Context: an optimization exercise on an open-source flow, tuned for small area. The choices shown serve that exercise and are no tape-out recipe.
Only simulation tests tie the RTL to the original design; equivalence was not proved.
Not every run is shown, and edits may drop behaviour that the tests do not exercise.

--- flow/run.sh ---
#!/bin/bash
# synth_recipe.tcl (not shown) runs the flow's synth.tcl, then flattens the netlist and writes it again
# the make line also repeats each setting of config.mk as NAME=value (left out here)
make -C /OpenROAD-flow-scripts/flow DESIGN_CONFIG=/design/flow/config.mk WORK_HOME=/design/flow/orfs CLKGATE_MAP_FILE= SYNTH_SCRIPT=/design/flow/synth_recipe.tcl finish
--- flow/config.mk ---
export PLATFORM = sky130hd
export DESIGN_NAME = SoC_Algorithm
export DESIGN_NICKNAME = SoC_Algorithm
export VERILOG_FILES = /design/flow/design.v
export SDC_FILE = /design/flow/constraint.sdc
export NUM_CORES = 4
export LEC_CHECK = 0
export CAP_MARGIN = 20
export CORE_MARGIN = 2
export CORE_UTILIZATION = 40
export SLEW_MARGIN = 20
--- flow/constraint.sdc ---
create_clock -name core_clock -period 36.0 [get_ports {clk}]
set_input_delay 7.2000 -clock core_clock [delete_from_list [all_inputs] [get_ports {clk}]]
set_output_delay 7.2000 -clock core_clock [all_outputs]
set_load 0.01 [all_outputs]
--- flow/design.v ---
module SoC_Algorithm (
    input clk,               
    input rst_n,           
    input [15:0] voltage,	
    input signed [15:0] current, 
    output reg [7:0] soc   
);
parameter SOC_SCALE    = 14000;      
parameter CLK_DIV 	= 50;             
parameter V_MAX        =  65535 ;	 
parameter V_MIN        =  0		;	 
parameter C_NOM       =  2000;	 
parameter ESR         =  1000;	 
parameter I_THRESH    =  5		; 
reg [15:0] clk_cnt;              
reg [15:0] v_comp;                
reg signed [31:0] q_accum;        
reg [7:0] soc_voltage;            
reg use_v_soc;                    
wire ms_tick;
reg signed [31:0] v_ocv;          
always @(posedge clk or negedge rst_n) begin
    if (!rst_n)begin
	clk_cnt <= 16'b0;
    end else if(clk_cnt == CLK_DIV -1)begin
	clk_cnt <= 16'b0;
    end else begin
	clk_cnt <= clk_cnt + 1;
    end
end
assign ms_tick = (clk_cnt == CLK_DIV-1);
always @(*) begin
    if (current > I_THRESH)begin        
        v_ocv = $signed({16'b0, voltage}) - ((current * ESR)/1000);
    end else if (current < -I_THRESH)begin  
        v_ocv = $signed({16'b0, voltage}) + (((-current) * ESR)/1000);
    end else begin                             
        v_ocv = $signed({16'b0, voltage});
    end
end
always @(posedge clk or negedge rst_n) begin
    if (!rst_n)begin 
	v_comp <= 16'b0;
    end else if (ms_tick) begin
        if (v_ocv < 0)begin
            v_comp <= 16'd0;
        end else if (v_ocv > 65535)begin
            v_comp <= 16'hFFFF;
        end else begin
            v_comp <= v_ocv[15:0];
        end
    end else begin
	v_comp <= v_comp;							 
     end
end
always @(posedge clk or negedge rst_n) begin
    if (!rst_n)begin
	soc_voltage <= 8'b0;
    end else if (ms_tick) begin
        if (v_comp >= V_MAX)begin 
		soc_voltage <= 100;
        end else if (v_comp <= V_MIN)begin 
		soc_voltage <= 0;
        end else begin
		soc_voltage <= ((v_comp - V_MIN) * 100) / (V_MAX - V_MIN);
	end
    end else begin
	soc_voltage <= soc_voltage;
    end
end
always @(posedge clk or negedge rst_n) begin
    if (!rst_n) begin
        q_accum <= 0;
        use_v_soc <= 1;
    end else if (ms_tick) begin
        if (current > -I_THRESH && current < I_THRESH) begin
            q_accum <= soc_voltage * SOC_SCALE;
            use_v_soc <= 1;
        end else begin
            q_accum <= q_accum + (current*100);
            use_v_soc <= 0;
        end
    end else begin
	use_v_soc <= use_v_soc;
    end
end
always @(posedge clk or negedge rst_n) begin
    if (!rst_n)begin
		soc <= 0;
    end else if (ms_tick) begin
        if (use_v_soc) begin
            soc <= soc_voltage;   
        end else begin
            if (q_accum >= 100 * SOC_SCALE)begin
				soc <= 100;
            end else if (q_accum <= 0)begin 
				soc <= 0;
            end else begin
				soc <= q_accum / SOC_SCALE;
	    end
        end
    end else begin
	 soc <= soc;
    end
end
endmodule
==> flow_summary.json, run 1 <==
{
  "outcome": "finished clean",
  "setup.worst_path.start_class": "input pin",
  "layout.filler_cells": 10700,
  "syn_to_layout_area_delta_pct": 7.05,
  "yosysUniqueCellTypes": 138,
  "area_share_clock_buf_inv_pct": 0.674,
  "globalRouteTotalUtil_pct": 22.4,
  "placement.setup.worst_slack_ps": 93.4,
  "final_cell_count_no_fill": 7073,
  "synth_area_per_cell_um2": 7.28,
  "cts_tree": "yes",
  "multi_input_gate_share_of_total_cell_area_pct": 84.3,
  "synth-simple-area-share_pct": 22.0,
  "n_all_inverters": 477,
  "core-area_mm2": 0.103,
  "die_height_um": 327,
  "synth.cell_area_mm2": 0.0416,
  "finish.net_count": 6271,
  "setup_viol_count_final": 0,
  "synth_async_sr_flop_share_pct": 100,
  "cts_htree_levels": 3,
  "whs_ps": 485,
  "worst_hold_path_type": "register to register",
  "grt_use_met1_pct": 31.7,
  "regToRegStartpoint": "q_accum[12]",
  "fin_crit_ps": 34630,
  "detail-route-antenna-nets": 0,
  "proportion_of_synthesized_chip_area_in_sequential_cells_pct": 4.75,
  "fin_crit_sh_pct": 96.2,
  "busiest_layer": "met2",
  "cap_violations": 0,
  "yosys.area_share.xor_xnor_pct": 11.5,
  "critical_path.startpoint": "current[3]",
  "detailedRoute.firstIterationViolations": 3250,
  "synth.top_cell.area_share_pct": 11.0,
  "layout_commonest_cell": "sky130_fd_sc_hd__nand2_1",
  "worst_margin_slew_ps": 1040,
  "worst_slew_margin_rel_pct": 29.2,
  "register_area_mm2": 0.00198,
  "largest_registers": "q_accum (30), clk_cnt (16), v_comp (16)",
  "cts-root-to-sink-buffers": 2,
  "wire_per_inst_um": 17.5,
  "worst_setup_path_end_kind": "register",
  "largest_reg_flops": 30,
  "hold_violations": 0,
  "clk_transition_reported_paths_ps": 80,
  "yosys.area.top_type": "sky130_fd_sc_hd__ha_1",
  "largest_register": "q_accum",
  "cp_max_fo": 16,
  "synth_edf_count": 0,
  "yosysWarningCount": 1,
  "syn_nets": 6299,
  "finalClockSkew_ps": 17.2,
  "routed.top_layer": "met5",
  "wirelength_mm": 124,
  "min_from": "soc[4]",
  "globalRouteMet3Util_pct": 1.58,
  "critical_path_depth": 106,
  "synth_compound_area_share_pct": 31.9,
  "setup_slack_ps": 1370,
  "rr_endpoint": "soc[0]"
}
run_1/sizing.png
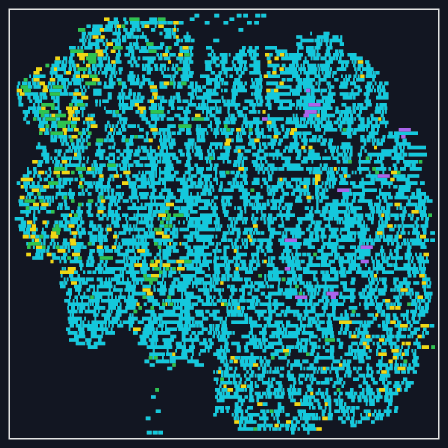
Cyan shows x1 and smaller, cells 5277, most used nand2_1. Green shows x3 and x4, cells 150, most used buf_4. Purple shows x6 and larger, cells 16, most used clkbuf_16. Yellow shows x2, cells 249, most used or2_2.

run_1/route_heat.png
Scale bar: 100 um. 33 x 33 tiles, from white (low) to dark blue (high), scaled to the fullest tile. Values are wire area over tile area, all layers added.
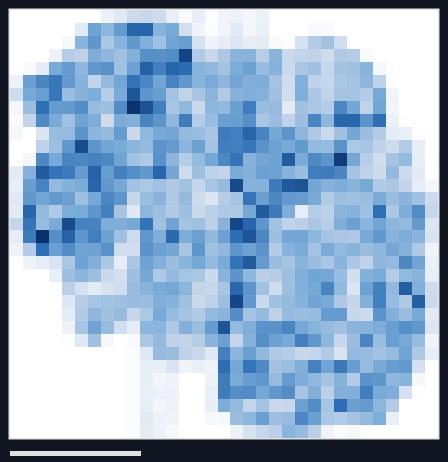
19% of the tiles are nearly empty. The emptiest ninth of the die: lower left. The mean over all tiles is 0.18. The densest ninth of the die: centre. The fullest tile reaches 0.54. 26% of the tiles are over half the peak.

run_1/clock_nets.png
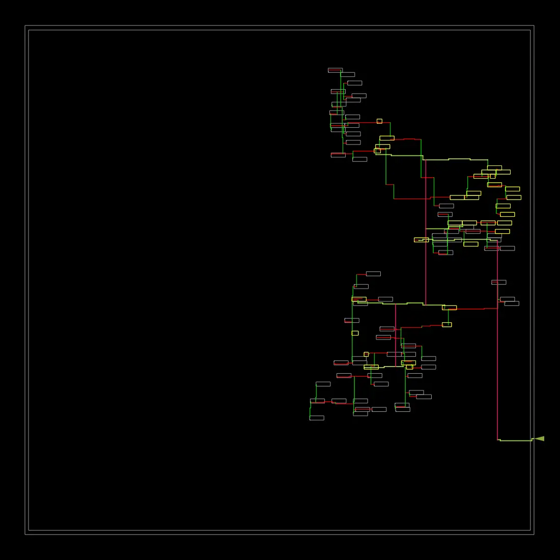
final-layout clock buffer total: 9
clock latency (worst-skew pair): 380 ps

run_1/placed.png
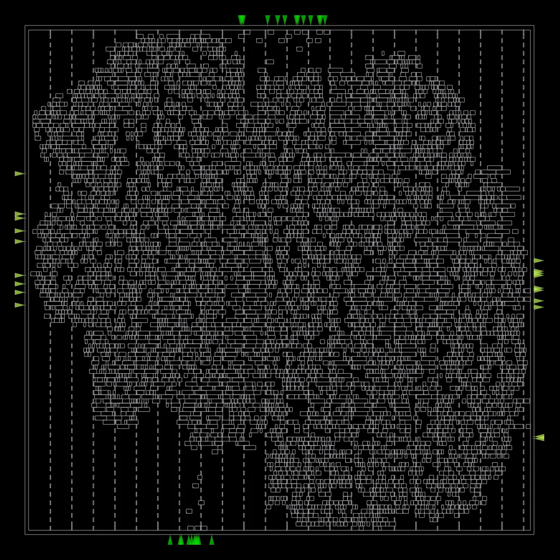
flip-flop and latch count: 79
share of cell area taken by flip-flops and latches: 4.44%
FP Rows: 118
fraction of the core area covered by cells at the end of the flow: 43.1%
Tapcells: 1380

run_1/ff_map.png
Other sequential cells in the stronger grey, the rest of the logic in the fainter grey.
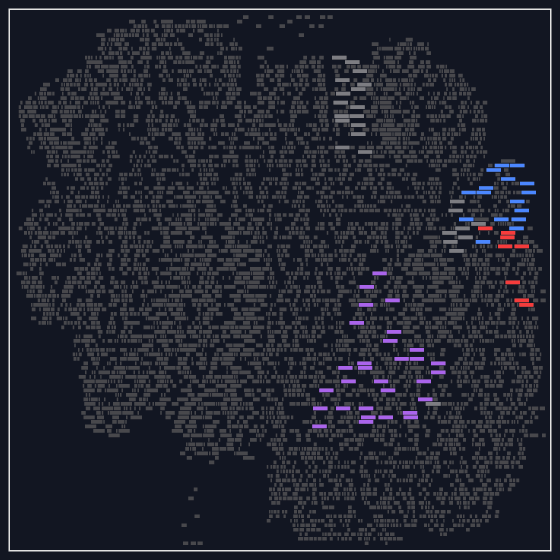

==> run 2, diff against run 1 <==
==> flow/design.v (replaced) <==
module SoC_Algorithm (
    input clk,
    input rst_n,
    input [15:0] voltage,
    input signed [15:0] current,
    output [7:0] soc
);
function [32:0] radd;
    input [31:0] a;
    input [31:0] b;
    input ci;
    integer k;
    reg c;
    begin
        c = ci;
        for (k = 0; k < 32; k = k + 1) begin
            radd[k] = a[k] ^ b[k] ^ c;
            c = (a[k] & b[k]) | (c & (a[k] ^ b[k]));
        end
        radd[32] = c;
    end
endfunction
reg [5:0] clk_cnt;
reg [6:0] soc_vpend;      
reg [6:0] soc_voltage;
reg [29:0] q4;            
reg [15:0] cur_r;         
reg use_v_soc;
reg [6:0] soc_r;
reg [16:0] dv;            
wire ms_tick  = clk_cnt[5] & clk_cnt[4] & clk_cnt[0];                                             
wire add_last = ~clk_cnt[5] & clk_cnt[4] & clk_cnt[3] & ~clk_cnt[2] & ~clk_cnt[1] & ~clk_cnt[0];  
wire dv_load  = clk_cnt[5] & ~clk_cnt[4] & clk_cnt[3] & ~clk_cnt[2] & ~clk_cnt[1] & clk_cnt[0];   
always @(posedge clk or negedge rst_n) begin
    if (!rst_n) clk_cnt <= 6'd0;
    else if (ms_tick) clk_cnt <= 6'd0;
    else clk_cnt <= clk_cnt + 6'd1;
end
wire comp = (current > 16'sd5) || (current < -16'sd5);
wire rest = (current > -16'sd5) && (current < 16'sd5);
wire [15:0] cg = current & {16{comp}};
wire [32:0] xsum = radd({16'd0, voltage}, {16'd0, ~cg}, 1'b1);
wire [15:0] xs = xsum[15:0];
wire x_neg = ~cg[15] & ~xsum[16];    
wire x_ovf = cg[15] & xsum[16];      
wire [32:0] x3 = radd({16'd0, xs}, {15'd0, xs, 1'b0}, 1'b0);
wire [32:0] p = radd({16'd0, xs}, {x3[28:0], 3'd0}, 1'b0);
wire [6:0] q0 = p[20:14];
wire [32:0] lo = radd({25'd0, p[4:0], 2'b00}, {25'd0, q0}, 1'b1);
wire corr = lo[7] & (&p[13:5]);
wire [32:0] q0c = radd({25'd0, q0}, 32'd0, corr);
wire [6:0] f_x = x_neg ? 7'd0 : x_ovf ? 7'd100 : q0c[6:0];
wire [32:0] sv3 = radd({25'd0, soc_voltage}, {24'd0, soc_voltage, 1'b0}, 1'b0);
wire [32:0] sv35 = radd({20'd0, soc_voltage, 5'd0}, {23'd0, sv3[8:0]}, 1'b0);
wire [13:0] sv140 = {sv35[11:0], 2'b00};
wire [32:0] qs = radd({2'b0, q4}, {{16{cur_r[15]}}, cur_r}, 1'b0);
always @(posedge clk or negedge rst_n) begin
    if (!rst_n) begin
        q4 <= 30'd0;
        cur_r <= 16'd0;
    end else begin
        q4 <= (ms_tick & rest) ? 30'd0 : qs[29:0];
        if (ms_tick) cur_r <= rest ? {2'b0, sv140} : current;
        else if (add_last) cur_r <= 16'd0;
    end
end
wire [32:0] dd = radd({21'd0, dv[16:6]}, {21'd0, 11'd1173}, 1'b0);    
wire dge = dd[11];
always @(posedge clk) begin
    if (dv_load) dv <= q4[18:2];
    else dv <= {dge ? dd[9:0] : dv[15:6], dv[5:0], dge};
end
wire q_big = ~q4[29] & ((|q4[28:19]) | (q4[18:0] >= 19'd350000));
wire [6:0] q_soc = q4[29] ? 7'd0 : q_big ? 7'd100 : dv[6:0];
always @(posedge clk or negedge rst_n) begin
    if (!rst_n) begin
        soc_vpend <= 7'd0;
        soc_voltage <= 7'd0;
        use_v_soc <= 1'b1;
        soc_r <= 7'd0;
    end else if (ms_tick) begin
        soc_vpend <= f_x;
        soc_voltage <= soc_vpend;
        use_v_soc <= rest;
        soc_r <= use_v_soc ? soc_voltage : q_soc;
    end
end
assign soc = {1'b0, soc_r};
endmodule
==> flow/flow/run.sh (new file) <==
#!/bin/bash
set -euo pipefail
export BUFFER_PORTS_ARGS="-buffer_cell sky130_fd_sc_hd__buf_1"
bash standard.sh > flow_standard.log 2>&1
==> flow/standard.sh (new file) <==
#!/bin/bash
# synth_recipe.tcl (not shown) runs the flow's synth.tcl, then flattens the netlist and writes it again
# the make line also repeats each setting of config.mk as NAME=value (left out here)
make -C /OpenROAD-flow-scripts/flow DESIGN_CONFIG=/design/flow/config.mk WORK_HOME=/design/flow/orfs CLKGATE_MAP_FILE= SYNTH_SCRIPT=/design/flow/synth_recipe.tcl "${@:-finish}"
--- a/flow/config.mk
+++ b/flow/config.mk
@@ -10,2 +10,4 @@
 export CORE_UTILIZATION = 40
+export CTS_CLUSTER_DIAMETER = 200
+export CTS_CLUSTER_SIZE = 50
 export SLEW_MARGIN = 20
removed: flow/run.sh
run_2/ff_map.png
Other sequential cells in the stronger grey, the rest of the logic in the fainter grey.
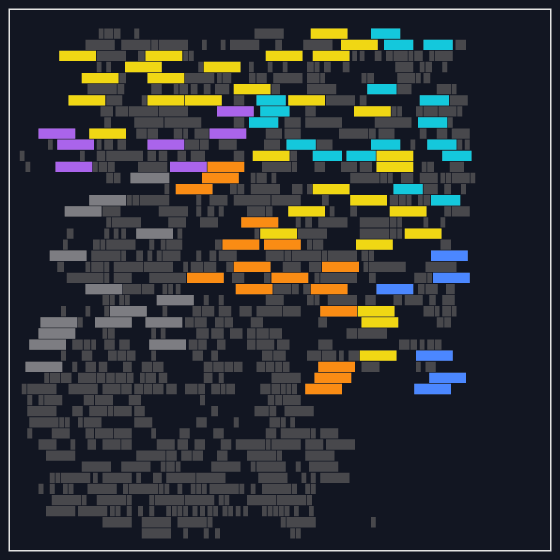
Cyan shows `dv`, flops 17. Orange shows `cur_r`, flops 16, where centre. Blue shows `clk_cnt`, flops 6, where middle right. Purple shows `soc_r`, flops 7. Yellow shows `q4`, flops 30.
Another 15 sequential cells are not coloured.

run_2/sizing.png
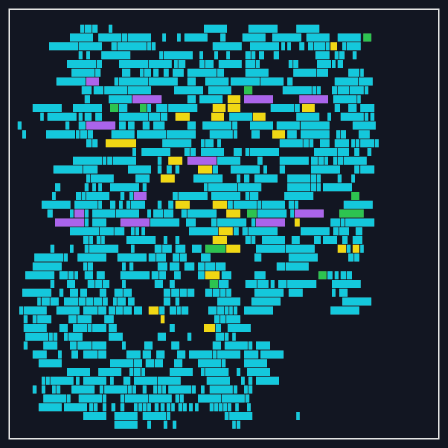
Purple shows x6 and larger, cells 12, most used clkbuf_16. Cyan shows x1 and smaller, cells 609, most used inv_1. Yellow shows x2, cells 26, most used o211ai_2. Green shows x3 and x4, cells 10, most used buf_4.

==> flow_summary.json, run 2 <==
{
  "outcome": "finished clean",
  "detailedRoute.firstIterationViolations": 262,
  "io_buffers": 40,
  "cap_violations": 0,
  "worst_slew_margin_rel_pct": 35.8,
  "cts_tree": "yes",
  "register_area_mm2": 0.00219,
  "critical_path_depth": 45,
  "core-area_mm2": 0.0160,
  "grt_max_degree": 75,
  "synth_async_sr_flop_share_pct": 81.3,
  "clk_transition_reported_paths_ps": 60,
  "yosys.area_share.xor_xnor_pct": 0.931,
  "yosys.area.top_type": "sky130_fd_sc_hd__dfrtp_1",
  "detail-route-antenna-nets": 0,
  "yosysWarningCount": 1,
  "largest_reg_flops": 30,
  "die_height_um": 132,
  "seq_cells": 91,
  "grt_use_met1_pct": 24.6,
  "detail_route.first_pass.iterations": 4,
  "most-common-layout-cells": "sky130_fd_sc_hd__inv_1 (107), sky130_fd_sc_hd__fa_1 (78), sky130_fd_sc_hd__dfrtp_1 (73), sky130_fd_sc_hd__nand2_1 (43), sky130_fd_sc_hd__buf_1 (39)",
  "yosysUniqueCellTypes": 54,
  "worst_margin_slew_ps": 963,
  "worst-setup-path-type": "input pin to register",
  "synth_compound_area_share_pct": 16.1,
  "syn_to_layout_area_delta_pct": 9.20,
  "fin_crit_sh_pct": 53.4,
  "syn_nets": 774,
  "fin_crit_ps": 19210,
  "wirelength_mm": 14.3,
  "cts_htree_levels": 3,
  "wire_per_inst_um": 16.3,
  "hold_violations": 0,
  "layout.filler_cells": 1557,
  "critical_path.startpoint": "current[15]",
  "synth.top_cell.area_share_pct": 27.8,
  "setup-tns-final_ps": 0,
  "n_clock_buffer": 9,
  "cp_max_fo": 23,
  "synth-simple-area-share_pct": 9.18,
  "routed.top_layer": "met4",
  "clkLatencyLatePin_ps": 340,
  "whs_ps": 474,
  "regToRegStartpoint": "cur_r[0]",
  "min_from": "soc_vpend[0]",
  "worst_setup_path_end_kind": "register",
  "share_of_synthesized_cell_area_in_full_adder_half_adder_and_majority_cells_pct": 30.0,
  "detailroute.via_count": 4516,
  "n_all_inverters": 108,
  "setup_viol_count_final": 0,
  "area_share_clock_buf_inv_pct": 3.95,
  "setup_slack_ps": 16790,
  "core.rowCount": 46,
  "cts-root-to-sink-buffers": 2,
  "busiest_layer": "met2",
  "synth_area_per_cell_um2": 10.5,
  "synth_top_cells_by_count": "sky130_fd_sc_hd__inv_1 (107), sky130_fd_sc_hd__fa_1 (78), sky130_fd_sc_hd__dfrtp_1 (73), sky130_fd_sc_hd__nand2_1 (43)",
  "largest_register": "q4",
  "synth.cell_area_mm2": 0.00658,
  "multi_input_gate_share_of_total_cell_area_pct": 53.6,
  "proportion_of_synthesized_chip_area_in_sequential_cells_pct": 33.3,
  "layout_commonest_cell": "sky130_fd_sc_hd__inv_1",
  "worst_hold_path_type": "register to register",
  "finish.net_count": 797,
  "setup.worst_path.start_class": "input pin",
  "viasPerCell": 5.17,
  "post_cts_resize_count": 0,
  "final_cell_count_no_fill": 873,
  "globalRouteTotalUtil_pct": 17.6,
  "largest_registers": "q4 (30), dv (17), cur_r (16)",
  "path_delay_family": "adder cells",
  "rr_endpoint": "q4[28]",
  "placement.setup.worst_slack_ps": 16440
}
run_2/clock_nets.png
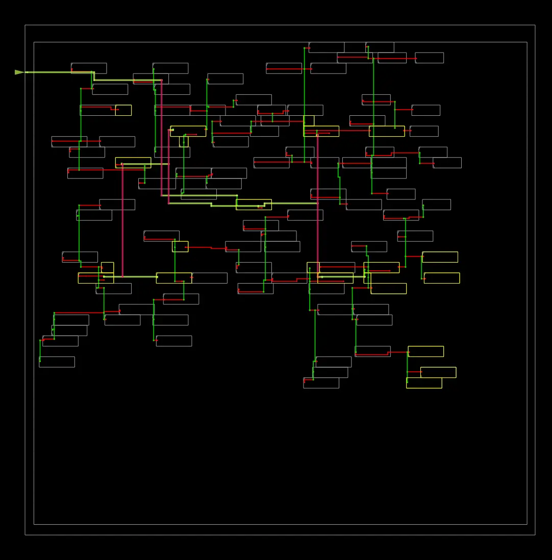
skew final: 10.2 ps
CTS sink count: 91

run_2/placed.png
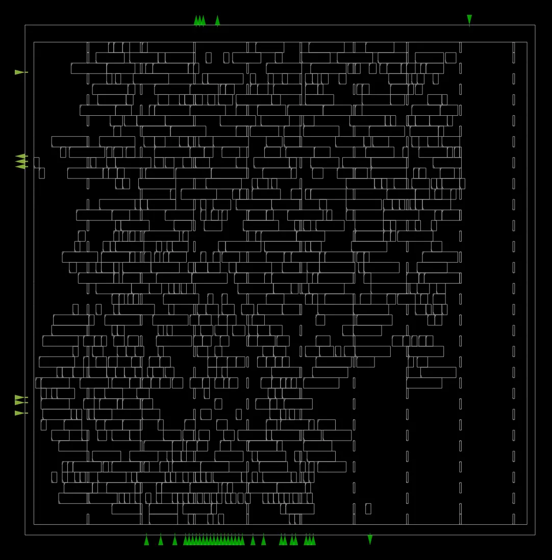
fraction of the core area covered by cells at the end of the flow: 44.9%
share of cell area taken by flip-flops and latches: 30.5%

run_2/m1.png
Supply wires on this layer in grey.
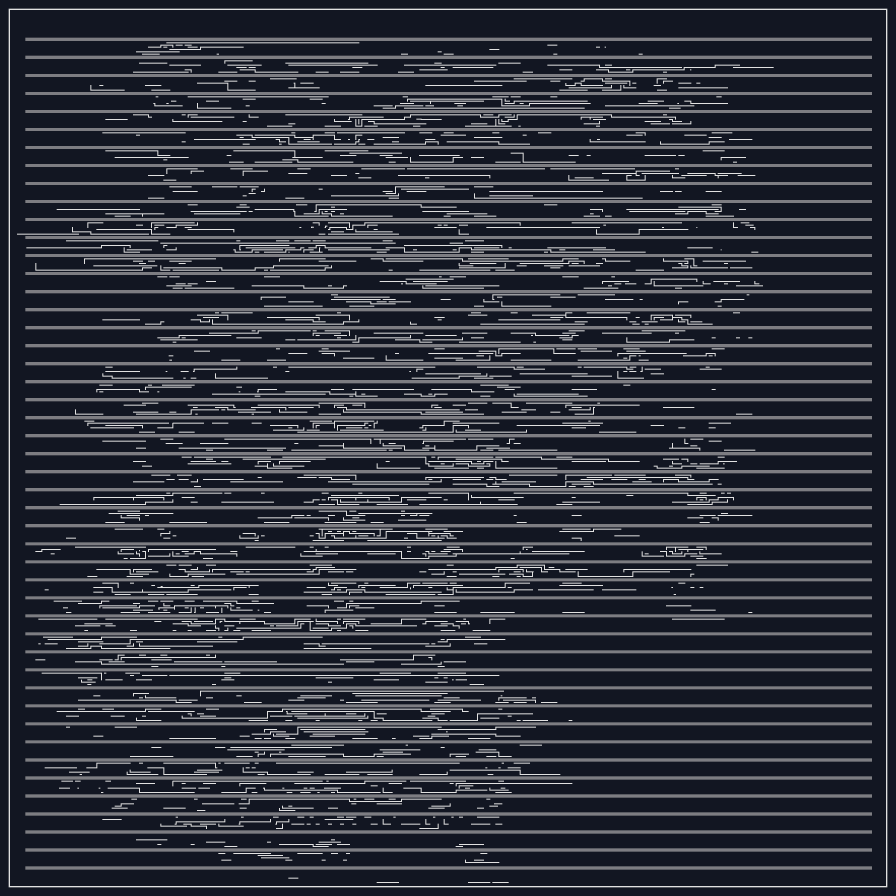

==> run 3, diff against run 2 <==
--- a/flow/config.mk
+++ b/flow/config.mk
@@ -10,4 +10,3 @@
 export CORE_UTILIZATION = 40
-export CTS_CLUSTER_DIAMETER = 200
-export CTS_CLUSTER_SIZE = 50
+export CTS_BUF_LIST = sky130_fd_sc_hd__clkbuf_8
 export SLEW_MARGIN = 20
run_3/m1.png
Supply wires on this layer in grey.
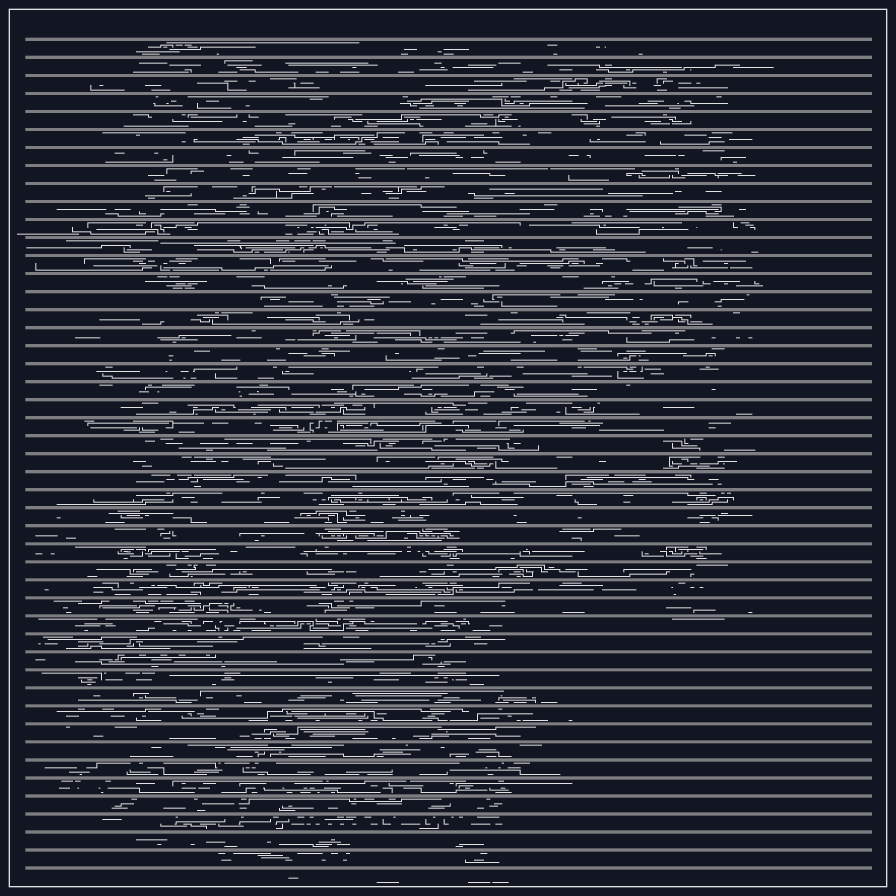
The layer carries 6540 um of wire. The wires run mostly horizontal. The longest straight run is 49.7 um. The layer holds 46% of the routed length. 755 nets have wire on it.

run_3/route_heat.png
Scale bar: 50 um. 26 x 26 tiles, from white (low) to dark blue (high), scaled to the fullest tile. Values are wire area over tile area, all layers added.
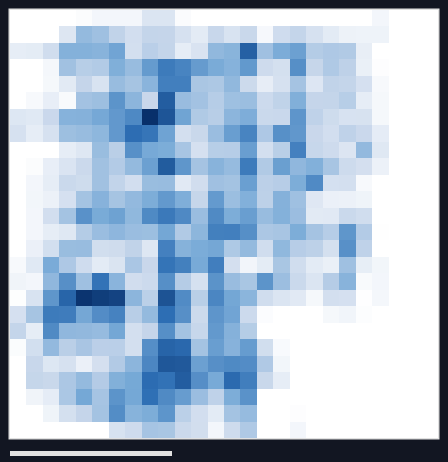
The emptiest ninth of the die: lower right. The densest ninth of the die: centre. 27% of the tiles are nearly empty. The mean over all tiles is 0.13.

run_3/clock_nets.png
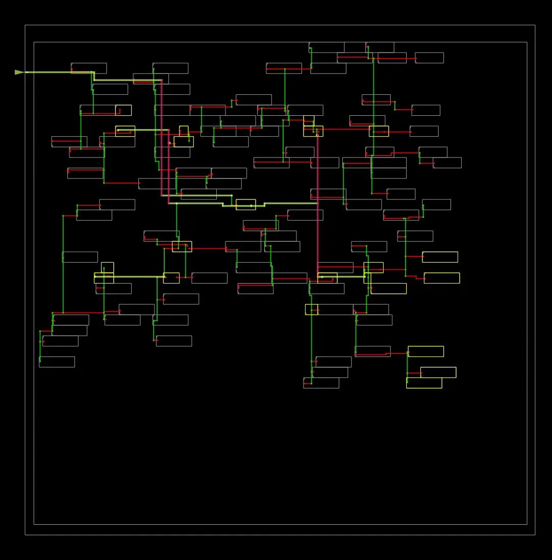
Num CTS Buffers: 9
skew final: 16.0 ps
flip-flop and latch count: 91
clock latency (worst-skew pair): 370 ps

run_3/placed.png
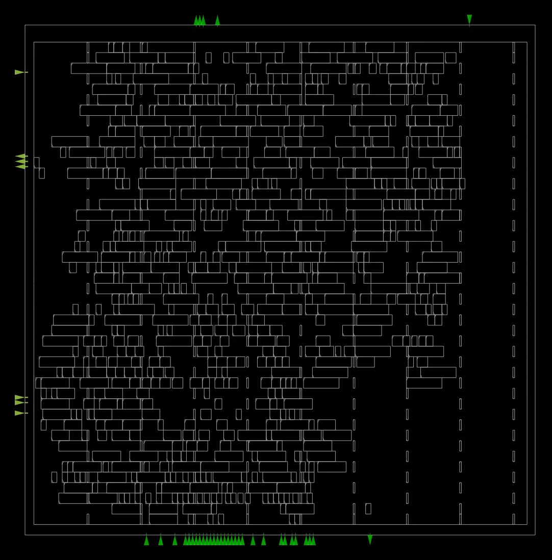
share of cell area taken by flip-flops and latches: 30.9%
fraction of the core area covered by cells at the end of the flow: 44.3%

==> flow_summary.json, run 3 <==
{
  "io_buffers": 40,
  "core-area_mm2": 0.0160,
  "detail_route.first_pass.iterations": 5,
  "worst_slew_margin_rel_pct": 36.9,
  "n_all_inverters": 108,
  "post_cts_resize_count": 0,
  "die_height_um": 132,
  "detail_route.drc_violations": 0,
  "synth_compound_area_share_pct": 16.1,
  "finish.net_count": 797,
  "yosys.area.top_type": "sky130_fd_sc_hd__dfrtp_1",
  "outcome": "finished clean",
  "share_of_synthesized_cell_area_in_full_adder_half_adder_and_majority_cells_pct": 30.0,
  "busiest_layer": "met2",
  "synth_top_cells_by_count": "sky130_fd_sc_hd__inv_1 (107), sky130_fd_sc_hd__fa_1 (78), sky130_fd_sc_hd__dfrtp_1 (73), sky130_fd_sc_hd__nand2_1 (43)",
  "grt_setup_unrepaired": "false",
  "setup_slack_ps": 16850,
  "synth_edf_count": 0,
  "rr_endpoint": "q4[28]",
  "worst_setup_path_end_kind": "register",
  "routed.top_layer": "met4",
  "register_area_mm2": 0.00219,
  "wire_per_inst_um": 16.3,
  "synth.cell_area_mm2": 0.00658,
  "fin_crit_sh_pct": 53.2,
  "setup.worst_path.start_class": "input pin",
  "syn_to_layout_area_delta_pct": 7.66,
  "grt_max_degree": 75,
  "detailedRoute.firstIterationViolations": 223,
  "largest_reg_flops": 30,
  "cts_tree": "yes",
  "cap_violations": 0,
  "cts_htree_levels": 3,
  "wirelength_mm": 14.2,
  "most-common-layout-cells": "sky130_fd_sc_hd__inv_1 (107), sky130_fd_sc_hd__fa_1 (78), sky130_fd_sc_hd__dfrtp_1 (73), sky130_fd_sc_hd__nand2_1 (43), sky130_fd_sc_hd__buf_1 (39)",
  "yosys.area_share.xor_xnor_pct": 0.931,
  "fin_crit_ps": 19150,
  "worst_margin_slew_ps": 946,
  "path_delay_family": "adder cells",
  "final_cell_count_no_fill": 873,
  "grt_use_met1_pct": 24.6,
  "largest_register": "q4",
  "worst-setup-path-type": "input pin to register",
  "viasPerCell": 5.16,
  "setup-tns-final_ps": 0,
  "proportion_of_synthesized_chip_area_in_sequential_cells_pct": 33.3,
  "nWellTaps": 216,
  "setup_viol_count_final": 0,
  "critical_path.startpoint": "current[15]",
  "clock_sink_count": 91,
  "yosysUniqueCellTypes": 54,
  "detail-route-antenna-nets": 0,
  "synth.top_cell.area_share_pct": 27.8,
  "yosysWarningCount": 1,
  "cp_max_fo": 23,
  "clk_transition_reported_paths_ps": 80,
  "n_clock_buffer": 9,
  "globalRouteMet3Util_pct": 3.04,
  "synth_async_sr_flop_share_pct": 81.3,
  "hold_violations": 0,
  "whs_ps": 480,
  "synth-simple-area-share_pct": 9.18,
  "min_from": "soc_vpend[0]",
  "placement.setup.worst_slack_ps": 16440,
  "layout.filler_cells": 1575,
  "critical_path_depth": 45,
  "cts-root-to-sink-buffers": 2,
  "core.rowCount": 46,
  "worst_hold_path_type": "register to register"
}
run_3/sizing.png
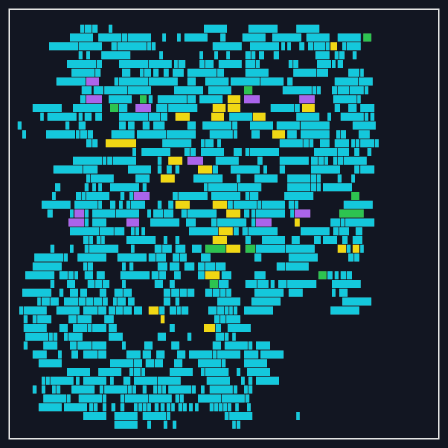

==> run 4, diff against run 3 <==
==> flow/run.sh (new file) <==
#!/bin/bash
# synth_recipe.tcl (not shown) runs the flow's synth.tcl, then flattens the netlist and writes it again
# the make line also repeats each setting of config.mk as NAME=value (left out here)
make -C /OpenROAD-flow-scripts/flow DESIGN_CONFIG=/design/flow/config.mk WORK_HOME=/design/flow/orfs CLKGATE_MAP_FILE= SYNTH_SCRIPT=/design/flow/synth_recipe.tcl finish
--- a/flow/config.mk
+++ b/flow/config.mk
@@ -10,3 +10,2 @@
 export CORE_UTILIZATION = 40
-export CTS_BUF_LIST = sky130_fd_sc_hd__clkbuf_8
 export SLEW_MARGIN = 20
removed: flow/flow/run.sh
removed: flow/standard.sh
run_4/sizing.png
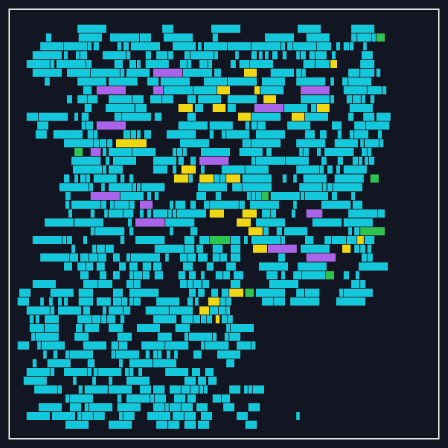
Green shows x3 and x4, cells 8, most used buf_4. Yellow shows x2, cells 26, most used o211ai_2. Cyan shows x1 and smaller, cells 609, most used inv_1. Purple shows x6 and larger, cells 14, most used clkbuf_16.

run_4/route_heat.png
Scale bar: 50 um. 26 x 26 tiles, from white (low) to dark blue (high), scaled to the fullest tile. Values are wire area over tile area, all layers added.
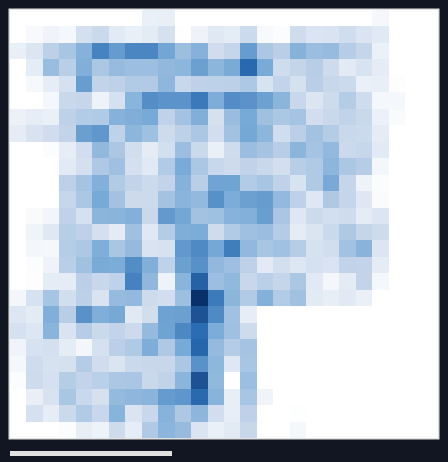
The fullest tile reaches 0.56. 8.3% of the tiles are over half the peak. 29% of the tiles are nearly empty. The densest ninth of the die: centre.

==> flow_summary.json, run 4 <==
{
  "synth-simple-area-share_pct": 9.18,
  "largest_registers": "q4 (30), dv (17), cur_r (16)",
  "synth_async_sr_flop_share_pct": 81.3,
  "cp_max_fo": 23,
  "setup-tns-final_ps": 0,
  "synth.cell_area_mm2": 0.00658,
  "syn_nets": 774,
  "synth_edf_count": 0,
  "most-common-layout-cells": "sky130_fd_sc_hd__inv_1 (107), sky130_fd_sc_hd__fa_1 (78), sky130_fd_sc_hd__dfrtp_1 (73), sky130_fd_sc_hd__nand2_1 (43), sky130_fd_sc_hd__clkdlybuf4s50_1 (39)",
  "clock_sink_count": 91,
  "outcome": "finished clean",
  "busiest_layer": "met2",
  "cts_inserted_buffers": 9,
  "fin_crit_ps": 19410,
  "grt_max_degree": 75,
  "core-area_mm2": 0.0160,
  "area_share_clock_buf_inv_pct": 4.08,
  "setup.worst_path.start_class": "input pin",
  "core.rowCount": 46,
  "whs_ps": 490,
  "placement.setup.worst_slack_ps": 16140,
  "register_area_mm2": 0.00219,
  "worst_setup_path_end_kind": "register",
  "critical_path_depth": 45,
  "cts-root-to-sink-buffers": 2,
  "yosysUniqueCellTypes": 54,
  "wirelength_mm": 14.2,
  "layout_commonest_cell": "sky130_fd_sc_hd__inv_1",
  "multi_input_gate_share_of_total_cell_area_pct": 51.7,
  "rr_endpoint": "q4[28]",
  "fin_crit_sh_pct": 53.9,
  "globalRouteMet3Util_pct": 2.88,
  "synth.top_cell.area_share_pct": 27.8,
  "cts_tree": "yes",
  "hold_violations": 0,
  "detail-route-antenna-nets": 0,
  "detailedRoute.firstIterationViolations": 207,
  "io_buffers": 40,
  "detailroute.via_count": 4520,
  "seq_share_pct": 29.4,
  "largest_reg_flops": 30,
  "detail_route.drc_violations": 0,
  "regToRegStartpoint": "cur_r[0]",
  "seq_cells": 91,
  "routed.top_layer": "met4",
  "clk_transition_reported_paths_ps": 70,
  "path_delay_family": "adder cells",
  "final_cell_count_no_fill": 873,
  "grt_use_met1_pct": 26.2,
  "die_height_um": 132,
  "largest_register": "q4",
  "worst_hold_path_type": "register to register",
  "setup_viol_count_final": 0,
  "cts_htree_levels": 3
}
run_4/placed.png
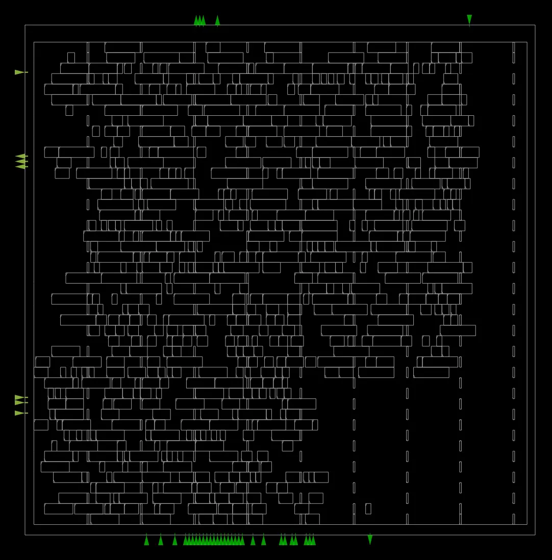
Tapcells: 216
count of fill cells added during filler insertion: 1551

run_4/clock_nets.png
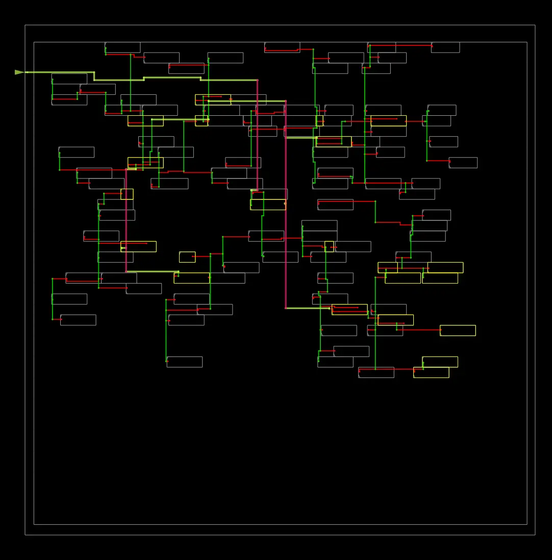
final-layout clock buffer total: 11
clock latency (worst-skew pair): 350 ps
skew final: 7.96 ps

run_4/m1.png
Supply wires on this layer in grey.
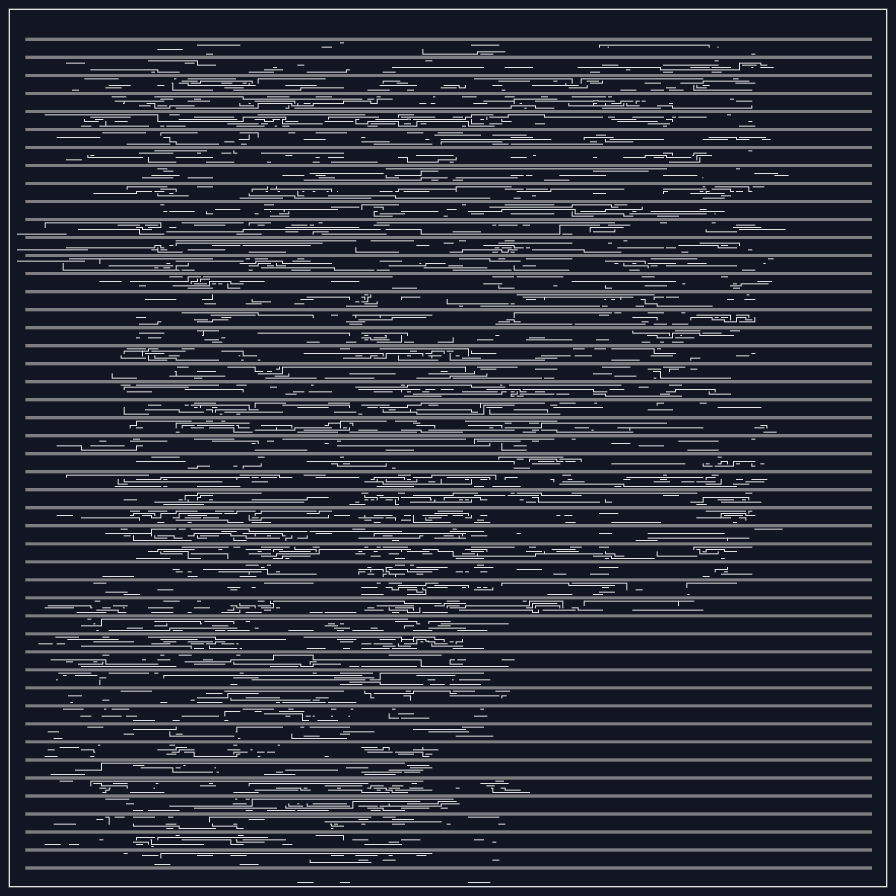

==> run 5, diff against run 4 <==
--- a/flow/design.v
+++ b/flow/design.v
@@ -26,9 +26,11 @@
 reg [29:0] q4;            
-reg [15:0] cur_r;         
 reg use_v_soc;
 reg [6:0] soc_r;
-reg [16:0] dv;            
+reg ticked;               
+reg [19:0] wk;            
+reg [1:0] scy;            
 wire ms_tick  = clk_cnt[5] & clk_cnt[4] & clk_cnt[0];                                             
-wire add_last = ~clk_cnt[5] & clk_cnt[4] & clk_cnt[3] & ~clk_cnt[2] & ~clk_cnt[1] & ~clk_cnt[0];  
 wire dv_load  = clk_cnt[5] & ~clk_cnt[4] & clk_cnt[3] & ~clk_cnt[2] & ~clk_cnt[1] & clk_cnt[0];   
+wire dv_en    = clk_cnt[5];                                                                       
+wire pass     = ticked & ~clk_cnt[5] & ~(&clk_cnt[4:1]);                                          
 always @(posedge clk or negedge rst_n) begin
@@ -54,4 +56,10 @@
 wire [32:0] sv35 = radd({20'd0, soc_voltage, 5'd0}, {23'd0, sv3[8:0]}, 1'b0);
-wire [13:0] sv140 = {sv35[11:0], 2'b00};
-wire [32:0] qs = radd({2'b0, q4}, {{16{cur_r[15]}}, cur_r}, 1'b0);
+wire [15:0] addend = rest ? {sv35[13:0], 2'b00} : current;
+wire qb = q4[0] & ~use_v_soc;            
+wire s1  = wk[15] ^ wk[18] ^ wk[19];
+wire k1  = (wk[15] & wk[18]) | (wk[19] & (wk[15] ^ wk[18]));
+wire sb  = qb ^ s1 ^ scy[0];
+wire k2  = (qb & s1) | (scy[0] & (qb ^ s1));
+wire c0n = k1 ^ k2 ^ scy[1];
+wire c1n = (k1 & k2) | (scy[1] & (k1 ^ k2));
 always @(posedge clk or negedge rst_n) begin
@@ -59,17 +67,29 @@
         q4 <= 30'd0;
-        cur_r <= 16'd0;
+        ticked <= 1'b0;
     end else begin
-        q4 <= (ms_tick & rest) ? 30'd0 : qs[29:0];
-        if (ms_tick) cur_r <= rest ? {2'b0, sv140} : current;
-        else if (add_last) cur_r <= 16'd0;
+        if (pass) q4 <= {sb, q4[29:1]};
+        if (ms_tick) ticked <= 1'b1;
     end
 end
-wire [32:0] dd = radd({21'd0, dv[16:6]}, {21'd0, 11'd1173}, 1'b0);    
-wire dge = dd[11];
 always @(posedge clk) begin
-    if (dv_load) dv <= q4[18:2];
-    else dv <= {dge ? dd[9:0] : dv[15:6], dv[5:0], dge};
+    if (ms_tick) scy <= 2'b00;
+    else scy <= {c1n, c0n};
+end
+wire [32:0] dd = radd({21'd0, wk[19:9]}, {21'd0, 11'd1173}, 1'b0);    
+wire dge = dv_en & dd[11];
+integer j;
+always @(posedge clk) begin
+    if (ms_tick) begin
+        wk[19:16] <= 4'd0;
+        for (j = 0; j < 16; j = j + 1) wk[15-j] <= addend[j];
+    end else if (dv_load) begin
+        wk[19:3] <= q4[18:2];
+    end else begin
+        wk[19:10] <= dge ? dd[9:0] : wk[18:9];
+        wk[9:1] <= wk[8:0];
+        wk[0] <= dv_en ? dge : wk[0];
+    end
 end
 wire q_big = ~q4[29] & ((|q4[28:19]) | (q4[18:0] >= 19'd350000));
-wire [6:0] q_soc = q4[29] ? 7'd0 : q_big ? 7'd100 : dv[6:0];
+wire [6:0] q_soc = q4[29] ? 7'd0 : q_big ? 7'd100 : wk[6:0];
 always @(posedge clk or negedge rst_n) begin
==> flow/flow/run.sh (new file) <==
#!/bin/bash
set -euo pipefail
export BUFFER_PORTS_ARGS="-buffer_cell sky130_fd_sc_hd__buf_1"
export CTS_ARGS="-sink_clustering_enable -repair_clock_nets -dont_use_dummy_load -buf_list sky130_fd_sc_hd__clkbuf_8"
bash standard.sh > flow_standard.log 2>&1
==> flow/standard.sh (new file) <==
#!/bin/bash
# synth_recipe.tcl (not shown) runs the flow's synth.tcl, then flattens the netlist and writes it again
# the make line also repeats each setting of config.mk as NAME=value (left out here)
make -C /OpenROAD-flow-scripts/flow DESIGN_CONFIG=/design/flow/config.mk WORK_HOME=/design/flow/orfs CLKGATE_MAP_FILE= SYNTH_SCRIPT=/design/flow/synth_recipe.tcl "${@:-finish}"
--- a/flow/config.mk
+++ b/flow/config.mk
@@ -10,2 +10,3 @@
 export CORE_UTILIZATION = 40
+export CTS_BUF_LIST = sky130_fd_sc_hd__clkbuf_8
 export SLEW_MARGIN = 20
removed: flow/run.sh
run_5/m1.png
Supply wires on this layer in grey.
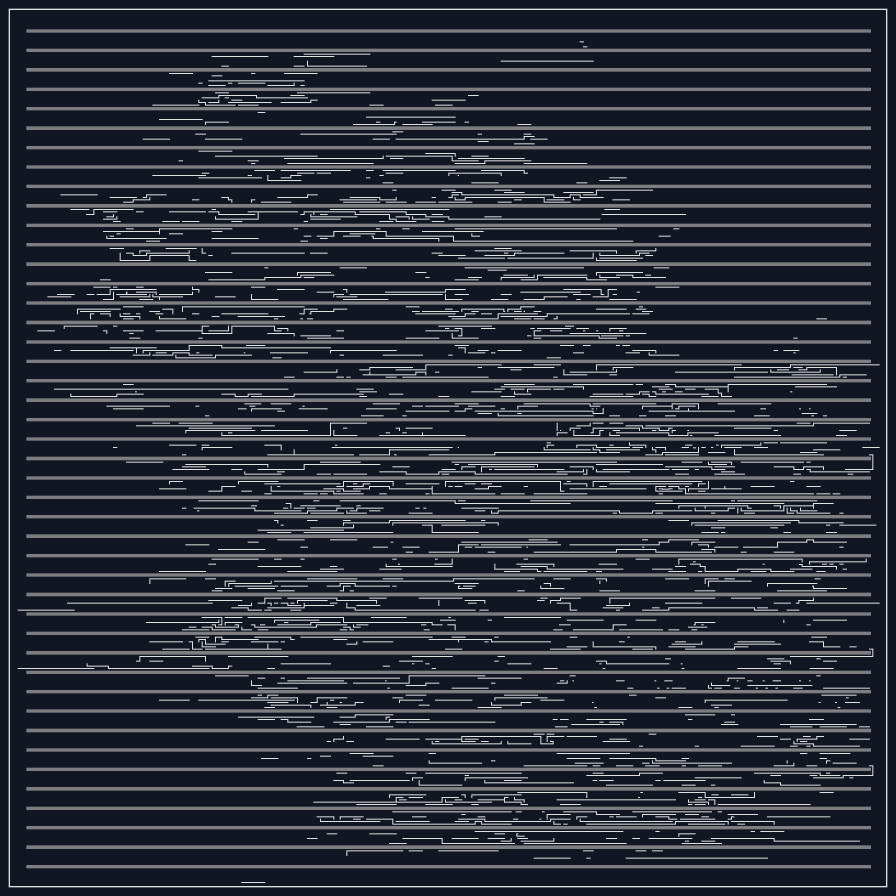
The layer holds 46% of the routed length. The longest straight run is 32.7 um.

run_5/ff_map.png
Other sequential cells in the stronger grey, the rest of the logic in the fainter grey.
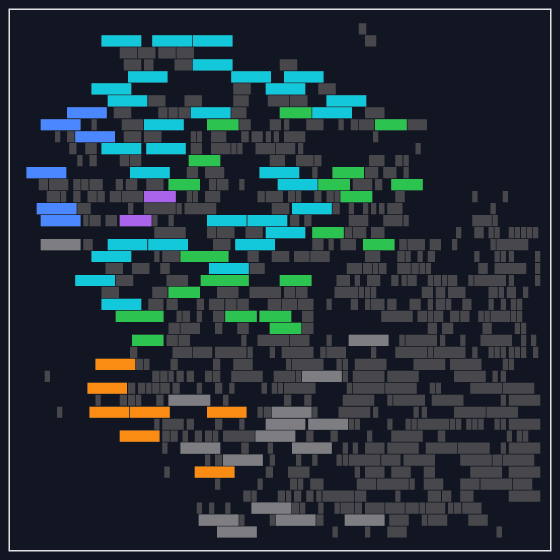
Purple shows `scy`, flops 2. Green shows `wk`, flops 20. Orange shows `soc_r`, flops 7, where lower left. Cyan shows `q4`, flops 30. Blue shows `clk_cnt`, flops 6, where upper left.

==> flow_summary.json, run 5 <==
{
  "n_all_inverters": 86,
  "proportion_of_synthesized_chip_area_in_sequential_cells_pct": 34.6,
  "worst_slew_margin_rel_pct": 27.2,
  "synth_top_cells_by_count": "sky130_fd_sc_hd__inv_1 (86), sky130_fd_sc_hd__dfrtp_1 (58), sky130_fd_sc_hd__fa_1 (53), sky130_fd_sc_hd__nand2_1 (47), sky130_fd_sc_hd__ha_1 (33)",
  "yosys.area_share.xor_xnor_pct": 0.778,
  "clk_transition_reported_paths_ps": 70,
  "detailroute.via_count": 4003,
  "cts-root-to-sink-buffers": 2,
  "placement.setup.worst_slack_ps": 16890,
  "synth_area_per_cell_um2": 10.3,
  "outcome": "finished clean",
  "cp_max_fo": 13,
  "synth_edf_count": 3,
  "detail-route-antenna-nets": 0,
  "layout_commonest_cell": "sky130_fd_sc_hd__inv_1",
  "clkLatencyLatePin_ps": 360,
  "n_clock_buffer": 9,
  "setup_viol_count_final": 0,
  "critical_path.startpoint": "current[10]",
  "share_of_synthesized_cell_area_in_full_adder_half_adder_and_majority_cells_pct": 26.2,
  "final_cell_count_no_fill": 761,
  "die_height_um": 123,
  "routed.top_layer": "met4",
  "viasPerCell": 5.26,
  "multi_input_gate_share_of_total_cell_area_pct": 53.4,
  "cap_violations": 0,
  "critical_path_depth": 48,
  "grt_max_degree": 60,
  "worst_setup_path_end_kind": "register",
  "synth_compound_area_share_pct": 10.6,
  "cts_tree": "yes",
  "yosys.area.top_type": "sky130_fd_sc_hd__dfrtp_1",
  "seq_share_pct": 32.2,
  "finish.utilization_pct": 43.8,
  "core-area_mm2": 0.0138,
  "detailedRoute.firstIterationViolations": 362,
  "wirelength_mm": 12.2,
  "largest_registers": "q4 (30), wk (20)",
  "nWellTaps": 180,
  "largest_reg_flops": 30,
  "globalRouteMet3Util_pct": 3.16,
  "grt_setup_unrepaired": "false",
  "min_from": "wk[3]",
  "most-common-layout-cells": "sky130_fd_sc_hd__inv_1 (86), sky130_fd_sc_hd__dfrtp_1 (58), sky130_fd_sc_hd__fa_1 (53), sky130_fd_sc_hd__nand2_1 (47), sky130_fd_sc_hd__buf_1 (39)",
  "synth.cell_area_mm2": 0.00563,
  "largest_register": "q4",
  "area_share_clock_buf_inv_pct": 2.05,
  "detail_route.first_pass.iterations": 5,
  "cts_htree_levels": 3
}
run_5/route_heat.png
Scale bar: 20 um. 25 x 25 tiles, from white (low) to dark blue (high), scaled to the fullest tile. Values are wire area over tile area, all layers added.
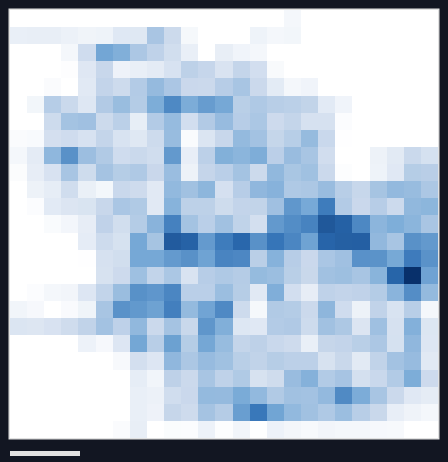
The fullest tile reaches 0.57. The mean over all tiles is 0.13. 10% of the tiles are over half the peak. 26% of the tiles are nearly empty. The emptiest ninth of the die: upper right.

run_5/clock_nets.png
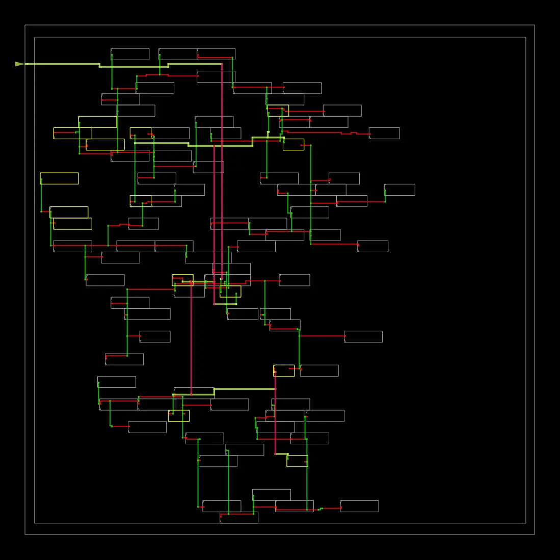
CTS sink count: 81
skew final: 27.2 ps
flip-flop and latch count: 81

run_5/placed.png
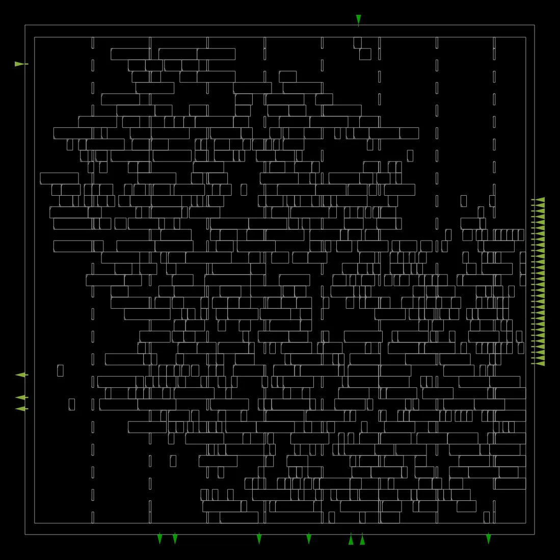

==> run 6, diff against run 5 <==
==> flow/flow/run.sh (replaced) <==
#!/bin/bash
set -euo pipefail
export BUFFER_PORTS_ARGS="-buffer_cell sky130_fd_sc_hd__buf_1"
bash standard.sh > flow_standard.log 2>&1
run_6/placed.png
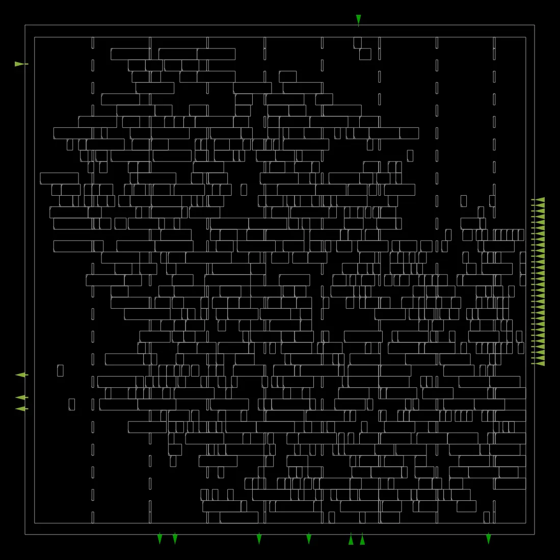
FP Rows: 43
area of the placeable core: 0.0138 mm2
fraction of the core area covered by cells at the end of the flow: 44.3%
Tapcells: 180
count of fill cells added during filler insertion: 1325

run_6/route_heat.png
Scale bar: 20 um. 25 x 25 tiles, from white (low) to dark blue (high), scaled to the fullest tile. Values are wire area over tile area, all layers added.
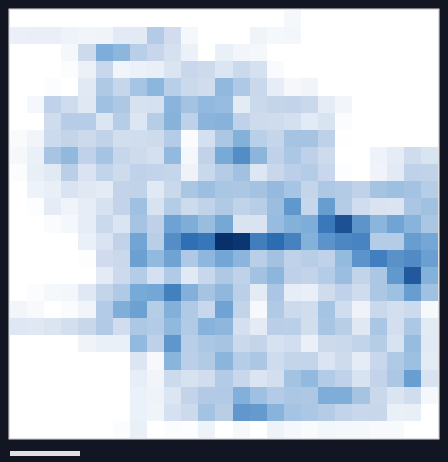
6.7% of the tiles are over half the peak. The mean over all tiles is 0.13. 26% of the tiles are nearly empty. The fullest tile reaches 0.63. The emptiest ninth of the die: upper right.

run_6/sizing.png
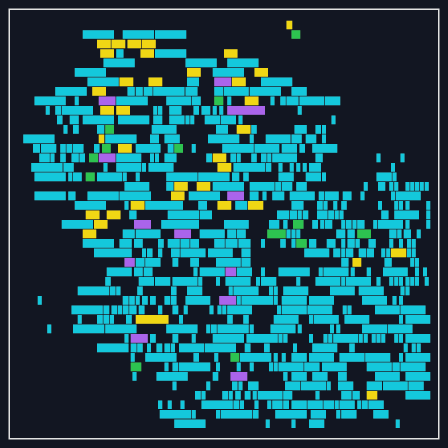
Yellow shows x2, cells 36, most used mux2_2. Green shows x3 and x4, cells 13, most used buf_4. Cyan shows x1 and smaller, cells 527, most used inv_1. Purple shows x6 and larger, cells 12, most used clkbuf_8.

run_6/clock_nets.png
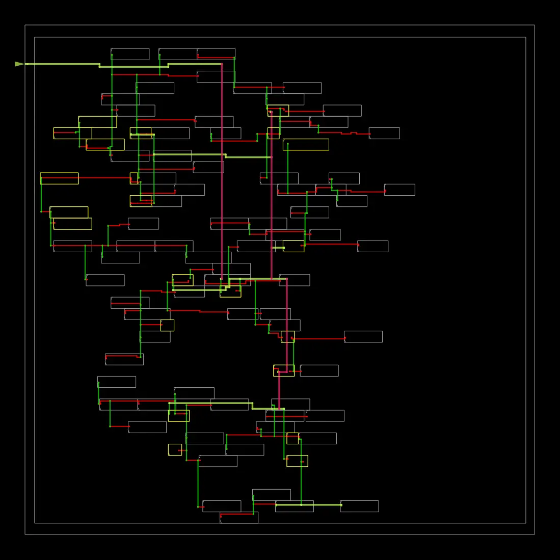
clock latency (worst-skew pair): 370 ps
final-layout clock buffer total: 9
skew final: 12.2 ps

==> flow_summary.json, run 6 <==
{
  "globalRouteMet3Util_pct": 2.97,
  "setup_slack_ps": 17210,
  "grt_setup_unrepaired": "false",
  "fin_crit_sh_pct": 52.2,
  "path_delay_family": "adder cells",
  "cp_data_arrival_time_ps": 19050,
  "cp_max_fo": 13,
  "synth.top_cells.by_area": "sky130_fd_sc_hd__dfrtp_1 (26%), sky130_fd_sc_hd__fa_1 (19%), sky130_fd_sc_hd__ha_1 (7.3%)",
  "grt_max_degree": 60,
  "layout_commonest_cell": "sky130_fd_sc_hd__inv_1",
  "detail-route-antenna-nets": 0,
  "largest_registers": "q4 (30), wk (20)",
  "grt_use_met1_pct": 25.5,
  "seq_share_pct": 31.8,
  "largest_reg_flops": 30,
  "yosys.area_share.xor_xnor_pct": 0.778,
  "worst_setup_path_end_kind": "register",
  "area_share_clock_buf_inv_pct": 3.27,
  "viasPerCell": 5.21,
  "synth_async_sr_flop_share_pct": 72.8,
  "register_area_mm2": 0.00195,
  "yosysWarningCount": 1,
  "n_all_inverters": 86,
  "final_cell_count_no_fill": 768,
  "largest_register": "q4",
  "synth-simple-area-share_pct": 11.5,
  "syn_nets": 667,
  "synth_area_per_cell_um2": 10.3,
  "grt_pass1_vias": 4097,
  "detailedRoute.firstIterationViolations": 364,
  "critical_path.startpoint": "current[9]",
  "cts_htree_levels": 3,
  "synth.cell_area_mm2": 0.00563,
  "cts_inserted_buffers": 9,
  "synth_top_cells_by_count": "sky130_fd_sc_hd__inv_1 (86), sky130_fd_sc_hd__dfrtp_1 (58), sky130_fd_sc_hd__fa_1 (53), sky130_fd_sc_hd__nand2_1 (47), sky130_fd_sc_hd__ha_1 (33)",
  "synth.top_cell.area_share_pct": 25.8,
  "setup-tns-final_ps": 0,
  "worst_slew_margin_rel_pct": 28.3,
  "finish.net_count": 703,
  "setup.worst_path.start_class": "input pin",
  "dr_wl_met3_um": 754,
  "busiest_layer": "met2",
  "outcome": "finished clean",
  "share_of_synthesized_cell_area_in_full_adder_half_adder_and_majority_cells_pct": 26.2,
  "proportion_of_synthesized_chip_area_in_sequential_cells_pct": 34.6,
  "globalRouteTotalUtil_pct": 17.8,
  "min_from": "wk[3]",
  "critical_path_depth": 48,
  "clock_sink_count": 81,
  "placement.setup.worst_slack_ps": 16890,
  "cap_violations": 0,
  "worst-setup-path-type": "input pin to register",
  "die_height_um": 123,
  "routed.top_layer": "met4",
  "detail_route.first_pass.iterations": 5,
  "hold_violations": 0,
  "detailroute.via_count": 4004,
  "synth_edf_count": 3,
  "yosys.area.top_type": "sky130_fd_sc_hd__dfrtp_1",
  "multi_input_gate_share_of_total_cell_area_pct": 52.8,
  "multi_input_gates": 359,
  "whs_ps": 476,
  "clk_transition_reported_paths_ps": 90,
  "most-common-layout-cells": "sky130_fd_sc_hd__inv_1 (86), sky130_fd_sc_hd__dfrtp_1 (58), sky130_fd_sc_hd__fa_1 (53), sky130_fd_sc_hd__nand2_1 (47), sky130_fd_sc_hd__buf_1 (39)",
  "regToRegStartpoint": "soc_voltage[0]",
  "footprint_of_the_multi_input_gates_mm2": 0.00323,
  "cts_tree": "yes",
  "setup_viol_count_final": 0,
  "first_pass_grt_wire_length_mm": 20.7,
  "yosysUniqueCellTypes": 57,
  "worst_margin_slew_ps": 1070,
  "syn_to_layout_area_delta_pct": 8.85,
  "wire_per_inst_um": 16.0,
  "rr_endpoint": "wk[2]"
}
run_6/ff_map.png
Other sequential cells in the stronger grey, the rest of the logic in the fainter grey.
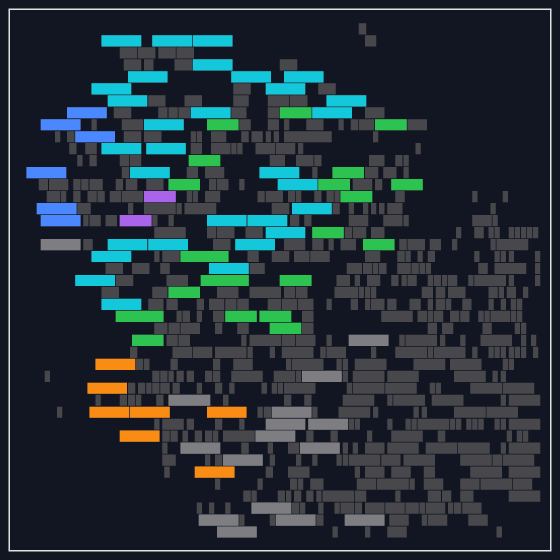

==> run 7, diff against run 6 <==
--- a/flow/design.v
+++ b/flow/design.v
@@ -23,3 +23,2 @@
 reg [5:0] clk_cnt;
-reg [6:0] soc_vpend;      
 reg [6:0] soc_voltage;
@@ -47,9 +46,44 @@
 wire x_ovf = cg[15] & xsum[16];      
-wire [32:0] x3 = radd({16'd0, xs}, {15'd0, xs, 1'b0}, 1'b0);
-wire [32:0] p = radd({16'd0, xs}, {x3[28:0], 3'd0}, 1'b0);
-wire [6:0] q0 = p[20:14];
-wire [32:0] lo = radd({25'd0, p[4:0], 2'b00}, {25'd0, q0}, 1'b1);
-wire corr = lo[7] & (&p[13:5]);
-wire [32:0] q0c = radd({25'd0, q0}, 32'd0, corr);
-wire [6:0] f_x = x_neg ? 7'd0 : x_ovf ? 7'd100 : q0c[6:0];
+reg [19:0] xw;
+reg [1:0] pca;           
+reg pcb;                 
+reg fneg, fovf;          
+wire lt16 = ~clk_cnt[5] & ~clk_cnt[4];
+wire lt19 = lt16 | (~clk_cnt[5] & ~clk_cnt[3] & ~clk_cnt[2] & ~(clk_cnt[1] & clk_cnt[0]));    
+wire lt20 = lt16 | (~clk_cnt[5] & ~clk_cnt[3] & ~clk_cnt[2]);                                
+wire lt24 = ~clk_cnt[5] & ~(clk_cnt[4] & clk_cnt[3]);
+wire kb   = lt16 & clk_cnt[3] & ~clk_cnt[2];                                                 
+wire ta = xw[15] & lt16;
+wire tb = xw[18] & lt19;
+wire tc = xw[19] & lt20;
+wire sa1 = ta ^ tb ^ tc;
+wire ka1 = (ta & tb) | (tc & (ta ^ tb));
+wire pb  = sa1 ^ pca[0] ^ pca[1];
+wire ka2 = (sa1 & pca[0]) | (pca[1] & (sa1 ^ pca[0]));
+wire zb2 = lt16 ? kb : xw[15];
+wire zb  = pb ^ zb2 ^ pcb;
+wire kz  = (pb & zb2) | (pcb & (pb ^ zb2));
+integer m;
+always @(posedge clk) begin
+    if (ms_tick) begin
+        xw[19:16] <= 4'd0;
+        for (m = 0; m < 16; m = m + 1) xw[15-m] <= xs[m];
+        pca <= 2'b00;
+        pcb <= 1'b0;
+    end else begin
+        xw <= {xw[18:0], lt24 ? pb : zb};
+        pca <= {ka1, ka2};
+        pcb <= kz;
+    end
+end
+always @(posedge clk or negedge rst_n) begin
+    if (!rst_n) begin
+        fneg <= 1'b1;
+        fovf <= 1'b0;
+    end else if (ms_tick) begin
+        fneg <= x_neg;
+        fovf <= x_ovf;
+    end
+end
+wire [6:0] f_x = fneg ? 7'd0 : fovf ? 7'd100 : {xw[12], xw[13], xw[14], xw[15], xw[16], xw[17], xw[18]};
 wire [32:0] sv3 = radd({25'd0, soc_voltage}, {24'd0, soc_voltage, 1'b0}, 1'b0);
@@ -96,3 +130,2 @@
     if (!rst_n) begin
-        soc_vpend <= 7'd0;
         soc_voltage <= 7'd0;
@@ -101,4 +134,3 @@
     end else if (ms_tick) begin
-        soc_vpend <= f_x;
-        soc_voltage <= soc_vpend;
+        soc_voltage <= f_x;
         use_v_soc <= rest;
==> flow/flow/run.sh (replaced) <==
#!/bin/bash
set -euo pipefail
export BUFFER_PORTS_ARGS="-buffer_cell sky130_fd_sc_hd__buf_1"
export CTS_ARGS="-sink_clustering_enable -repair_clock_nets -dont_use_dummy_load -buf_list sky130_fd_sc_hd__clkbuf_8"
bash standard.sh > flow_standard.log 2>&1
run_7/ff_map.png
Other sequential cells in the stronger grey, the rest of the logic in the fainter grey.
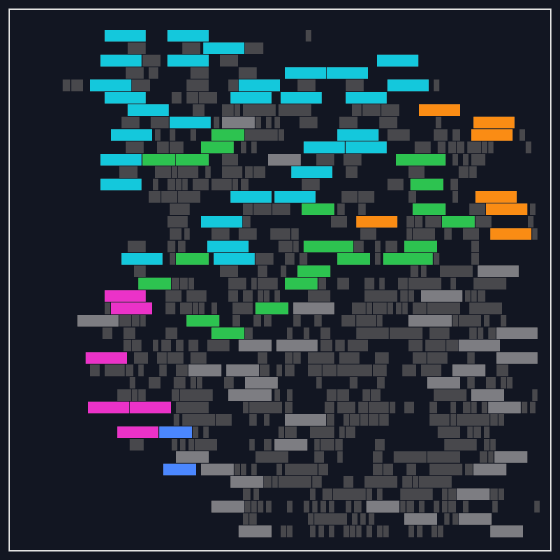
Blue shows `pca`, flops 2. Magenta shows `clk_cnt`, flops 6. Green shows `wk`, flops 20. Orange shows `soc_r`, flops 7. Cyan shows `q4`, flops 30.
Another 34 sequential cells are not coloured.

run_7/placed.png
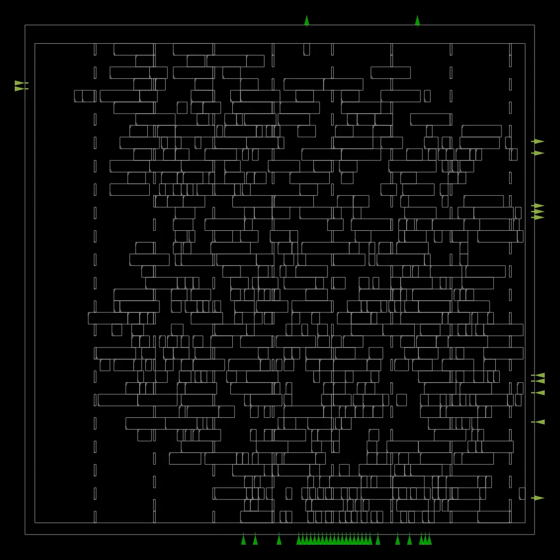
flip-flop and latch count: 99
Tapcells: 172

==> flow_summary.json, run 7 <==
{
  "largest_reg_flops": 30,
  "multi_input_gate_share_of_total_cell_area_pct": 46.7,
  "detail-route-antenna-nets": 0,
  "layout_commonest_cell": "sky130_fd_sc_hd__dfrtp_1",
  "finish.utilization_pct": 44.4,
  "busiest_layer": "met2",
  "multi_input_gates": 324,
  "area_share_clock_buf_inv_pct": 2.19,
  "yosys.area_share.xor_xnor_pct": 0.667,
  "wire_per_inst_um": 15.4,
  "synth_edf_count": 3,
  "n_all_inverters": 51,
  "min_from": "xw[11]",
  "synth_area_per_cell_um2": 10.5,
  "largest_register": "q4",
  "hold_depth": 2,
  "synth-simple-area-share_pct": 13.5,
  "detail_route.drc_violations": 0,
  "cts_inserted_buffers": 9,
  "cts_tree": "yes",
  "globalRouteTotalUtil_pct": 16.6,
  "grt_pass1_vias": 3775,
  "first_pass_grt_wire_length_mm": 18.4,
  "core.rowCount": 41,
  "detail_route.first_pass.iterations": 4,
  "worst_setup_path_end": "fovf",
  "post_cts_resize_count": 0,
  "clkLatencyLatePin_ps": 370,
  "grt_use_met1_pct": 21.2,
  "layout.filler_cells": 1273,
  "worst_margin_slew_ps": 832,
  "cts-root-to-sink-buffers": 2,
  "final_cell_count_no_fill": 701,
  "synth.cell_area_mm2": 0.00525,
  "hold_violations": 0,
  "largest_registers": "q4 (30), wk (20), xw (20)",
  "worst_slew_margin_rel_pct": 44.2,
  "cts_htree_levels": 3,
  "clock_sink_count": 99,
  "total_non_filler_cell_area_in_the_finished_layout_mm2": 0.00565,
  "fin_crit_sh_pct": 41.2,
  "detailedRoute.firstIterationViolations": 246,
  "wirelength_mm": 10.8,
  "detailroute.via_count": 3603,
  "viasPerCell": 5.14,
  "yosysWarningCount": 1,
  "worst_r2r_path_depth": 20,
  "grt_max_degree": 55,
  "finish.net_count": 611,
  "initial_utilization_pct": 41.3,
  "die_height_um": 119,
  "grt_antenna_before_repair": 0,
  "routed.top_layer": "met4",
  "dr_wl_met3_um": 335,
  "grt_setup_unrepaired": "false",
  "register_area_mm2": 0.00228,
  "critical_path_depth": 26,
  "globalRouteMet3Util_pct": 3.19,
  "synth.top_cell.area_share_pct": 24.8,
  "worst-setup-path-type": "input pin to register",
  "syn_nets": 582,
  "setup-tns-final_ps": 0,
  "synth_async_sr_flop_share_pct": 54.5,
  "setup_viol_count_final": 0,
  "synth.top_cells.by_area": "sky130_fd_sc_hd__dfrtp_1 (25%), sky130_fd_sc_hd__dfxtp_1 (16%), sky130_fd_sc_hd__fa_1 (11%)",
  "drive_above_1_share_pct": 11.2,
  "cp_data_arrival_time_ps": 15110,
  "setup_slack_ps": 21180,
  "footprint_of_the_multi_input_gates_mm2": 0.00264,
  "clk_transition_reported_paths_ps": 80,
  "yosys.area.top_type": "sky130_fd_sc_hd__dfrtp_1",
  "seq_share_pct": 40.5,
  "synth_top_cells_by_count": "sky130_fd_sc_hd__dfrtp_1 (52), sky130_fd_sc_hd__inv_1 (51), sky130_fd_sc_hd__dfxtp_1 (42), sky130_fd_sc_hd__nand2_1 (37), sky130_fd_sc_hd__o21ai_0 (36)",
  "cp_max_fo": 15,
  "share_of_synthesized_cell_area_in_full_adder_half_adder_and_majority_cells_pct": 15.1,
  "yosysUniqueCellTypes": 54,
  "fin_crit_ps": 14820,
  "synth_compound_area_share_pct": 11.2,
  "critPathBufInv": 3,
  "most-common-layout-cells": "sky130_fd_sc_hd__dfrtp_1 (52), sky130_fd_sc_hd__inv_1 (51), sky130_fd_sc_hd__dfxtp_1 (42), sky130_fd_sc_hd__buf_1 (39), sky130_fd_sc_hd__nand2_1 (37)",
  "worst_ep_required_time_ps": 36290,
  "proportion_of_synthesized_chip_area_in_sequential_cells_pct": 43.5,
  "worst_setup_path_end_kind": "register",
  "syn_to_layout_area_delta_pct": 7.58,
  "whs_ps": 425,
  "use_met2_pct": 27.0,
  "placed_cells_incl_taps": 692,
  "path_delay_family": "adder cells",
  "critical_path.startpoint": "current[15]",
  "worst_hold_path_type": "register to register",
  "die_w_um": 119,
  "core-area_mm2": 0.0127,
  "outcome": "finished clean",
  "io_buffers": 40,
  "cap_violations": 0,
  "regToRegStartpoint": "soc_voltage[0]",
  "placement.setup.worst_slack_ps": 20820,
  "n_clock_buffer": 9
}
run_7/sizing.png
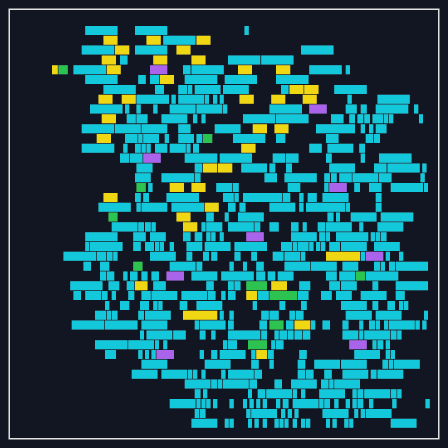
Purple shows x6 and larger, cells 9, most used clkbuf_8. Cyan shows x1 and smaller, cells 470, most used dfrtp_1. Yellow shows x2, cells 40, most used mux2_2. Green shows x3 and x4, cells 10, most used buf_4.

run_7/clock_nets.png
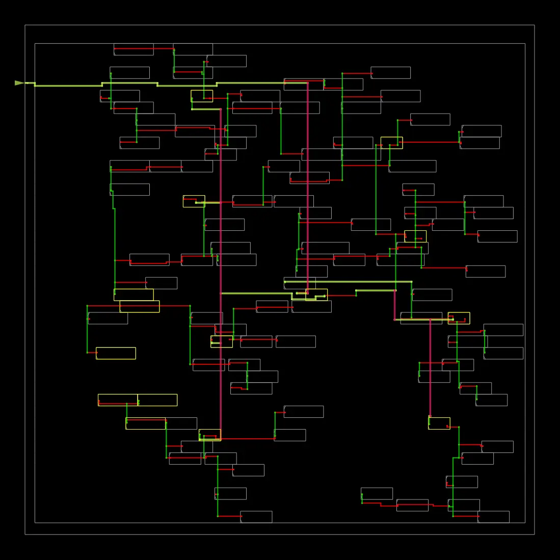
skew final: 25.8 ps

run_7/route_heat.png
Scale bar: 20 um. 24 x 24 tiles, from white (low) to dark blue (high), scaled to the fullest tile. Values are wire area over tile area, all layers added.
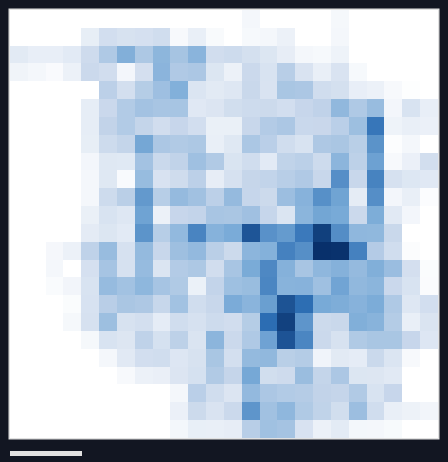

## Run 8: files that changed since run 7, shown whole
==> flow/design.v <==
module SoC_Algorithm (
    input clk,
    input rst_n,
    input [15:0] voltage,
    input signed [15:0] current,
    output [7:0] soc
);
function [32:0] radd;
    input [31:0] a;
    input [31:0] b;
    input ci;
    integer k;
    reg c;
    begin
        c = ci;
        for (k = 0; k < 32; k = k + 1) begin
            radd[k] = a[k] ^ b[k] ^ c;
            c = (a[k] & b[k]) | (c & (a[k] ^ b[k]));
        end
        radd[32] = c;
    end
endfunction
reg [5:0] clk_cnt;
reg [6:0] soc_voltage;
reg [24:0] qr;            
reg [4:0] qh;             
reg use_v_soc;
reg [6:0] soc_r;
reg ticked;               
reg [19:0] wk;            
reg [1:0] scy;            
wire ms_tick  = clk_cnt[5] & clk_cnt[4] & clk_cnt[0];                                             
wire dv_load  = clk_cnt[5] & ~clk_cnt[4] & clk_cnt[3] & ~clk_cnt[2] & ~clk_cnt[1] & clk_cnt[0];   
wire dv_en    = clk_cnt[5];                                                                       
wire lt25     = ~clk_cnt[5] & ~(clk_cnt[4] & clk_cnt[3] & (clk_cnt[2] | clk_cnt[1] | clk_cnt[0]));  
wire in2530   = ~clk_cnt[5] & clk_cnt[4] & clk_cnt[3] & ~(clk_cnt[2] & clk_cnt[1]) & (clk_cnt[2] | clk_cnt[1] | clk_cnt[0]);  
wire lt16     = ~clk_cnt[5] & ~clk_cnt[4];                                                        
wire lt24     = ~clk_cnt[5] & ~(clk_cnt[4] & clk_cnt[3]);                                         
wire at15     = lt16 & (&clk_cnt[3:0]);                                                           
wire kb       = lt16 & clk_cnt[3] & ~clk_cnt[2];                                                  
always @(posedge clk or negedge rst_n) begin
    if (!rst_n) clk_cnt <= 6'd0;
    else if (ms_tick) clk_cnt <= 6'd0;
    else clk_cnt <= clk_cnt + 6'd1;
end
wire comp = (current > 16'sd5) || (current < -16'sd5);
wire rest = (current > -16'sd5) && (current < 16'sd5);
wire [32:0] sv3 = radd({25'd0, soc_voltage}, {24'd0, soc_voltage, 1'b0}, 1'b0);
wire [32:0] sv35 = radd({20'd0, soc_voltage, 5'd0}, {23'd0, sv3[8:0]}, 1'b0);
wire [15:0] addend = rest ? {sv35[13:0], 2'b00} : current;
wire qb = (lt25 ? qr[0] : qh[0]) & ~use_v_soc;      
wire s1  = wk[15] ^ wk[18] ^ wk[19];
wire k1  = (wk[15] & wk[18]) | (wk[19] & (wk[15] ^ wk[18]));
wire sb  = qb ^ s1 ^ scy[0];
wire k2  = (qb & s1) | (scy[0] & (qb ^ s1));
wire c0n = k1 ^ k2 ^ scy[1];
wire c1n = (k1 & k2) | (scy[1] & (k1 ^ k2));
always @(posedge clk or negedge rst_n) begin
    if (!rst_n) begin
        qr <= 25'd0;
        qh <= 5'd0;
        ticked <= 1'b0;
    end else begin
        qr <= {(ticked & lt25) ? sb : qr[0], qr[24:1]};
        qh <= {(ticked & in2530) ? sb : qh[0], qh[4:1]};
        if (ms_tick) ticked <= 1'b1;
    end
end
always @(posedge clk) begin
    if (ms_tick) scy <= 2'b00;
    else scy <= {c1n, c0n};
end
reg [29:0] q41, q49;
integer b;
always @(*) begin
    for (b = 0; b < 25; b = b + 1) begin
        q41[b] = qr[(b + 9) % 25];
        q49[b] = qr[(b + 1) % 25];
    end
    for (b = 25; b < 30; b = b + 1) begin
        q41[b] = qh[(b + 4) % 5];
        q49[b] = qh[(b + 1) % 5];
    end
end
wire [32:0] dd = radd({21'd0, wk[19:9]}, {21'd0, 11'd1173}, 1'b0);    
wire dge = dv_en & dd[11];
integer j;
always @(posedge clk) begin
    if (ms_tick) begin
        wk[19:16] <= 4'd0;
        for (j = 0; j < 16; j = j + 1) wk[15-j] <= addend[j];
    end else if (dv_load) begin
        wk[19:3] <= q41[18:2];
    end else begin
        wk[19:10] <= dge ? dd[9:0] : wk[18:9];
        wk[9:1] <= wk[8:0];
        wk[0] <= dv_en ? dge : wk[0];
    end
end
reg [19:0] xw;
reg compf;               
reg xc;                  
reg [4:1] xd;            
reg [1:0] pca;           
reg pcb;                 
reg fneg, fovf;          
wire cgb = ~(wk[15] & compf);
wire xb  = (xw[19] ^ cgb ^ xc) & lt16;
wire xcn = (xw[19] & cgb) | (xc & (xw[19] ^ cgb));
wire ta = xb;
wire tb = xd[3];
wire tc = xd[4];
wire sa1 = ta ^ tb ^ tc;
wire ka1 = (ta & tb) | (tc & (ta ^ tb));
wire pb  = sa1 ^ pca[0] ^ pca[1];
wire ka2 = (sa1 & pca[0]) | (pca[1] & (sa1 ^ pca[0]));
wire zb2 = lt16 ? kb : xw[15];
wire zb  = pb ^ zb2 ^ pcb;
wire kz  = (pb & zb2) | (pcb & (pb ^ zb2));
integer m;
always @(posedge clk) begin
    if (ms_tick) begin
        for (m = 0; m < 16; m = m + 1) xw[19-m] <= voltage[m];
        xw[3:0] <= 4'd0;
        compf <= comp;
        xc <= 1'b1;
        xd <= 4'd0;
        pca <= 2'b00;
        pcb <= 1'b0;
    end else begin
        xw <= {xw[18:0], lt24 ? pb : zb};
        xc <= xcn;
        xd <= {xd[3:1], xb};
        pca <= {ka1, ka2};
        pcb <= kz;
    end
end
always @(posedge clk or negedge rst_n) begin
    if (!rst_n) begin
        fneg <= 1'b1;
        fovf <= 1'b0;
    end else if (at15 & ticked) begin
        fneg <= cgb & ~xcn;
        fovf <= ~cgb & xcn;
    end
end
wire [6:0] f_x = fneg ? 7'd0 : fovf ? 7'd100 : {xw[12], xw[13], xw[14], xw[15], xw[16], xw[17], xw[18]};
wire q_big = ~q49[29] & ((|q49[28:19]) | (q49[18:0] >= 19'd350000));
wire [6:0] q_soc = q49[29] ? 7'd0 : q_big ? 7'd100 : wk[6:0];
always @(posedge clk or negedge rst_n) begin
    if (!rst_n) begin
        soc_voltage <= 7'd0;
        use_v_soc <= 1'b1;
        soc_r <= 7'd0;
    end else if (ms_tick) begin
        soc_voltage <= f_x;
        use_v_soc <= rest;
        soc_r <= use_v_soc ? soc_voltage : q_soc;
    end
end
assign soc = {1'b0, soc_r};
endmodule
run_8/route_heat.png
Scale bar: 20 um. 23 x 23 tiles, from white (low) to dark blue (high), scaled to the fullest tile. Values are wire area over tile area, all layers added.
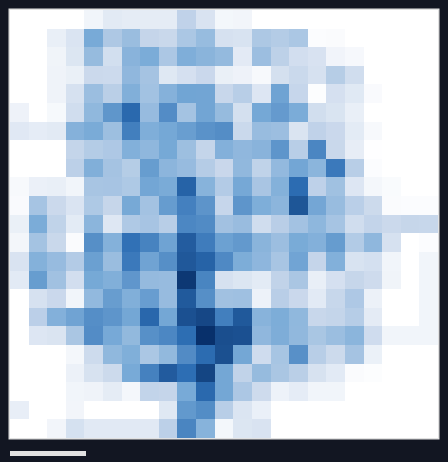
The emptiest ninth of the die: upper right. 18% of the tiles are over half the peak. The fullest tile reaches 0.45.

run_8/m1.png
Supply wires on this layer in grey.
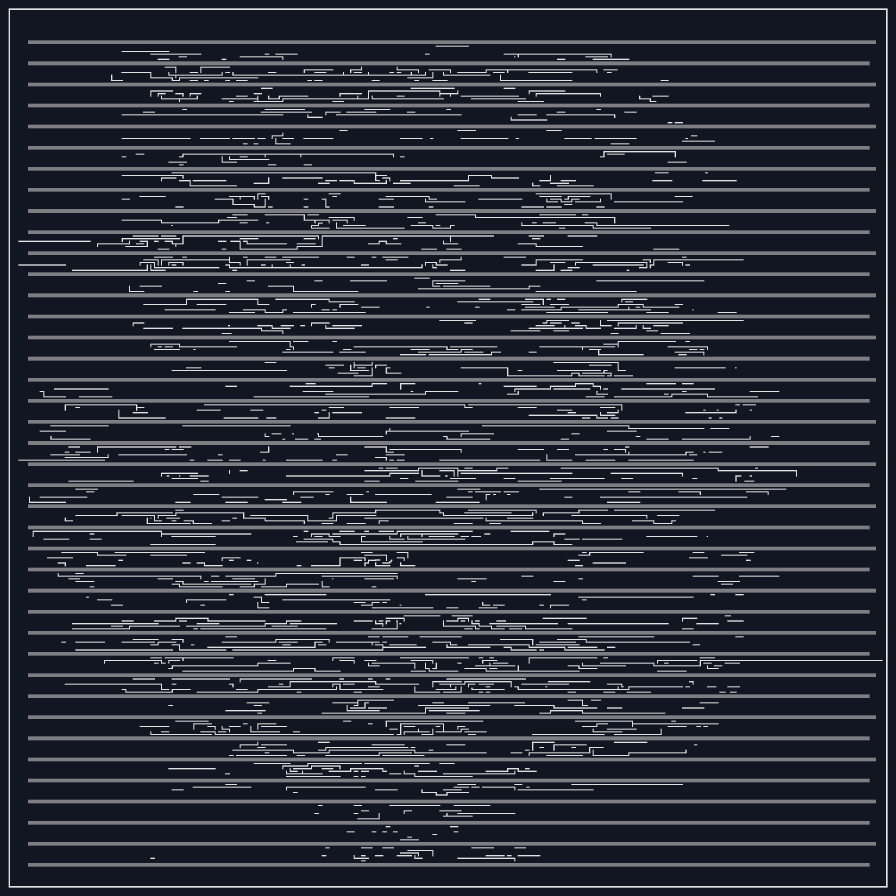
512 nets have wire on it. The longest straight run is 33.6 um. The wires run mostly horizontal. The layer holds 46% of the routed length. The layer carries 4560 um of wire.

==> flow_summary.json, run 8 <==
{
  "cts_tree": "yes",
  "grt_pass1_vias": 3327,
  "drive_above_1_share_pct": 6.17,
  "footprint_of_the_multi_input_gates_mm2": 0.00207,
  "grt_use_met1_pct": 22.4,
  "worst_r2r_path_depth": 18,
  "synth_area_per_cell_um2": 10.4,
  "layout.filler_cells": 1157,
  "setup_slack_ps": 27120,
  "syn_to_layout_area_delta_pct": 7.59,
  "globalRouteMet3Util_pct": 2.57,
  "seq_share_pct": 47.3,
  "setup.worst_path.start_class": "input pin",
  "critical_path_depth": 6,
  "initial_utilization_pct": 41.2,
  "setup-tns-final_ps": 0,
  "fin_crit_ps": 8880,
  "finish.net_count": 553,
  "grt_antenna_before_repair": 0,
  "clk_transition_reported_paths_ps": 70,
  "synth-simple-area-share_pct": 17.5,
  "largest_reg_flops": 25,
  "largest_register": "qr",
  "path_delay_family": "simple AND/OR/NAND/NOR gates",
  "busiest_layer": "met2",
  "yosysWarningCount": 1,
  "detailedRoute.firstIterationViolations": 174,
  "cp_max_fo": 8,
  "first_pass_grt_wire_length_mm": 16.8,
  "layout_commonest_cell": "sky130_fd_sc_hd__nand2_1",
  "worst_ep_required_time_ps": 36090,
  "critPathBufInv": 1,
  "synth_compound_area_share_pct": 11.0,
  "synth_async_sr_flop_share_pct": 51.4,
  "hold_depth": 0,
  "cts_htree_levels": 3,
  "regToRegStartpoint": "soc_voltage[0]",
  "outcome": "finished clean",
  "final_cell_count_no_fill": 629,
  "whs_ps": 350,
  "multi_input_gates": 292,
  "placement.setup.worst_slack_ps": 26800,
  "largest_registers": "qr (25), wk (20), xw (20)",
  "cts-root-to-sink-buffers": 2,
  "synth.cell_area_mm2": 0.00475,
  "total_non_filler_cell_area_in_the_finished_layout_mm2": 0.00511,
  "post_cts_resize_count": 0,
  "detail-route-antenna-nets": 0,
  "syn_nets": 523,
  "detail_route.drc_violations": 0,
  "yosysUniqueCellTypes": 55,
  "placed_cells_incl_taps": 620,
  "globalRouteTotalUtil_pct": 16.7,
  "finish.utilization_pct": 44.4,
  "register_area_mm2": 0.00241,
  "core-area_mm2": 0.0115,
  "worst_slew_margin_rel_pct": 41.5,
  "clock_sink_count": 105,
  "synth.top_cells.by_area": "sky130_fd_sc_hd__dfrtp_1 (27%), sky130_fd_sc_hd__dfxtp_1 (20%), sky130_fd_sc_hd__fa_1 (6.3%)",
  "use_met2_pct": 27.9,
  "grt_max_degree": 69,
  "nWellTaps": 143,
  "synth_edf_count": 4,
  "die_height_um": 113,
  "core.rowCount": 39,
  "io_buffers": 40,
  "finalClockSkew_ps": 23.0,
  "detailroute.via_count": 3275,
  "detail_route.first_pass.iterations": 15,
  "worst_hold_path_type": "register to register",
  "most-common-layout-cells": "sky130_fd_sc_hd__nand2_1 (72), sky130_fd_sc_hd__dfrtp_1 (52), sky130_fd_sc_hd__dfxtp_1 (47), sky130_fd_sc_hd__buf_1 (39), sky130_fd_sc_hd__inv_1 (35)",
  "clkLatencyLatePin_ps": 360,
  "worst-setup-path-type": "input pin to register",
  "cap_violations": 0,
  "worst_setup_path_end": "wk[1]",
  "proportion_of_synthesized_chip_area_in_sequential_cells_pct": 50.9,
  "n_clock_buffer": 9,
  "hold_violations": 0,
  "wire_per_inst_um": 15.7,
  "area_share_clock_buf_inv_pct": 2.42,
  "yosys.area_share.xor_xnor_pct": 0.553,
  "setup_viol_count_final": 0,
  "seq_cells": 105,
  "fin_crit_sh_pct": 24.7,
  "worst_margin_slew_ps": 877
}
run_8/sizing.png
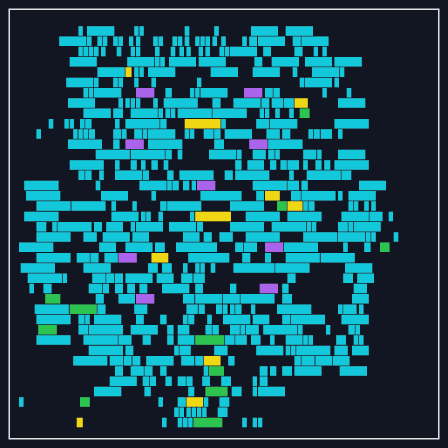
Purple shows x6 and larger, cells 9, most used clkbuf_8. Green shows x3 and x4, cells 11, most used buf_4. Yellow shows x2, cells 10. Cyan shows x1 and smaller, cells 456, most used nand2_1.

run_8/ff_map.png
Other sequential cells in the stronger grey, the rest of the logic in the fainter grey.
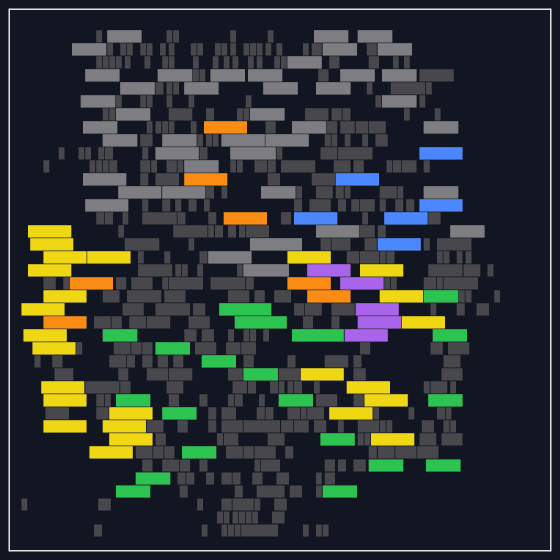
Blue shows `clk_cnt`, flops 6. Purple shows `qh`, flops 5. Yellow shows `qr`, flops 25. Orange shows `soc_r`, flops 7. Green shows `wk`, flops 20.
Another 42 sequential cells are not coloured.

run_8/clock_nets.png
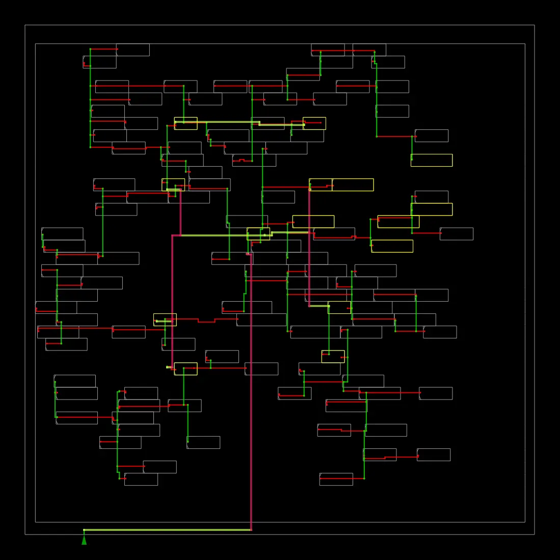

==> run 9, diff against run 8 <==
--- a/flow/design.v
+++ b/flow/design.v
@@ -29,2 +29,3 @@
 reg ticked;               
+reg zq;                   
 reg [19:0] wk;            
@@ -50,3 +51,3 @@
 wire [15:0] addend = rest ? {sv35[13:0], 2'b00} : current;
-wire qb = (lt25 ? qr[0] : qh[0]) & ~use_v_soc;      
+wire qb = (lt25 ? qr[0] : qh[0]) & ~use_v_soc & ~zq;      
 wire s1  = wk[15] ^ wk[18] ^ wk[19];
@@ -57,11 +58,13 @@
 wire c1n = (k1 & k2) | (scy[1] & (k1 ^ k2));
+always @(posedge clk) begin
+    qr <= {(ticked & lt25) ? sb : qr[0], qr[24:1]};
+    qh <= {(ticked & in2530) ? sb : qh[0], qh[4:1]};
+end
 always @(posedge clk or negedge rst_n) begin
     if (!rst_n) begin
-        qr <= 25'd0;
-        qh <= 5'd0;
         ticked <= 1'b0;
-    end else begin
-        qr <= {(ticked & lt25) ? sb : qr[0], qr[24:1]};
-        qh <= {(ticked & in2530) ? sb : qh[0], qh[4:1]};
-        if (ms_tick) ticked <= 1'b1;
+        zq <= 1'b1;
+    end else if (ms_tick) begin
+        ticked <= 1'b1;
+        zq <= ~ticked;
     end
==> flow/flow/run.sh (replaced) <==
#!/bin/bash
set -euo pipefail
export BUFFER_PORTS_ARGS="-buffer_cell sky130_fd_sc_hd__buf_1"
export CTS_ARGS="-repair_clock_nets -dont_use_dummy_load -buf_list sky130_fd_sc_hd__clkbuf_8"
bash standard.sh > flow_standard.log 2>&1
run_9/clock_nets.png
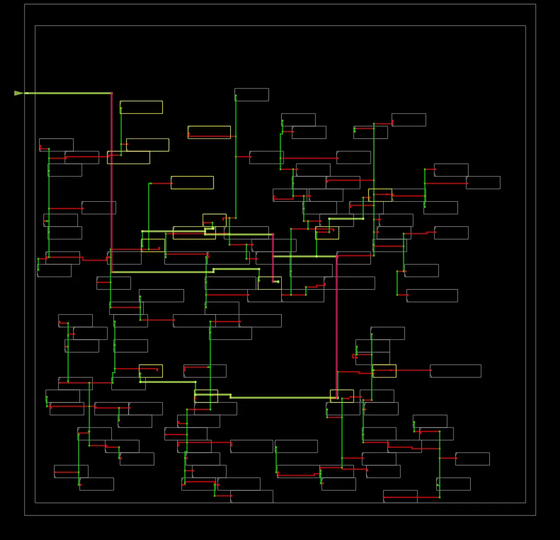
CTS sink count: 106
skew final: 36.1 ps
clock latency (worst-skew pair): 360 ps

run_9/placed.png
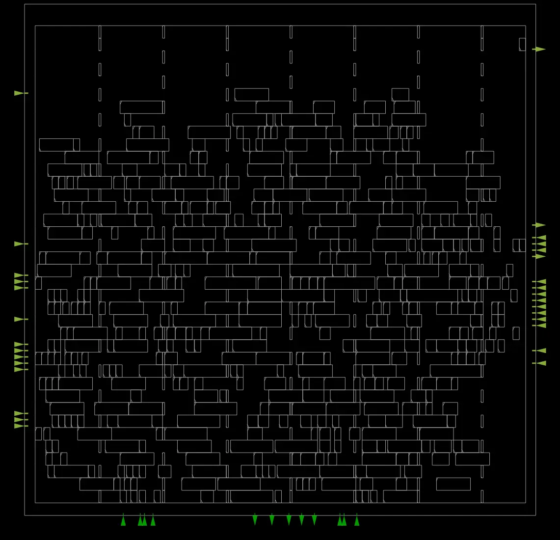
FP Rows: 38
non-filler cells, final: 630
fraction of the core area covered by cells at the end of the flow: 44.8%
count of fill cells added during filler insertion: 1074
Tapcells: 140

run_9/m1.png
Supply wires on this layer in grey.
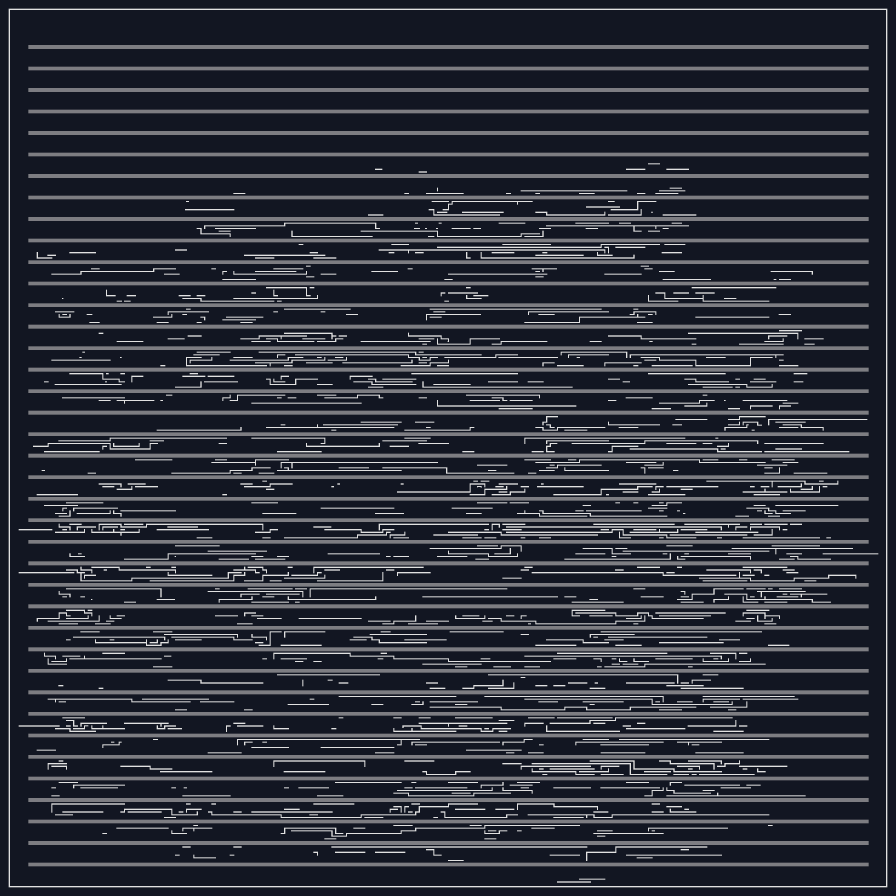
The wires run mostly horizontal. The layer holds 50% of the routed length. 508 nets have wire on it. The layer carries 4640 um of wire.

run_9/route_heat.png
Scale bar: 20 um. 22 x 22 tiles, from white (low) to dark blue (high), scaled to the fullest tile. Values are wire area over tile area, all layers added.
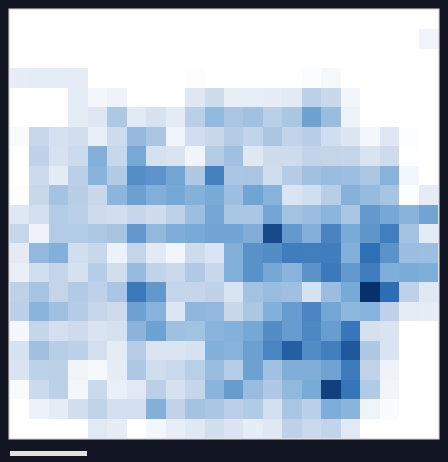
26% of the tiles are nearly empty. The fullest tile reaches 0.49. The emptiest ninth of the die: upper right. The mean over all tiles is 0.12. 13% of the tiles are over half the peak.

==> flow_summary.json, run 9 <==
{
  "syn_nets": 526,
  "placement.setup.worst_slack_ps": 27050,
  "hold_violations": 0,
  "worst-setup-path-type": "input pin to register",
  "n_all_inverters": 35,
  "synth-simple-area-share_pct": 16.9,
  "total_non_filler_cell_area_in_the_finished_layout_mm2": 0.00492,
  "regToRegStartpoint": "soc_voltage[0]",
  "footprint_of_the_multi_input_gates_mm2": 0.00201,
  "synth_edf_count": 4,
  "largest_register": "qr",
  "cts_inserted_buffers": 9,
  "synth_async_sr_flop_share_pct": 23.6,
  "whs_ps": 333,
  "detail_route.first_pass.iterations": 4,
  "cts_htree_levels": 3,
  "grt_use_met1_pct": 23.1,
  "outcome": "finished clean",
  "routed.top_layer": "met4",
  "worst_setup_path_end": "wk[7]",
  "core-area_mm2": 0.0110,
  "most-common-layout-cells": "sky130_fd_sc_hd__dfxtp_1 (77), sky130_fd_sc_hd__nand2_1 (73), sky130_fd_sc_hd__buf_1 (40), sky130_fd_sc_hd__inv_1 (34), sky130_fd_sc_hd__nor2_1 (32)",
  "setup-tns-final_ps": 0,
  "yosysWarningCount": 1,
  "hold_depth": 0,
  "post_cts_resize_count": 0,
  "seq_share_pct": 46.5,
  "critPathBufInv": 1,
  "yosys.area_share.xor_xnor_pct": 0.576,
  "n_clock_buffer": 9,
  "worst_ep_required_time_ps": 36190,
  "globalRouteMet3Util_pct": 4.48,
  "wire_per_inst_um": 14.8,
  "use_met2_pct": 24.4,
  "worst_r2r_path_depth": 18,
  "cap_violations": 0,
  "layout_commonest_cell": "sky130_fd_sc_hd__dfxtp_1",
  "placed_cells_incl_taps": 620,
  "yosys.area.top_type": "sky130_fd_sc_hd__dfxtp_1",
  "fin_crit_sh_pct": 23.9,
  "drive_above_1_share_pct": 5.31,
  "worst_hold_path_type": "register to register",
  "largest_registers": "qr (25), wk (20), xw (20)",
  "synth.top_cells.by_area": "sky130_fd_sc_hd__dfxtp_1 (34%), sky130_fd_sc_hd__dfrtp_1 (12%), sky130_fd_sc_hd__fa_1 (6.6%)",
  "area_share_clock_buf_inv_pct": 2.52,
  "largest_reg_flops": 25,
  "die_height_um": 111,
  "synth.cell_area_mm2": 0.00456,
  "fin_crit_ps": 8610,
  "busiest_layer": "met2",
  "detailedRoute.firstIterationViolations": 151,
  "path_delay_family": "simple AND/OR/NAND/NOR gates",
  "io_buffers": 40,
  "cp_max_fo": 15,
  "grt_antenna_before_repair": 0,
  "synth.top_cell.area_share_pct": 33.8
}
==> run 10, diff against run 9 <==
==> flow/flow/run.sh (replaced) <==
#!/bin/bash
set -euo pipefail
export BUFFER_PORTS_ARGS="-buffer_cell sky130_fd_sc_hd__buf_1"
export CTS_ARGS="-sink_clustering_enable -repair_clock_nets -dont_use_dummy_load -buf_list sky130_fd_sc_hd__clkbuf_8 -sink_clustering_size 40 -sink_clustering_max_diameter 150"
bash standard.sh > flow_standard.log 2>&1
run_10/ff_map.png
Other sequential cells in the stronger grey, the rest of the logic in the fainter grey.
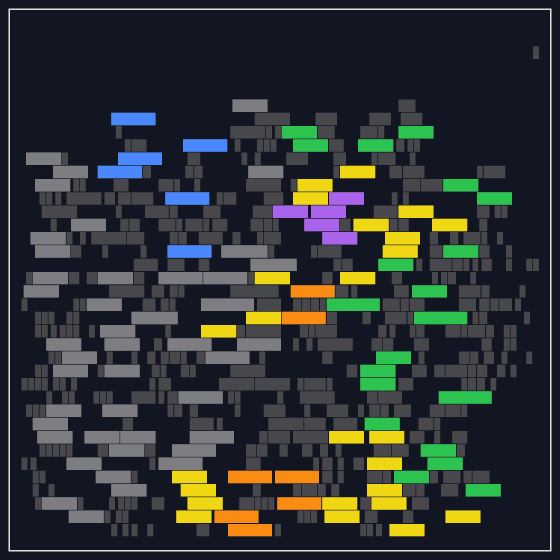
Green shows `wk`, flops 20. Orange shows `soc_r`, flops 7, where bottom centre. Blue shows `clk_cnt`, flops 6. Yellow shows `qr`, flops 25. Purple shows `qh`, flops 5.

run_10/sizing.png
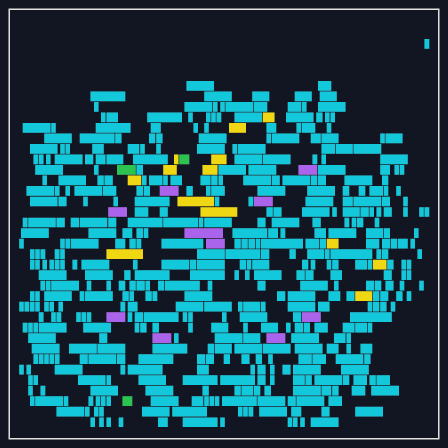
Green shows x3 and x4, cells 3, most used buf_4. Yellow shows x2, cells 13, most used dfstp_2. Purple shows x6 and larger, cells 10, most used clkbuf_8. Cyan shows x1 and smaller, cells 464, most used dfxtp_1.

==> flow_summary.json, run 10 <==
{
  "outcome": "finished clean",
  "layout_commonest_cell": "sky130_fd_sc_hd__dfxtp_1",
  "cts_htree_levels": 3,
  "io_buffers": 40,
  "critical_path.startpoint": "current[15]",
  "cts_tree": "yes",
  "footprint_of_the_multi_input_gates_mm2": 0.00201,
  "clock_sink_count": 106,
  "seq_share_pct": 46.5,
  "synth_top_cells_by_count": "sky130_fd_sc_hd__dfxtp_1 (77), sky130_fd_sc_hd__nand2_1 (73), sky130_fd_sc_hd__inv_1 (34), sky130_fd_sc_hd__nor2_1 (32), sky130_fd_sc_hd__dfrtp_1 (22)",
  "grt_use_met1_pct": 23.1,
  "proportion_of_synthesized_chip_area_in_sequential_cells_pct": 50.3,
  "register_area_mm2": 0.00229,
  "wirelength_mm": 9.30,
  "synth.cell_area_mm2": 0.00456,
  "wire_per_inst_um": 14.8,
  "regToRegStartpoint": "soc_voltage[0]",
  "post_cts_resize_count": 0,
  "worst_slew_margin_rel_pct": 49.5,
  "finish.utilization_pct": 44.8,
  "worst_r2r_path_depth": 18,
  "detailedRoute.firstIterationViolations": 151,
  "detailroute.via_count": 3256,
  "total_non_filler_cell_area_in_the_finished_layout_mm2": 0.00492,
  "core-area_mm2": 0.0110,
  "layout.filler_cells": 1074,
  "clk_transition_reported_paths_ps": 80,
  "worst-setup-path-type": "input pin to register",
  "finalClockSkew_ps": 36.1,
  "grt_setup_unrepaired": "false",
  "detail_route.drc_violations": 0,
  "seq_cells": 106,
  "die_w_um": 111,
  "multi_input_gates": 297,
  "synth_compound_area_share_pct": 11.4,
  "synth.top_cells.by_area": "sky130_fd_sc_hd__dfxtp_1 (34%), sky130_fd_sc_hd__dfrtp_1 (12%), sky130_fd_sc_hd__fa_1 (6.6%)",
  "cp_max_fo": 15,
  "placed_cells_incl_taps": 620,
  "hold_depth": 0,
  "most-common-layout-cells": "sky130_fd_sc_hd__dfxtp_1 (77), sky130_fd_sc_hd__nand2_1 (73), sky130_fd_sc_hd__buf_1 (40), sky130_fd_sc_hd__inv_1 (34), sky130_fd_sc_hd__nor2_1 (32)",
  "worst_setup_path_end_kind": "register",
  "setup.worst_path.start_class": "input pin"
}
==> run 11, diff against run 10 <==
==> flow/flow/run.sh (replaced) <==
#!/bin/bash
set -euo pipefail
export BUFFER_PORTS_ARGS="-buffer_cell sky130_fd_sc_hd__buf_1"
export CTS_ARGS="-sink_clustering_enable -repair_clock_nets -dont_use_dummy_load -buf_list sky130_fd_sc_hd__clkbuf_16 -sink_clustering_size 60 -sink_clustering_max_diameter 250"
bash standard.sh > flow_standard.log 2>&1
run_11/clock_nets.png
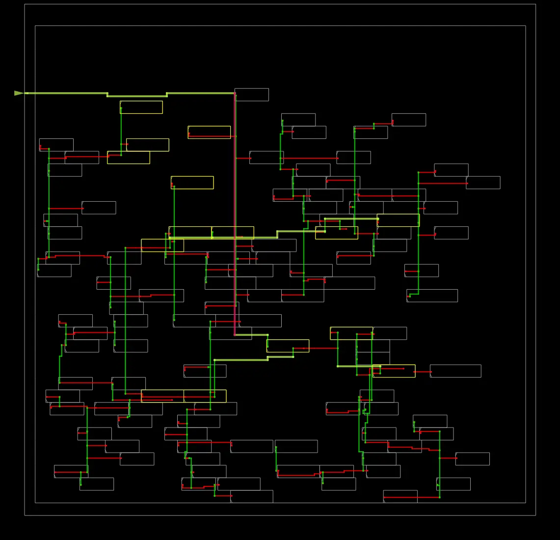
flip-flop and latch count: 106
clock latency (worst-skew pair): 340 ps

run_11/sizing.png
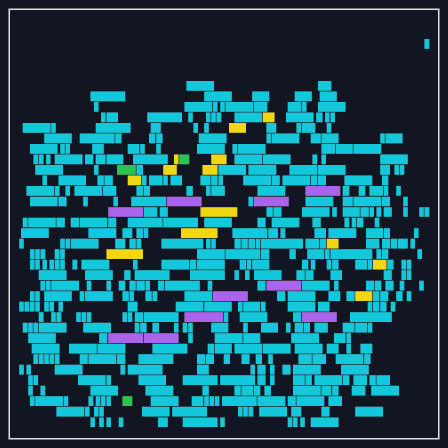
Green shows x3 and x4, cells 3, most used buf_4. Cyan shows x1 and smaller, cells 464, most used dfxtp_1. Purple shows x6 and larger, cells 10, most used clkbuf_16. Yellow shows x2, cells 13, most used dfstp_2.

==> flow_summary.json, run 11 <==
{
  "critPathBufInv": 1,
  "worst-setup-path-type": "input pin to register",
  "outcome": "finished clean",
  "critical_path_depth": 6,
  "yosysUniqueCellTypes": 53,
  "grt_antenna_before_repair": 0,
  "hold_violations": 0,
  "share_of_synthesized_cell_area_in_full_adder_half_adder_and_majority_cells_pct": 11.0,
  "total_non_filler_cell_area_in_the_finished_layout_mm2": 0.00502,
  "regToRegStartpoint": "soc_voltage[0]",
  "finish.net_count": 557,
  "die_height_um": 111,
  "path_delay_family": "simple AND/OR/NAND/NOR gates",
  "footprint_of_the_multi_input_gates_mm2": 0.00201,
  "multi_input_gates": 297,
  "first_pass_grt_wire_length_mm": 16.2,
  "io_buffers": 40,
  "finish.utilization_pct": 45.8,
  "worst_r2r_path_depth": 18,
  "syn_to_layout_area_delta_pct": 10.2,
  "nWellTaps": 140,
  "grt_pass1_vias": 3245,
  "wire_per_inst_um": 14.9,
  "synth.top_cell.area_share_pct": 33.8,
  "routed.top_layer": "met4",
  "detail-route-antenna-nets": 0,
  "hold_depth": 0,
  "layout.filler_cells": 1057,
  "worst_setup_path_end_kind": "register",
  "cts_tree": "yes",
  "placed_cells_incl_taps": 620,
  "grt_max_degree": 64,
  "yosysWarningCount": 1,
  "synth-simple-area-share_pct": 16.9,
  "globalRouteMet3Util_pct": 4.81,
  "core.rowCount": 38,
  "use_met2_pct": 24.6,
  "yosys.area.top_type": "sky130_fd_sc_hd__dfxtp_1",
  "cap_violations": 0,
  "fin_crit_sh_pct": 23.9,
  "yosys.area_share.xor_xnor_pct": 0.576,
  "cts-root-to-sink-buffers": 2,
  "largest_registers": "qr (25), wk (20), xw (20)",
  "worst_hold_path_type": "register to register",
  "synth_area_per_cell_um2": 9.89,
  "cts_htree_levels": 3,
  "min_from": "qr[4]",
  "register_area_mm2": 0.00229,
  "drive_above_1_share_pct": 5.31,
  "layout_commonest_cell": "sky130_fd_sc_hd__dfxtp_1",
  "die_w_um": 111,
  "proportion_of_synthesized_chip_area_in_sequential_cells_pct": 50.3,
  "grt_setup_unrepaired": "false",
  "clk_transition_reported_paths_ps": 60,
  "core-area_mm2": 0.0110,
  "finalClockSkew_ps": 25.1,
  "rr_endpoint": "wk[2]",
  "setup_slack_ps": 27390,
  "seq_share_pct": 45.6,
  "detail_route.first_pass.iterations": 4,
  "worst_setup_path_end": "wk[7]",
  "synth.cell_area_mm2": 0.00456,
  "wirelength_mm": 9.38,
  "whs_ps": 331,
  "initial_utilization_pct": 41.5,
  "final_cell_count_no_fill": 630,
  "dr_wl_met3_um": 470,
  "viasPerCell": 5.15,
  "n_clock_buffer": 9,
  "worst_slew_margin_rel_pct": 50.8,
  "detailroute.via_count": 3242,
  "cp_data_arrival_time_ps": 8780,
  "globalRouteTotalUtil_pct": 16.3,
  "most-common-layout-cells": "sky130_fd_sc_hd__dfxtp_1 (77), sky130_fd_sc_hd__nand2_1 (73), sky130_fd_sc_hd__buf_1 (40), sky130_fd_sc_hd__inv_1 (34), sky130_fd_sc_hd__nor2_1 (32)",
  "area_share_clock_buf_inv_pct": 4.48,
  "placement.setup.worst_slack_ps": 27050,
  "cts_inserted_buffers": 9,
  "post_cts_resize_count": 0,
  "worst_margin_slew_ps": 737,
  "detail_route.drc_violations": 0,
  "setup.worst_path.start_class": "input pin",
  "synth_top_cells_by_count": "sky130_fd_sc_hd__dfxtp_1 (77), sky130_fd_sc_hd__nand2_1 (73), sky130_fd_sc_hd__inv_1 (34), sky130_fd_sc_hd__nor2_1 (32), sky130_fd_sc_hd__dfrtp_1 (22)",
  "worst_ep_required_time_ps": 36170
}
run_11/route_heat.png
Scale bar: 20 um. 22 x 22 tiles, from white (low) to dark blue (high), scaled to the fullest tile. Values are wire area over tile area, all layers added.
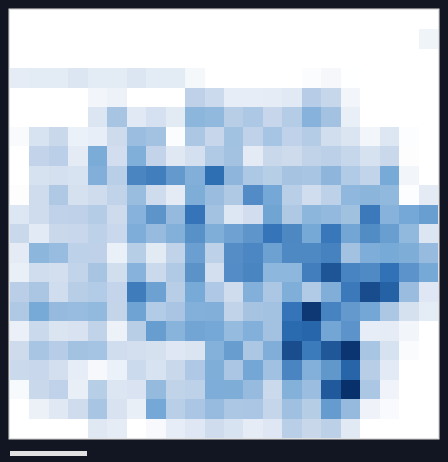
The fullest tile reaches 0.47. The emptiest ninth of the die: upper right. 15% of the tiles are over half the peak. 25% of the tiles are nearly empty.

run_11/ff_map.png
Other sequential cells in the stronger grey, the rest of the logic in the fainter grey.
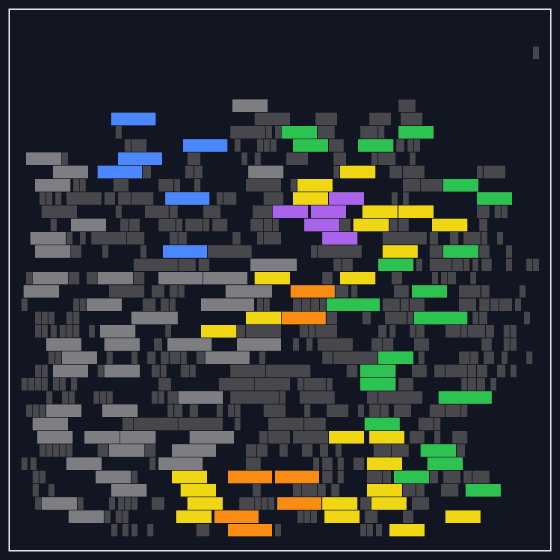
Yellow shows `qr`, flops 25. Orange shows `soc_r`, flops 7, where bottom centre. Green shows `wk`, flops 20. Purple shows `qh`, flops 5. Blue shows `clk_cnt`, flops 6.

==> run 12, diff against run 11 <==
==> flow/flow/run.sh (replaced) <==
#!/bin/bash
set -euo pipefail
export BUFFER_PORTS_ARGS="-buffer_cell sky130_fd_sc_hd__buf_1"
export CTS_ARGS="-sink_clustering_enable -repair_clock_nets -dont_use_dummy_load -buf_list {sky130_fd_sc_hd__clkbuf_4 sky130_fd_sc_hd__clkbuf_8}"
bash standard.sh > flow_standard.log 2>&1
==> flow_summary.json, run 12 <==
{
  "path_delay_family": "simple AND/OR/NAND/NOR gates",
  "footprint_of_the_multi_input_gates_mm2": 0.00201,
  "busiest_layer": "met2",
  "globalRouteTotalUtil_pct": 16.2,
  "most-common-layout-cells": "sky130_fd_sc_hd__dfxtp_1 (77), sky130_fd_sc_hd__nand2_1 (73), sky130_fd_sc_hd__buf_1 (40), sky130_fd_sc_hd__inv_1 (34), sky130_fd_sc_hd__nor2_1 (32)",
  "worst_setup_path_end": "wk[7]",
  "layout.filler_cells": 1074,
  "cap_violations": 0,
  "register_area_mm2": 0.00229,
  "grt_antenna_before_repair": 0,
  "setup_viol_count_final": 0,
  "placement.setup.worst_slack_ps": 27050,
  "core-area_mm2": 0.0110,
  "detail_route.first_pass.iterations": 4,
  "wire_per_inst_um": 14.8,
  "final_cell_count_no_fill": 630,
  "critical_path.startpoint": "current[15]",
  "detailedRoute.firstIterationViolations": 151,
  "synth_edf_count": 4,
  "viasPerCell": 5.17,
  "cts-root-to-sink-buffers": 2,
  "total_non_filler_cell_area_in_the_finished_layout_mm2": 0.00492,
  "yosys.area_share.xor_xnor_pct": 0.576,
  "outcome": "finished clean",
  "finalClockSkew_ps": 36.1,
  "layout_commonest_cell": "sky130_fd_sc_hd__dfxtp_1",
  "synth.top_cells.by_area": "sky130_fd_sc_hd__dfxtp_1 (34%), sky130_fd_sc_hd__dfrtp_1 (12%), sky130_fd_sc_hd__fa_1 (6.6%)",
  "first_pass_grt_wire_length_mm": 16.2,
  "proportion_of_synthesized_chip_area_in_sequential_cells_pct": 50.3,
  "nWellTaps": 140,
  "yosys.area.top_type": "sky130_fd_sc_hd__dfxtp_1",
  "cts_htree_levels": 3,
  "grt_pass1_vias": 3258,
  "fin_crit_sh_pct": 23.9,
  "worst_slew_margin_rel_pct": 49.5,
  "clock_sink_count": 106,
  "seq_share_pct": 46.5,
  "largest_reg_flops": 25,
  "worst_ep_required_time_ps": 36190,
  "worst-setup-path-type": "input pin to register",
  "placed_cells_incl_taps": 620,
  "worst_margin_slew_ps": 758,
  "post_cts_resize_count": 0,
  "finish.utilization_pct": 44.8,
  "hold_depth": 0,
  "globalRouteMet3Util_pct": 4.48,
  "worst_r2r_path_depth": 18,
  "setup-tns-final_ps": 0,
  "clk_transition_reported_paths_ps": 80,
  "multi_input_gate_share_of_total_cell_area_pct": 40.8,
  "initial_utilization_pct": 41.5,
  "synth_top_cells_by_count": "sky130_fd_sc_hd__dfxtp_1 (77), sky130_fd_sc_hd__nand2_1 (73), sky130_fd_sc_hd__inv_1 (34), sky130_fd_sc_hd__nor2_1 (32), sky130_fd_sc_hd__dfrtp_1 (22)"
}

==> layout pictures side by side <==
The metal 1 layer.
Supply wires on this layer in grey.
image #1
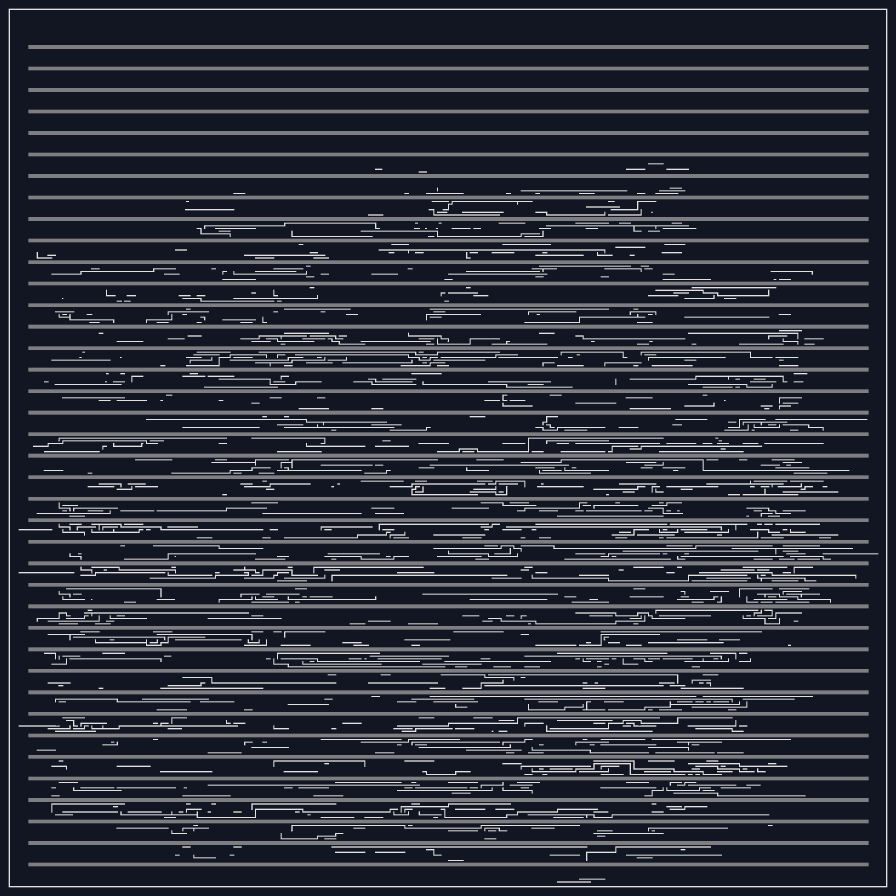
image #2
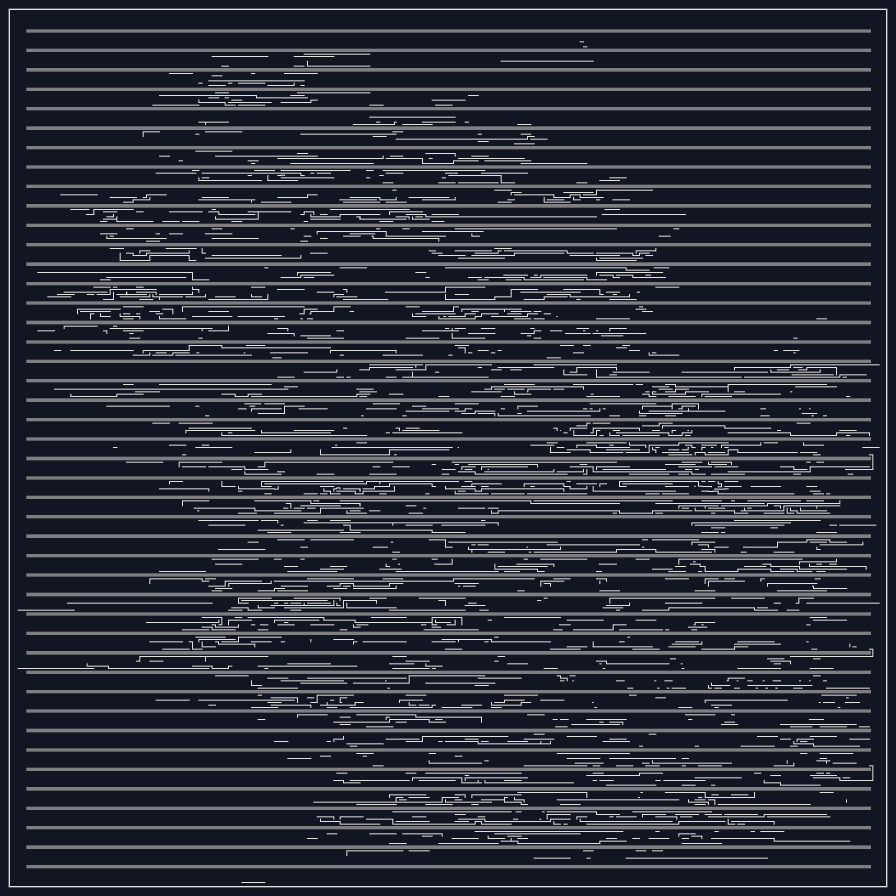
image #3
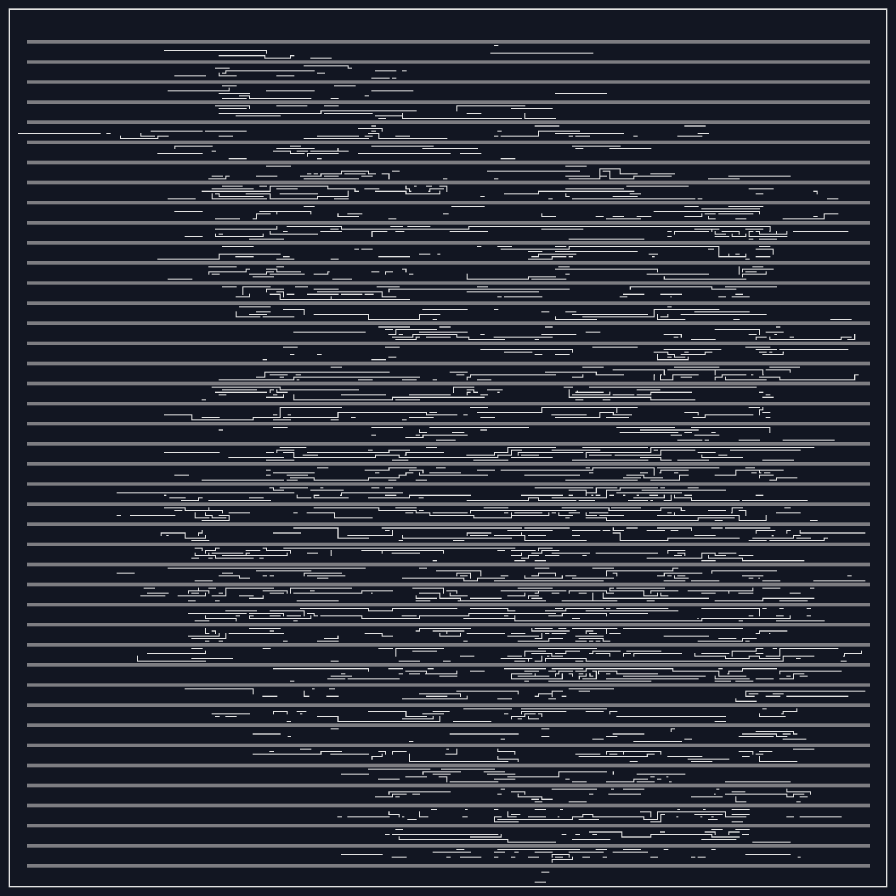
image #4
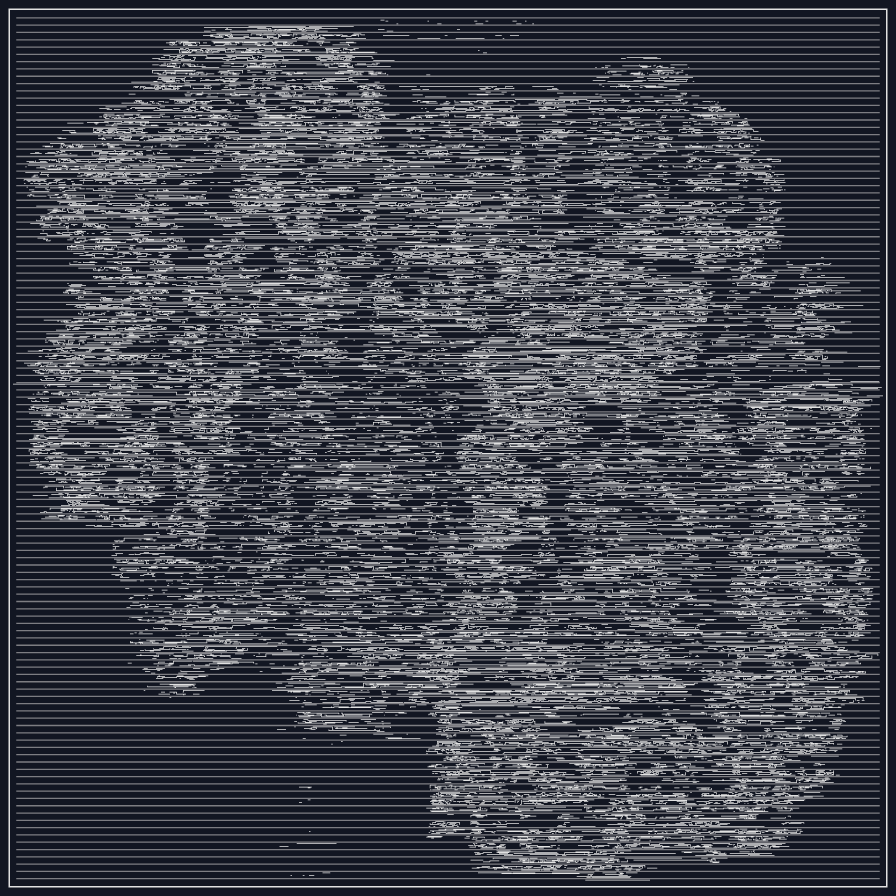
Image #4 comes from run 1.
Image #3 comes from run 7.
Image #1 comes from run 11.
Image #2 comes from run 6.

afterwards: timing with drivers on the ports:
The flow's constraints put no driver on any port. The routed layouts listed below were extracted and timed again, unchanged, in two steps. Step 1 (the two cells are an assumption about what drives the block):
set clk [get_ports {clk}]
set_driving_cell -lib_cell sky130_fd_sc_hd__clkbuf_16 $clk
set_driving_cell -lib_cell sky130_fd_sc_hd__buf_2 [delete_from_list [all_inputs] $clk]
Step 2 also shifts input and output timing later by t, the mid clock arrival at the registers, as if the neighbouring blocks saw the same clock. Slacks: no drivers / after step 1 / after step 2; pairs: no drivers / after step 1.
run | shift t [ns] | setup slack, ns | worst setup path after step 2 | cell pins on the clock port's net
run 1 | 0.433 | 1.373 / 1.324 / 0.890 | input to register | 1
run 2 | 0.376 | 16.789 / 16.775 / 16.399 | input to register | 1
run 3 | 0.390 | 16.847 / 16.831 / 16.441 | input to register | 1
run 4 | 0.380 | 16.592 / 16.580 / 16.200 | input to register | 1
run 5 | 0.385 | 17.154 / 17.161 / 16.776 | input to register | 1
run 6 | 0.398 | 17.209 / 17.214 / 16.816 | input to register | 1
run 7 | 0.400 | 21.179 / 21.173 / 20.773 | input to register | 1
run 8 | 0.387 | 27.119 / 27.097 / 26.710 | input to register | 1
run 9 | 0.376 | 27.390 / 27.399 / 27.023 | input to register | 1
run 10 | 0.376 | 27.390 / 27.399 / 27.023 | input to register | 1
run 11 | 0.365 | 27.393 / 27.409 / 27.043 | input to register | 1
run 12 | 0.376 | 27.390 / 27.399 / 27.023 | input to register | 1
After both steps every run listed still meets setup and hold. The setup slack of run 1, which loses most, moves by -0.049 ns with the drivers and by -0.483 ns with both steps.
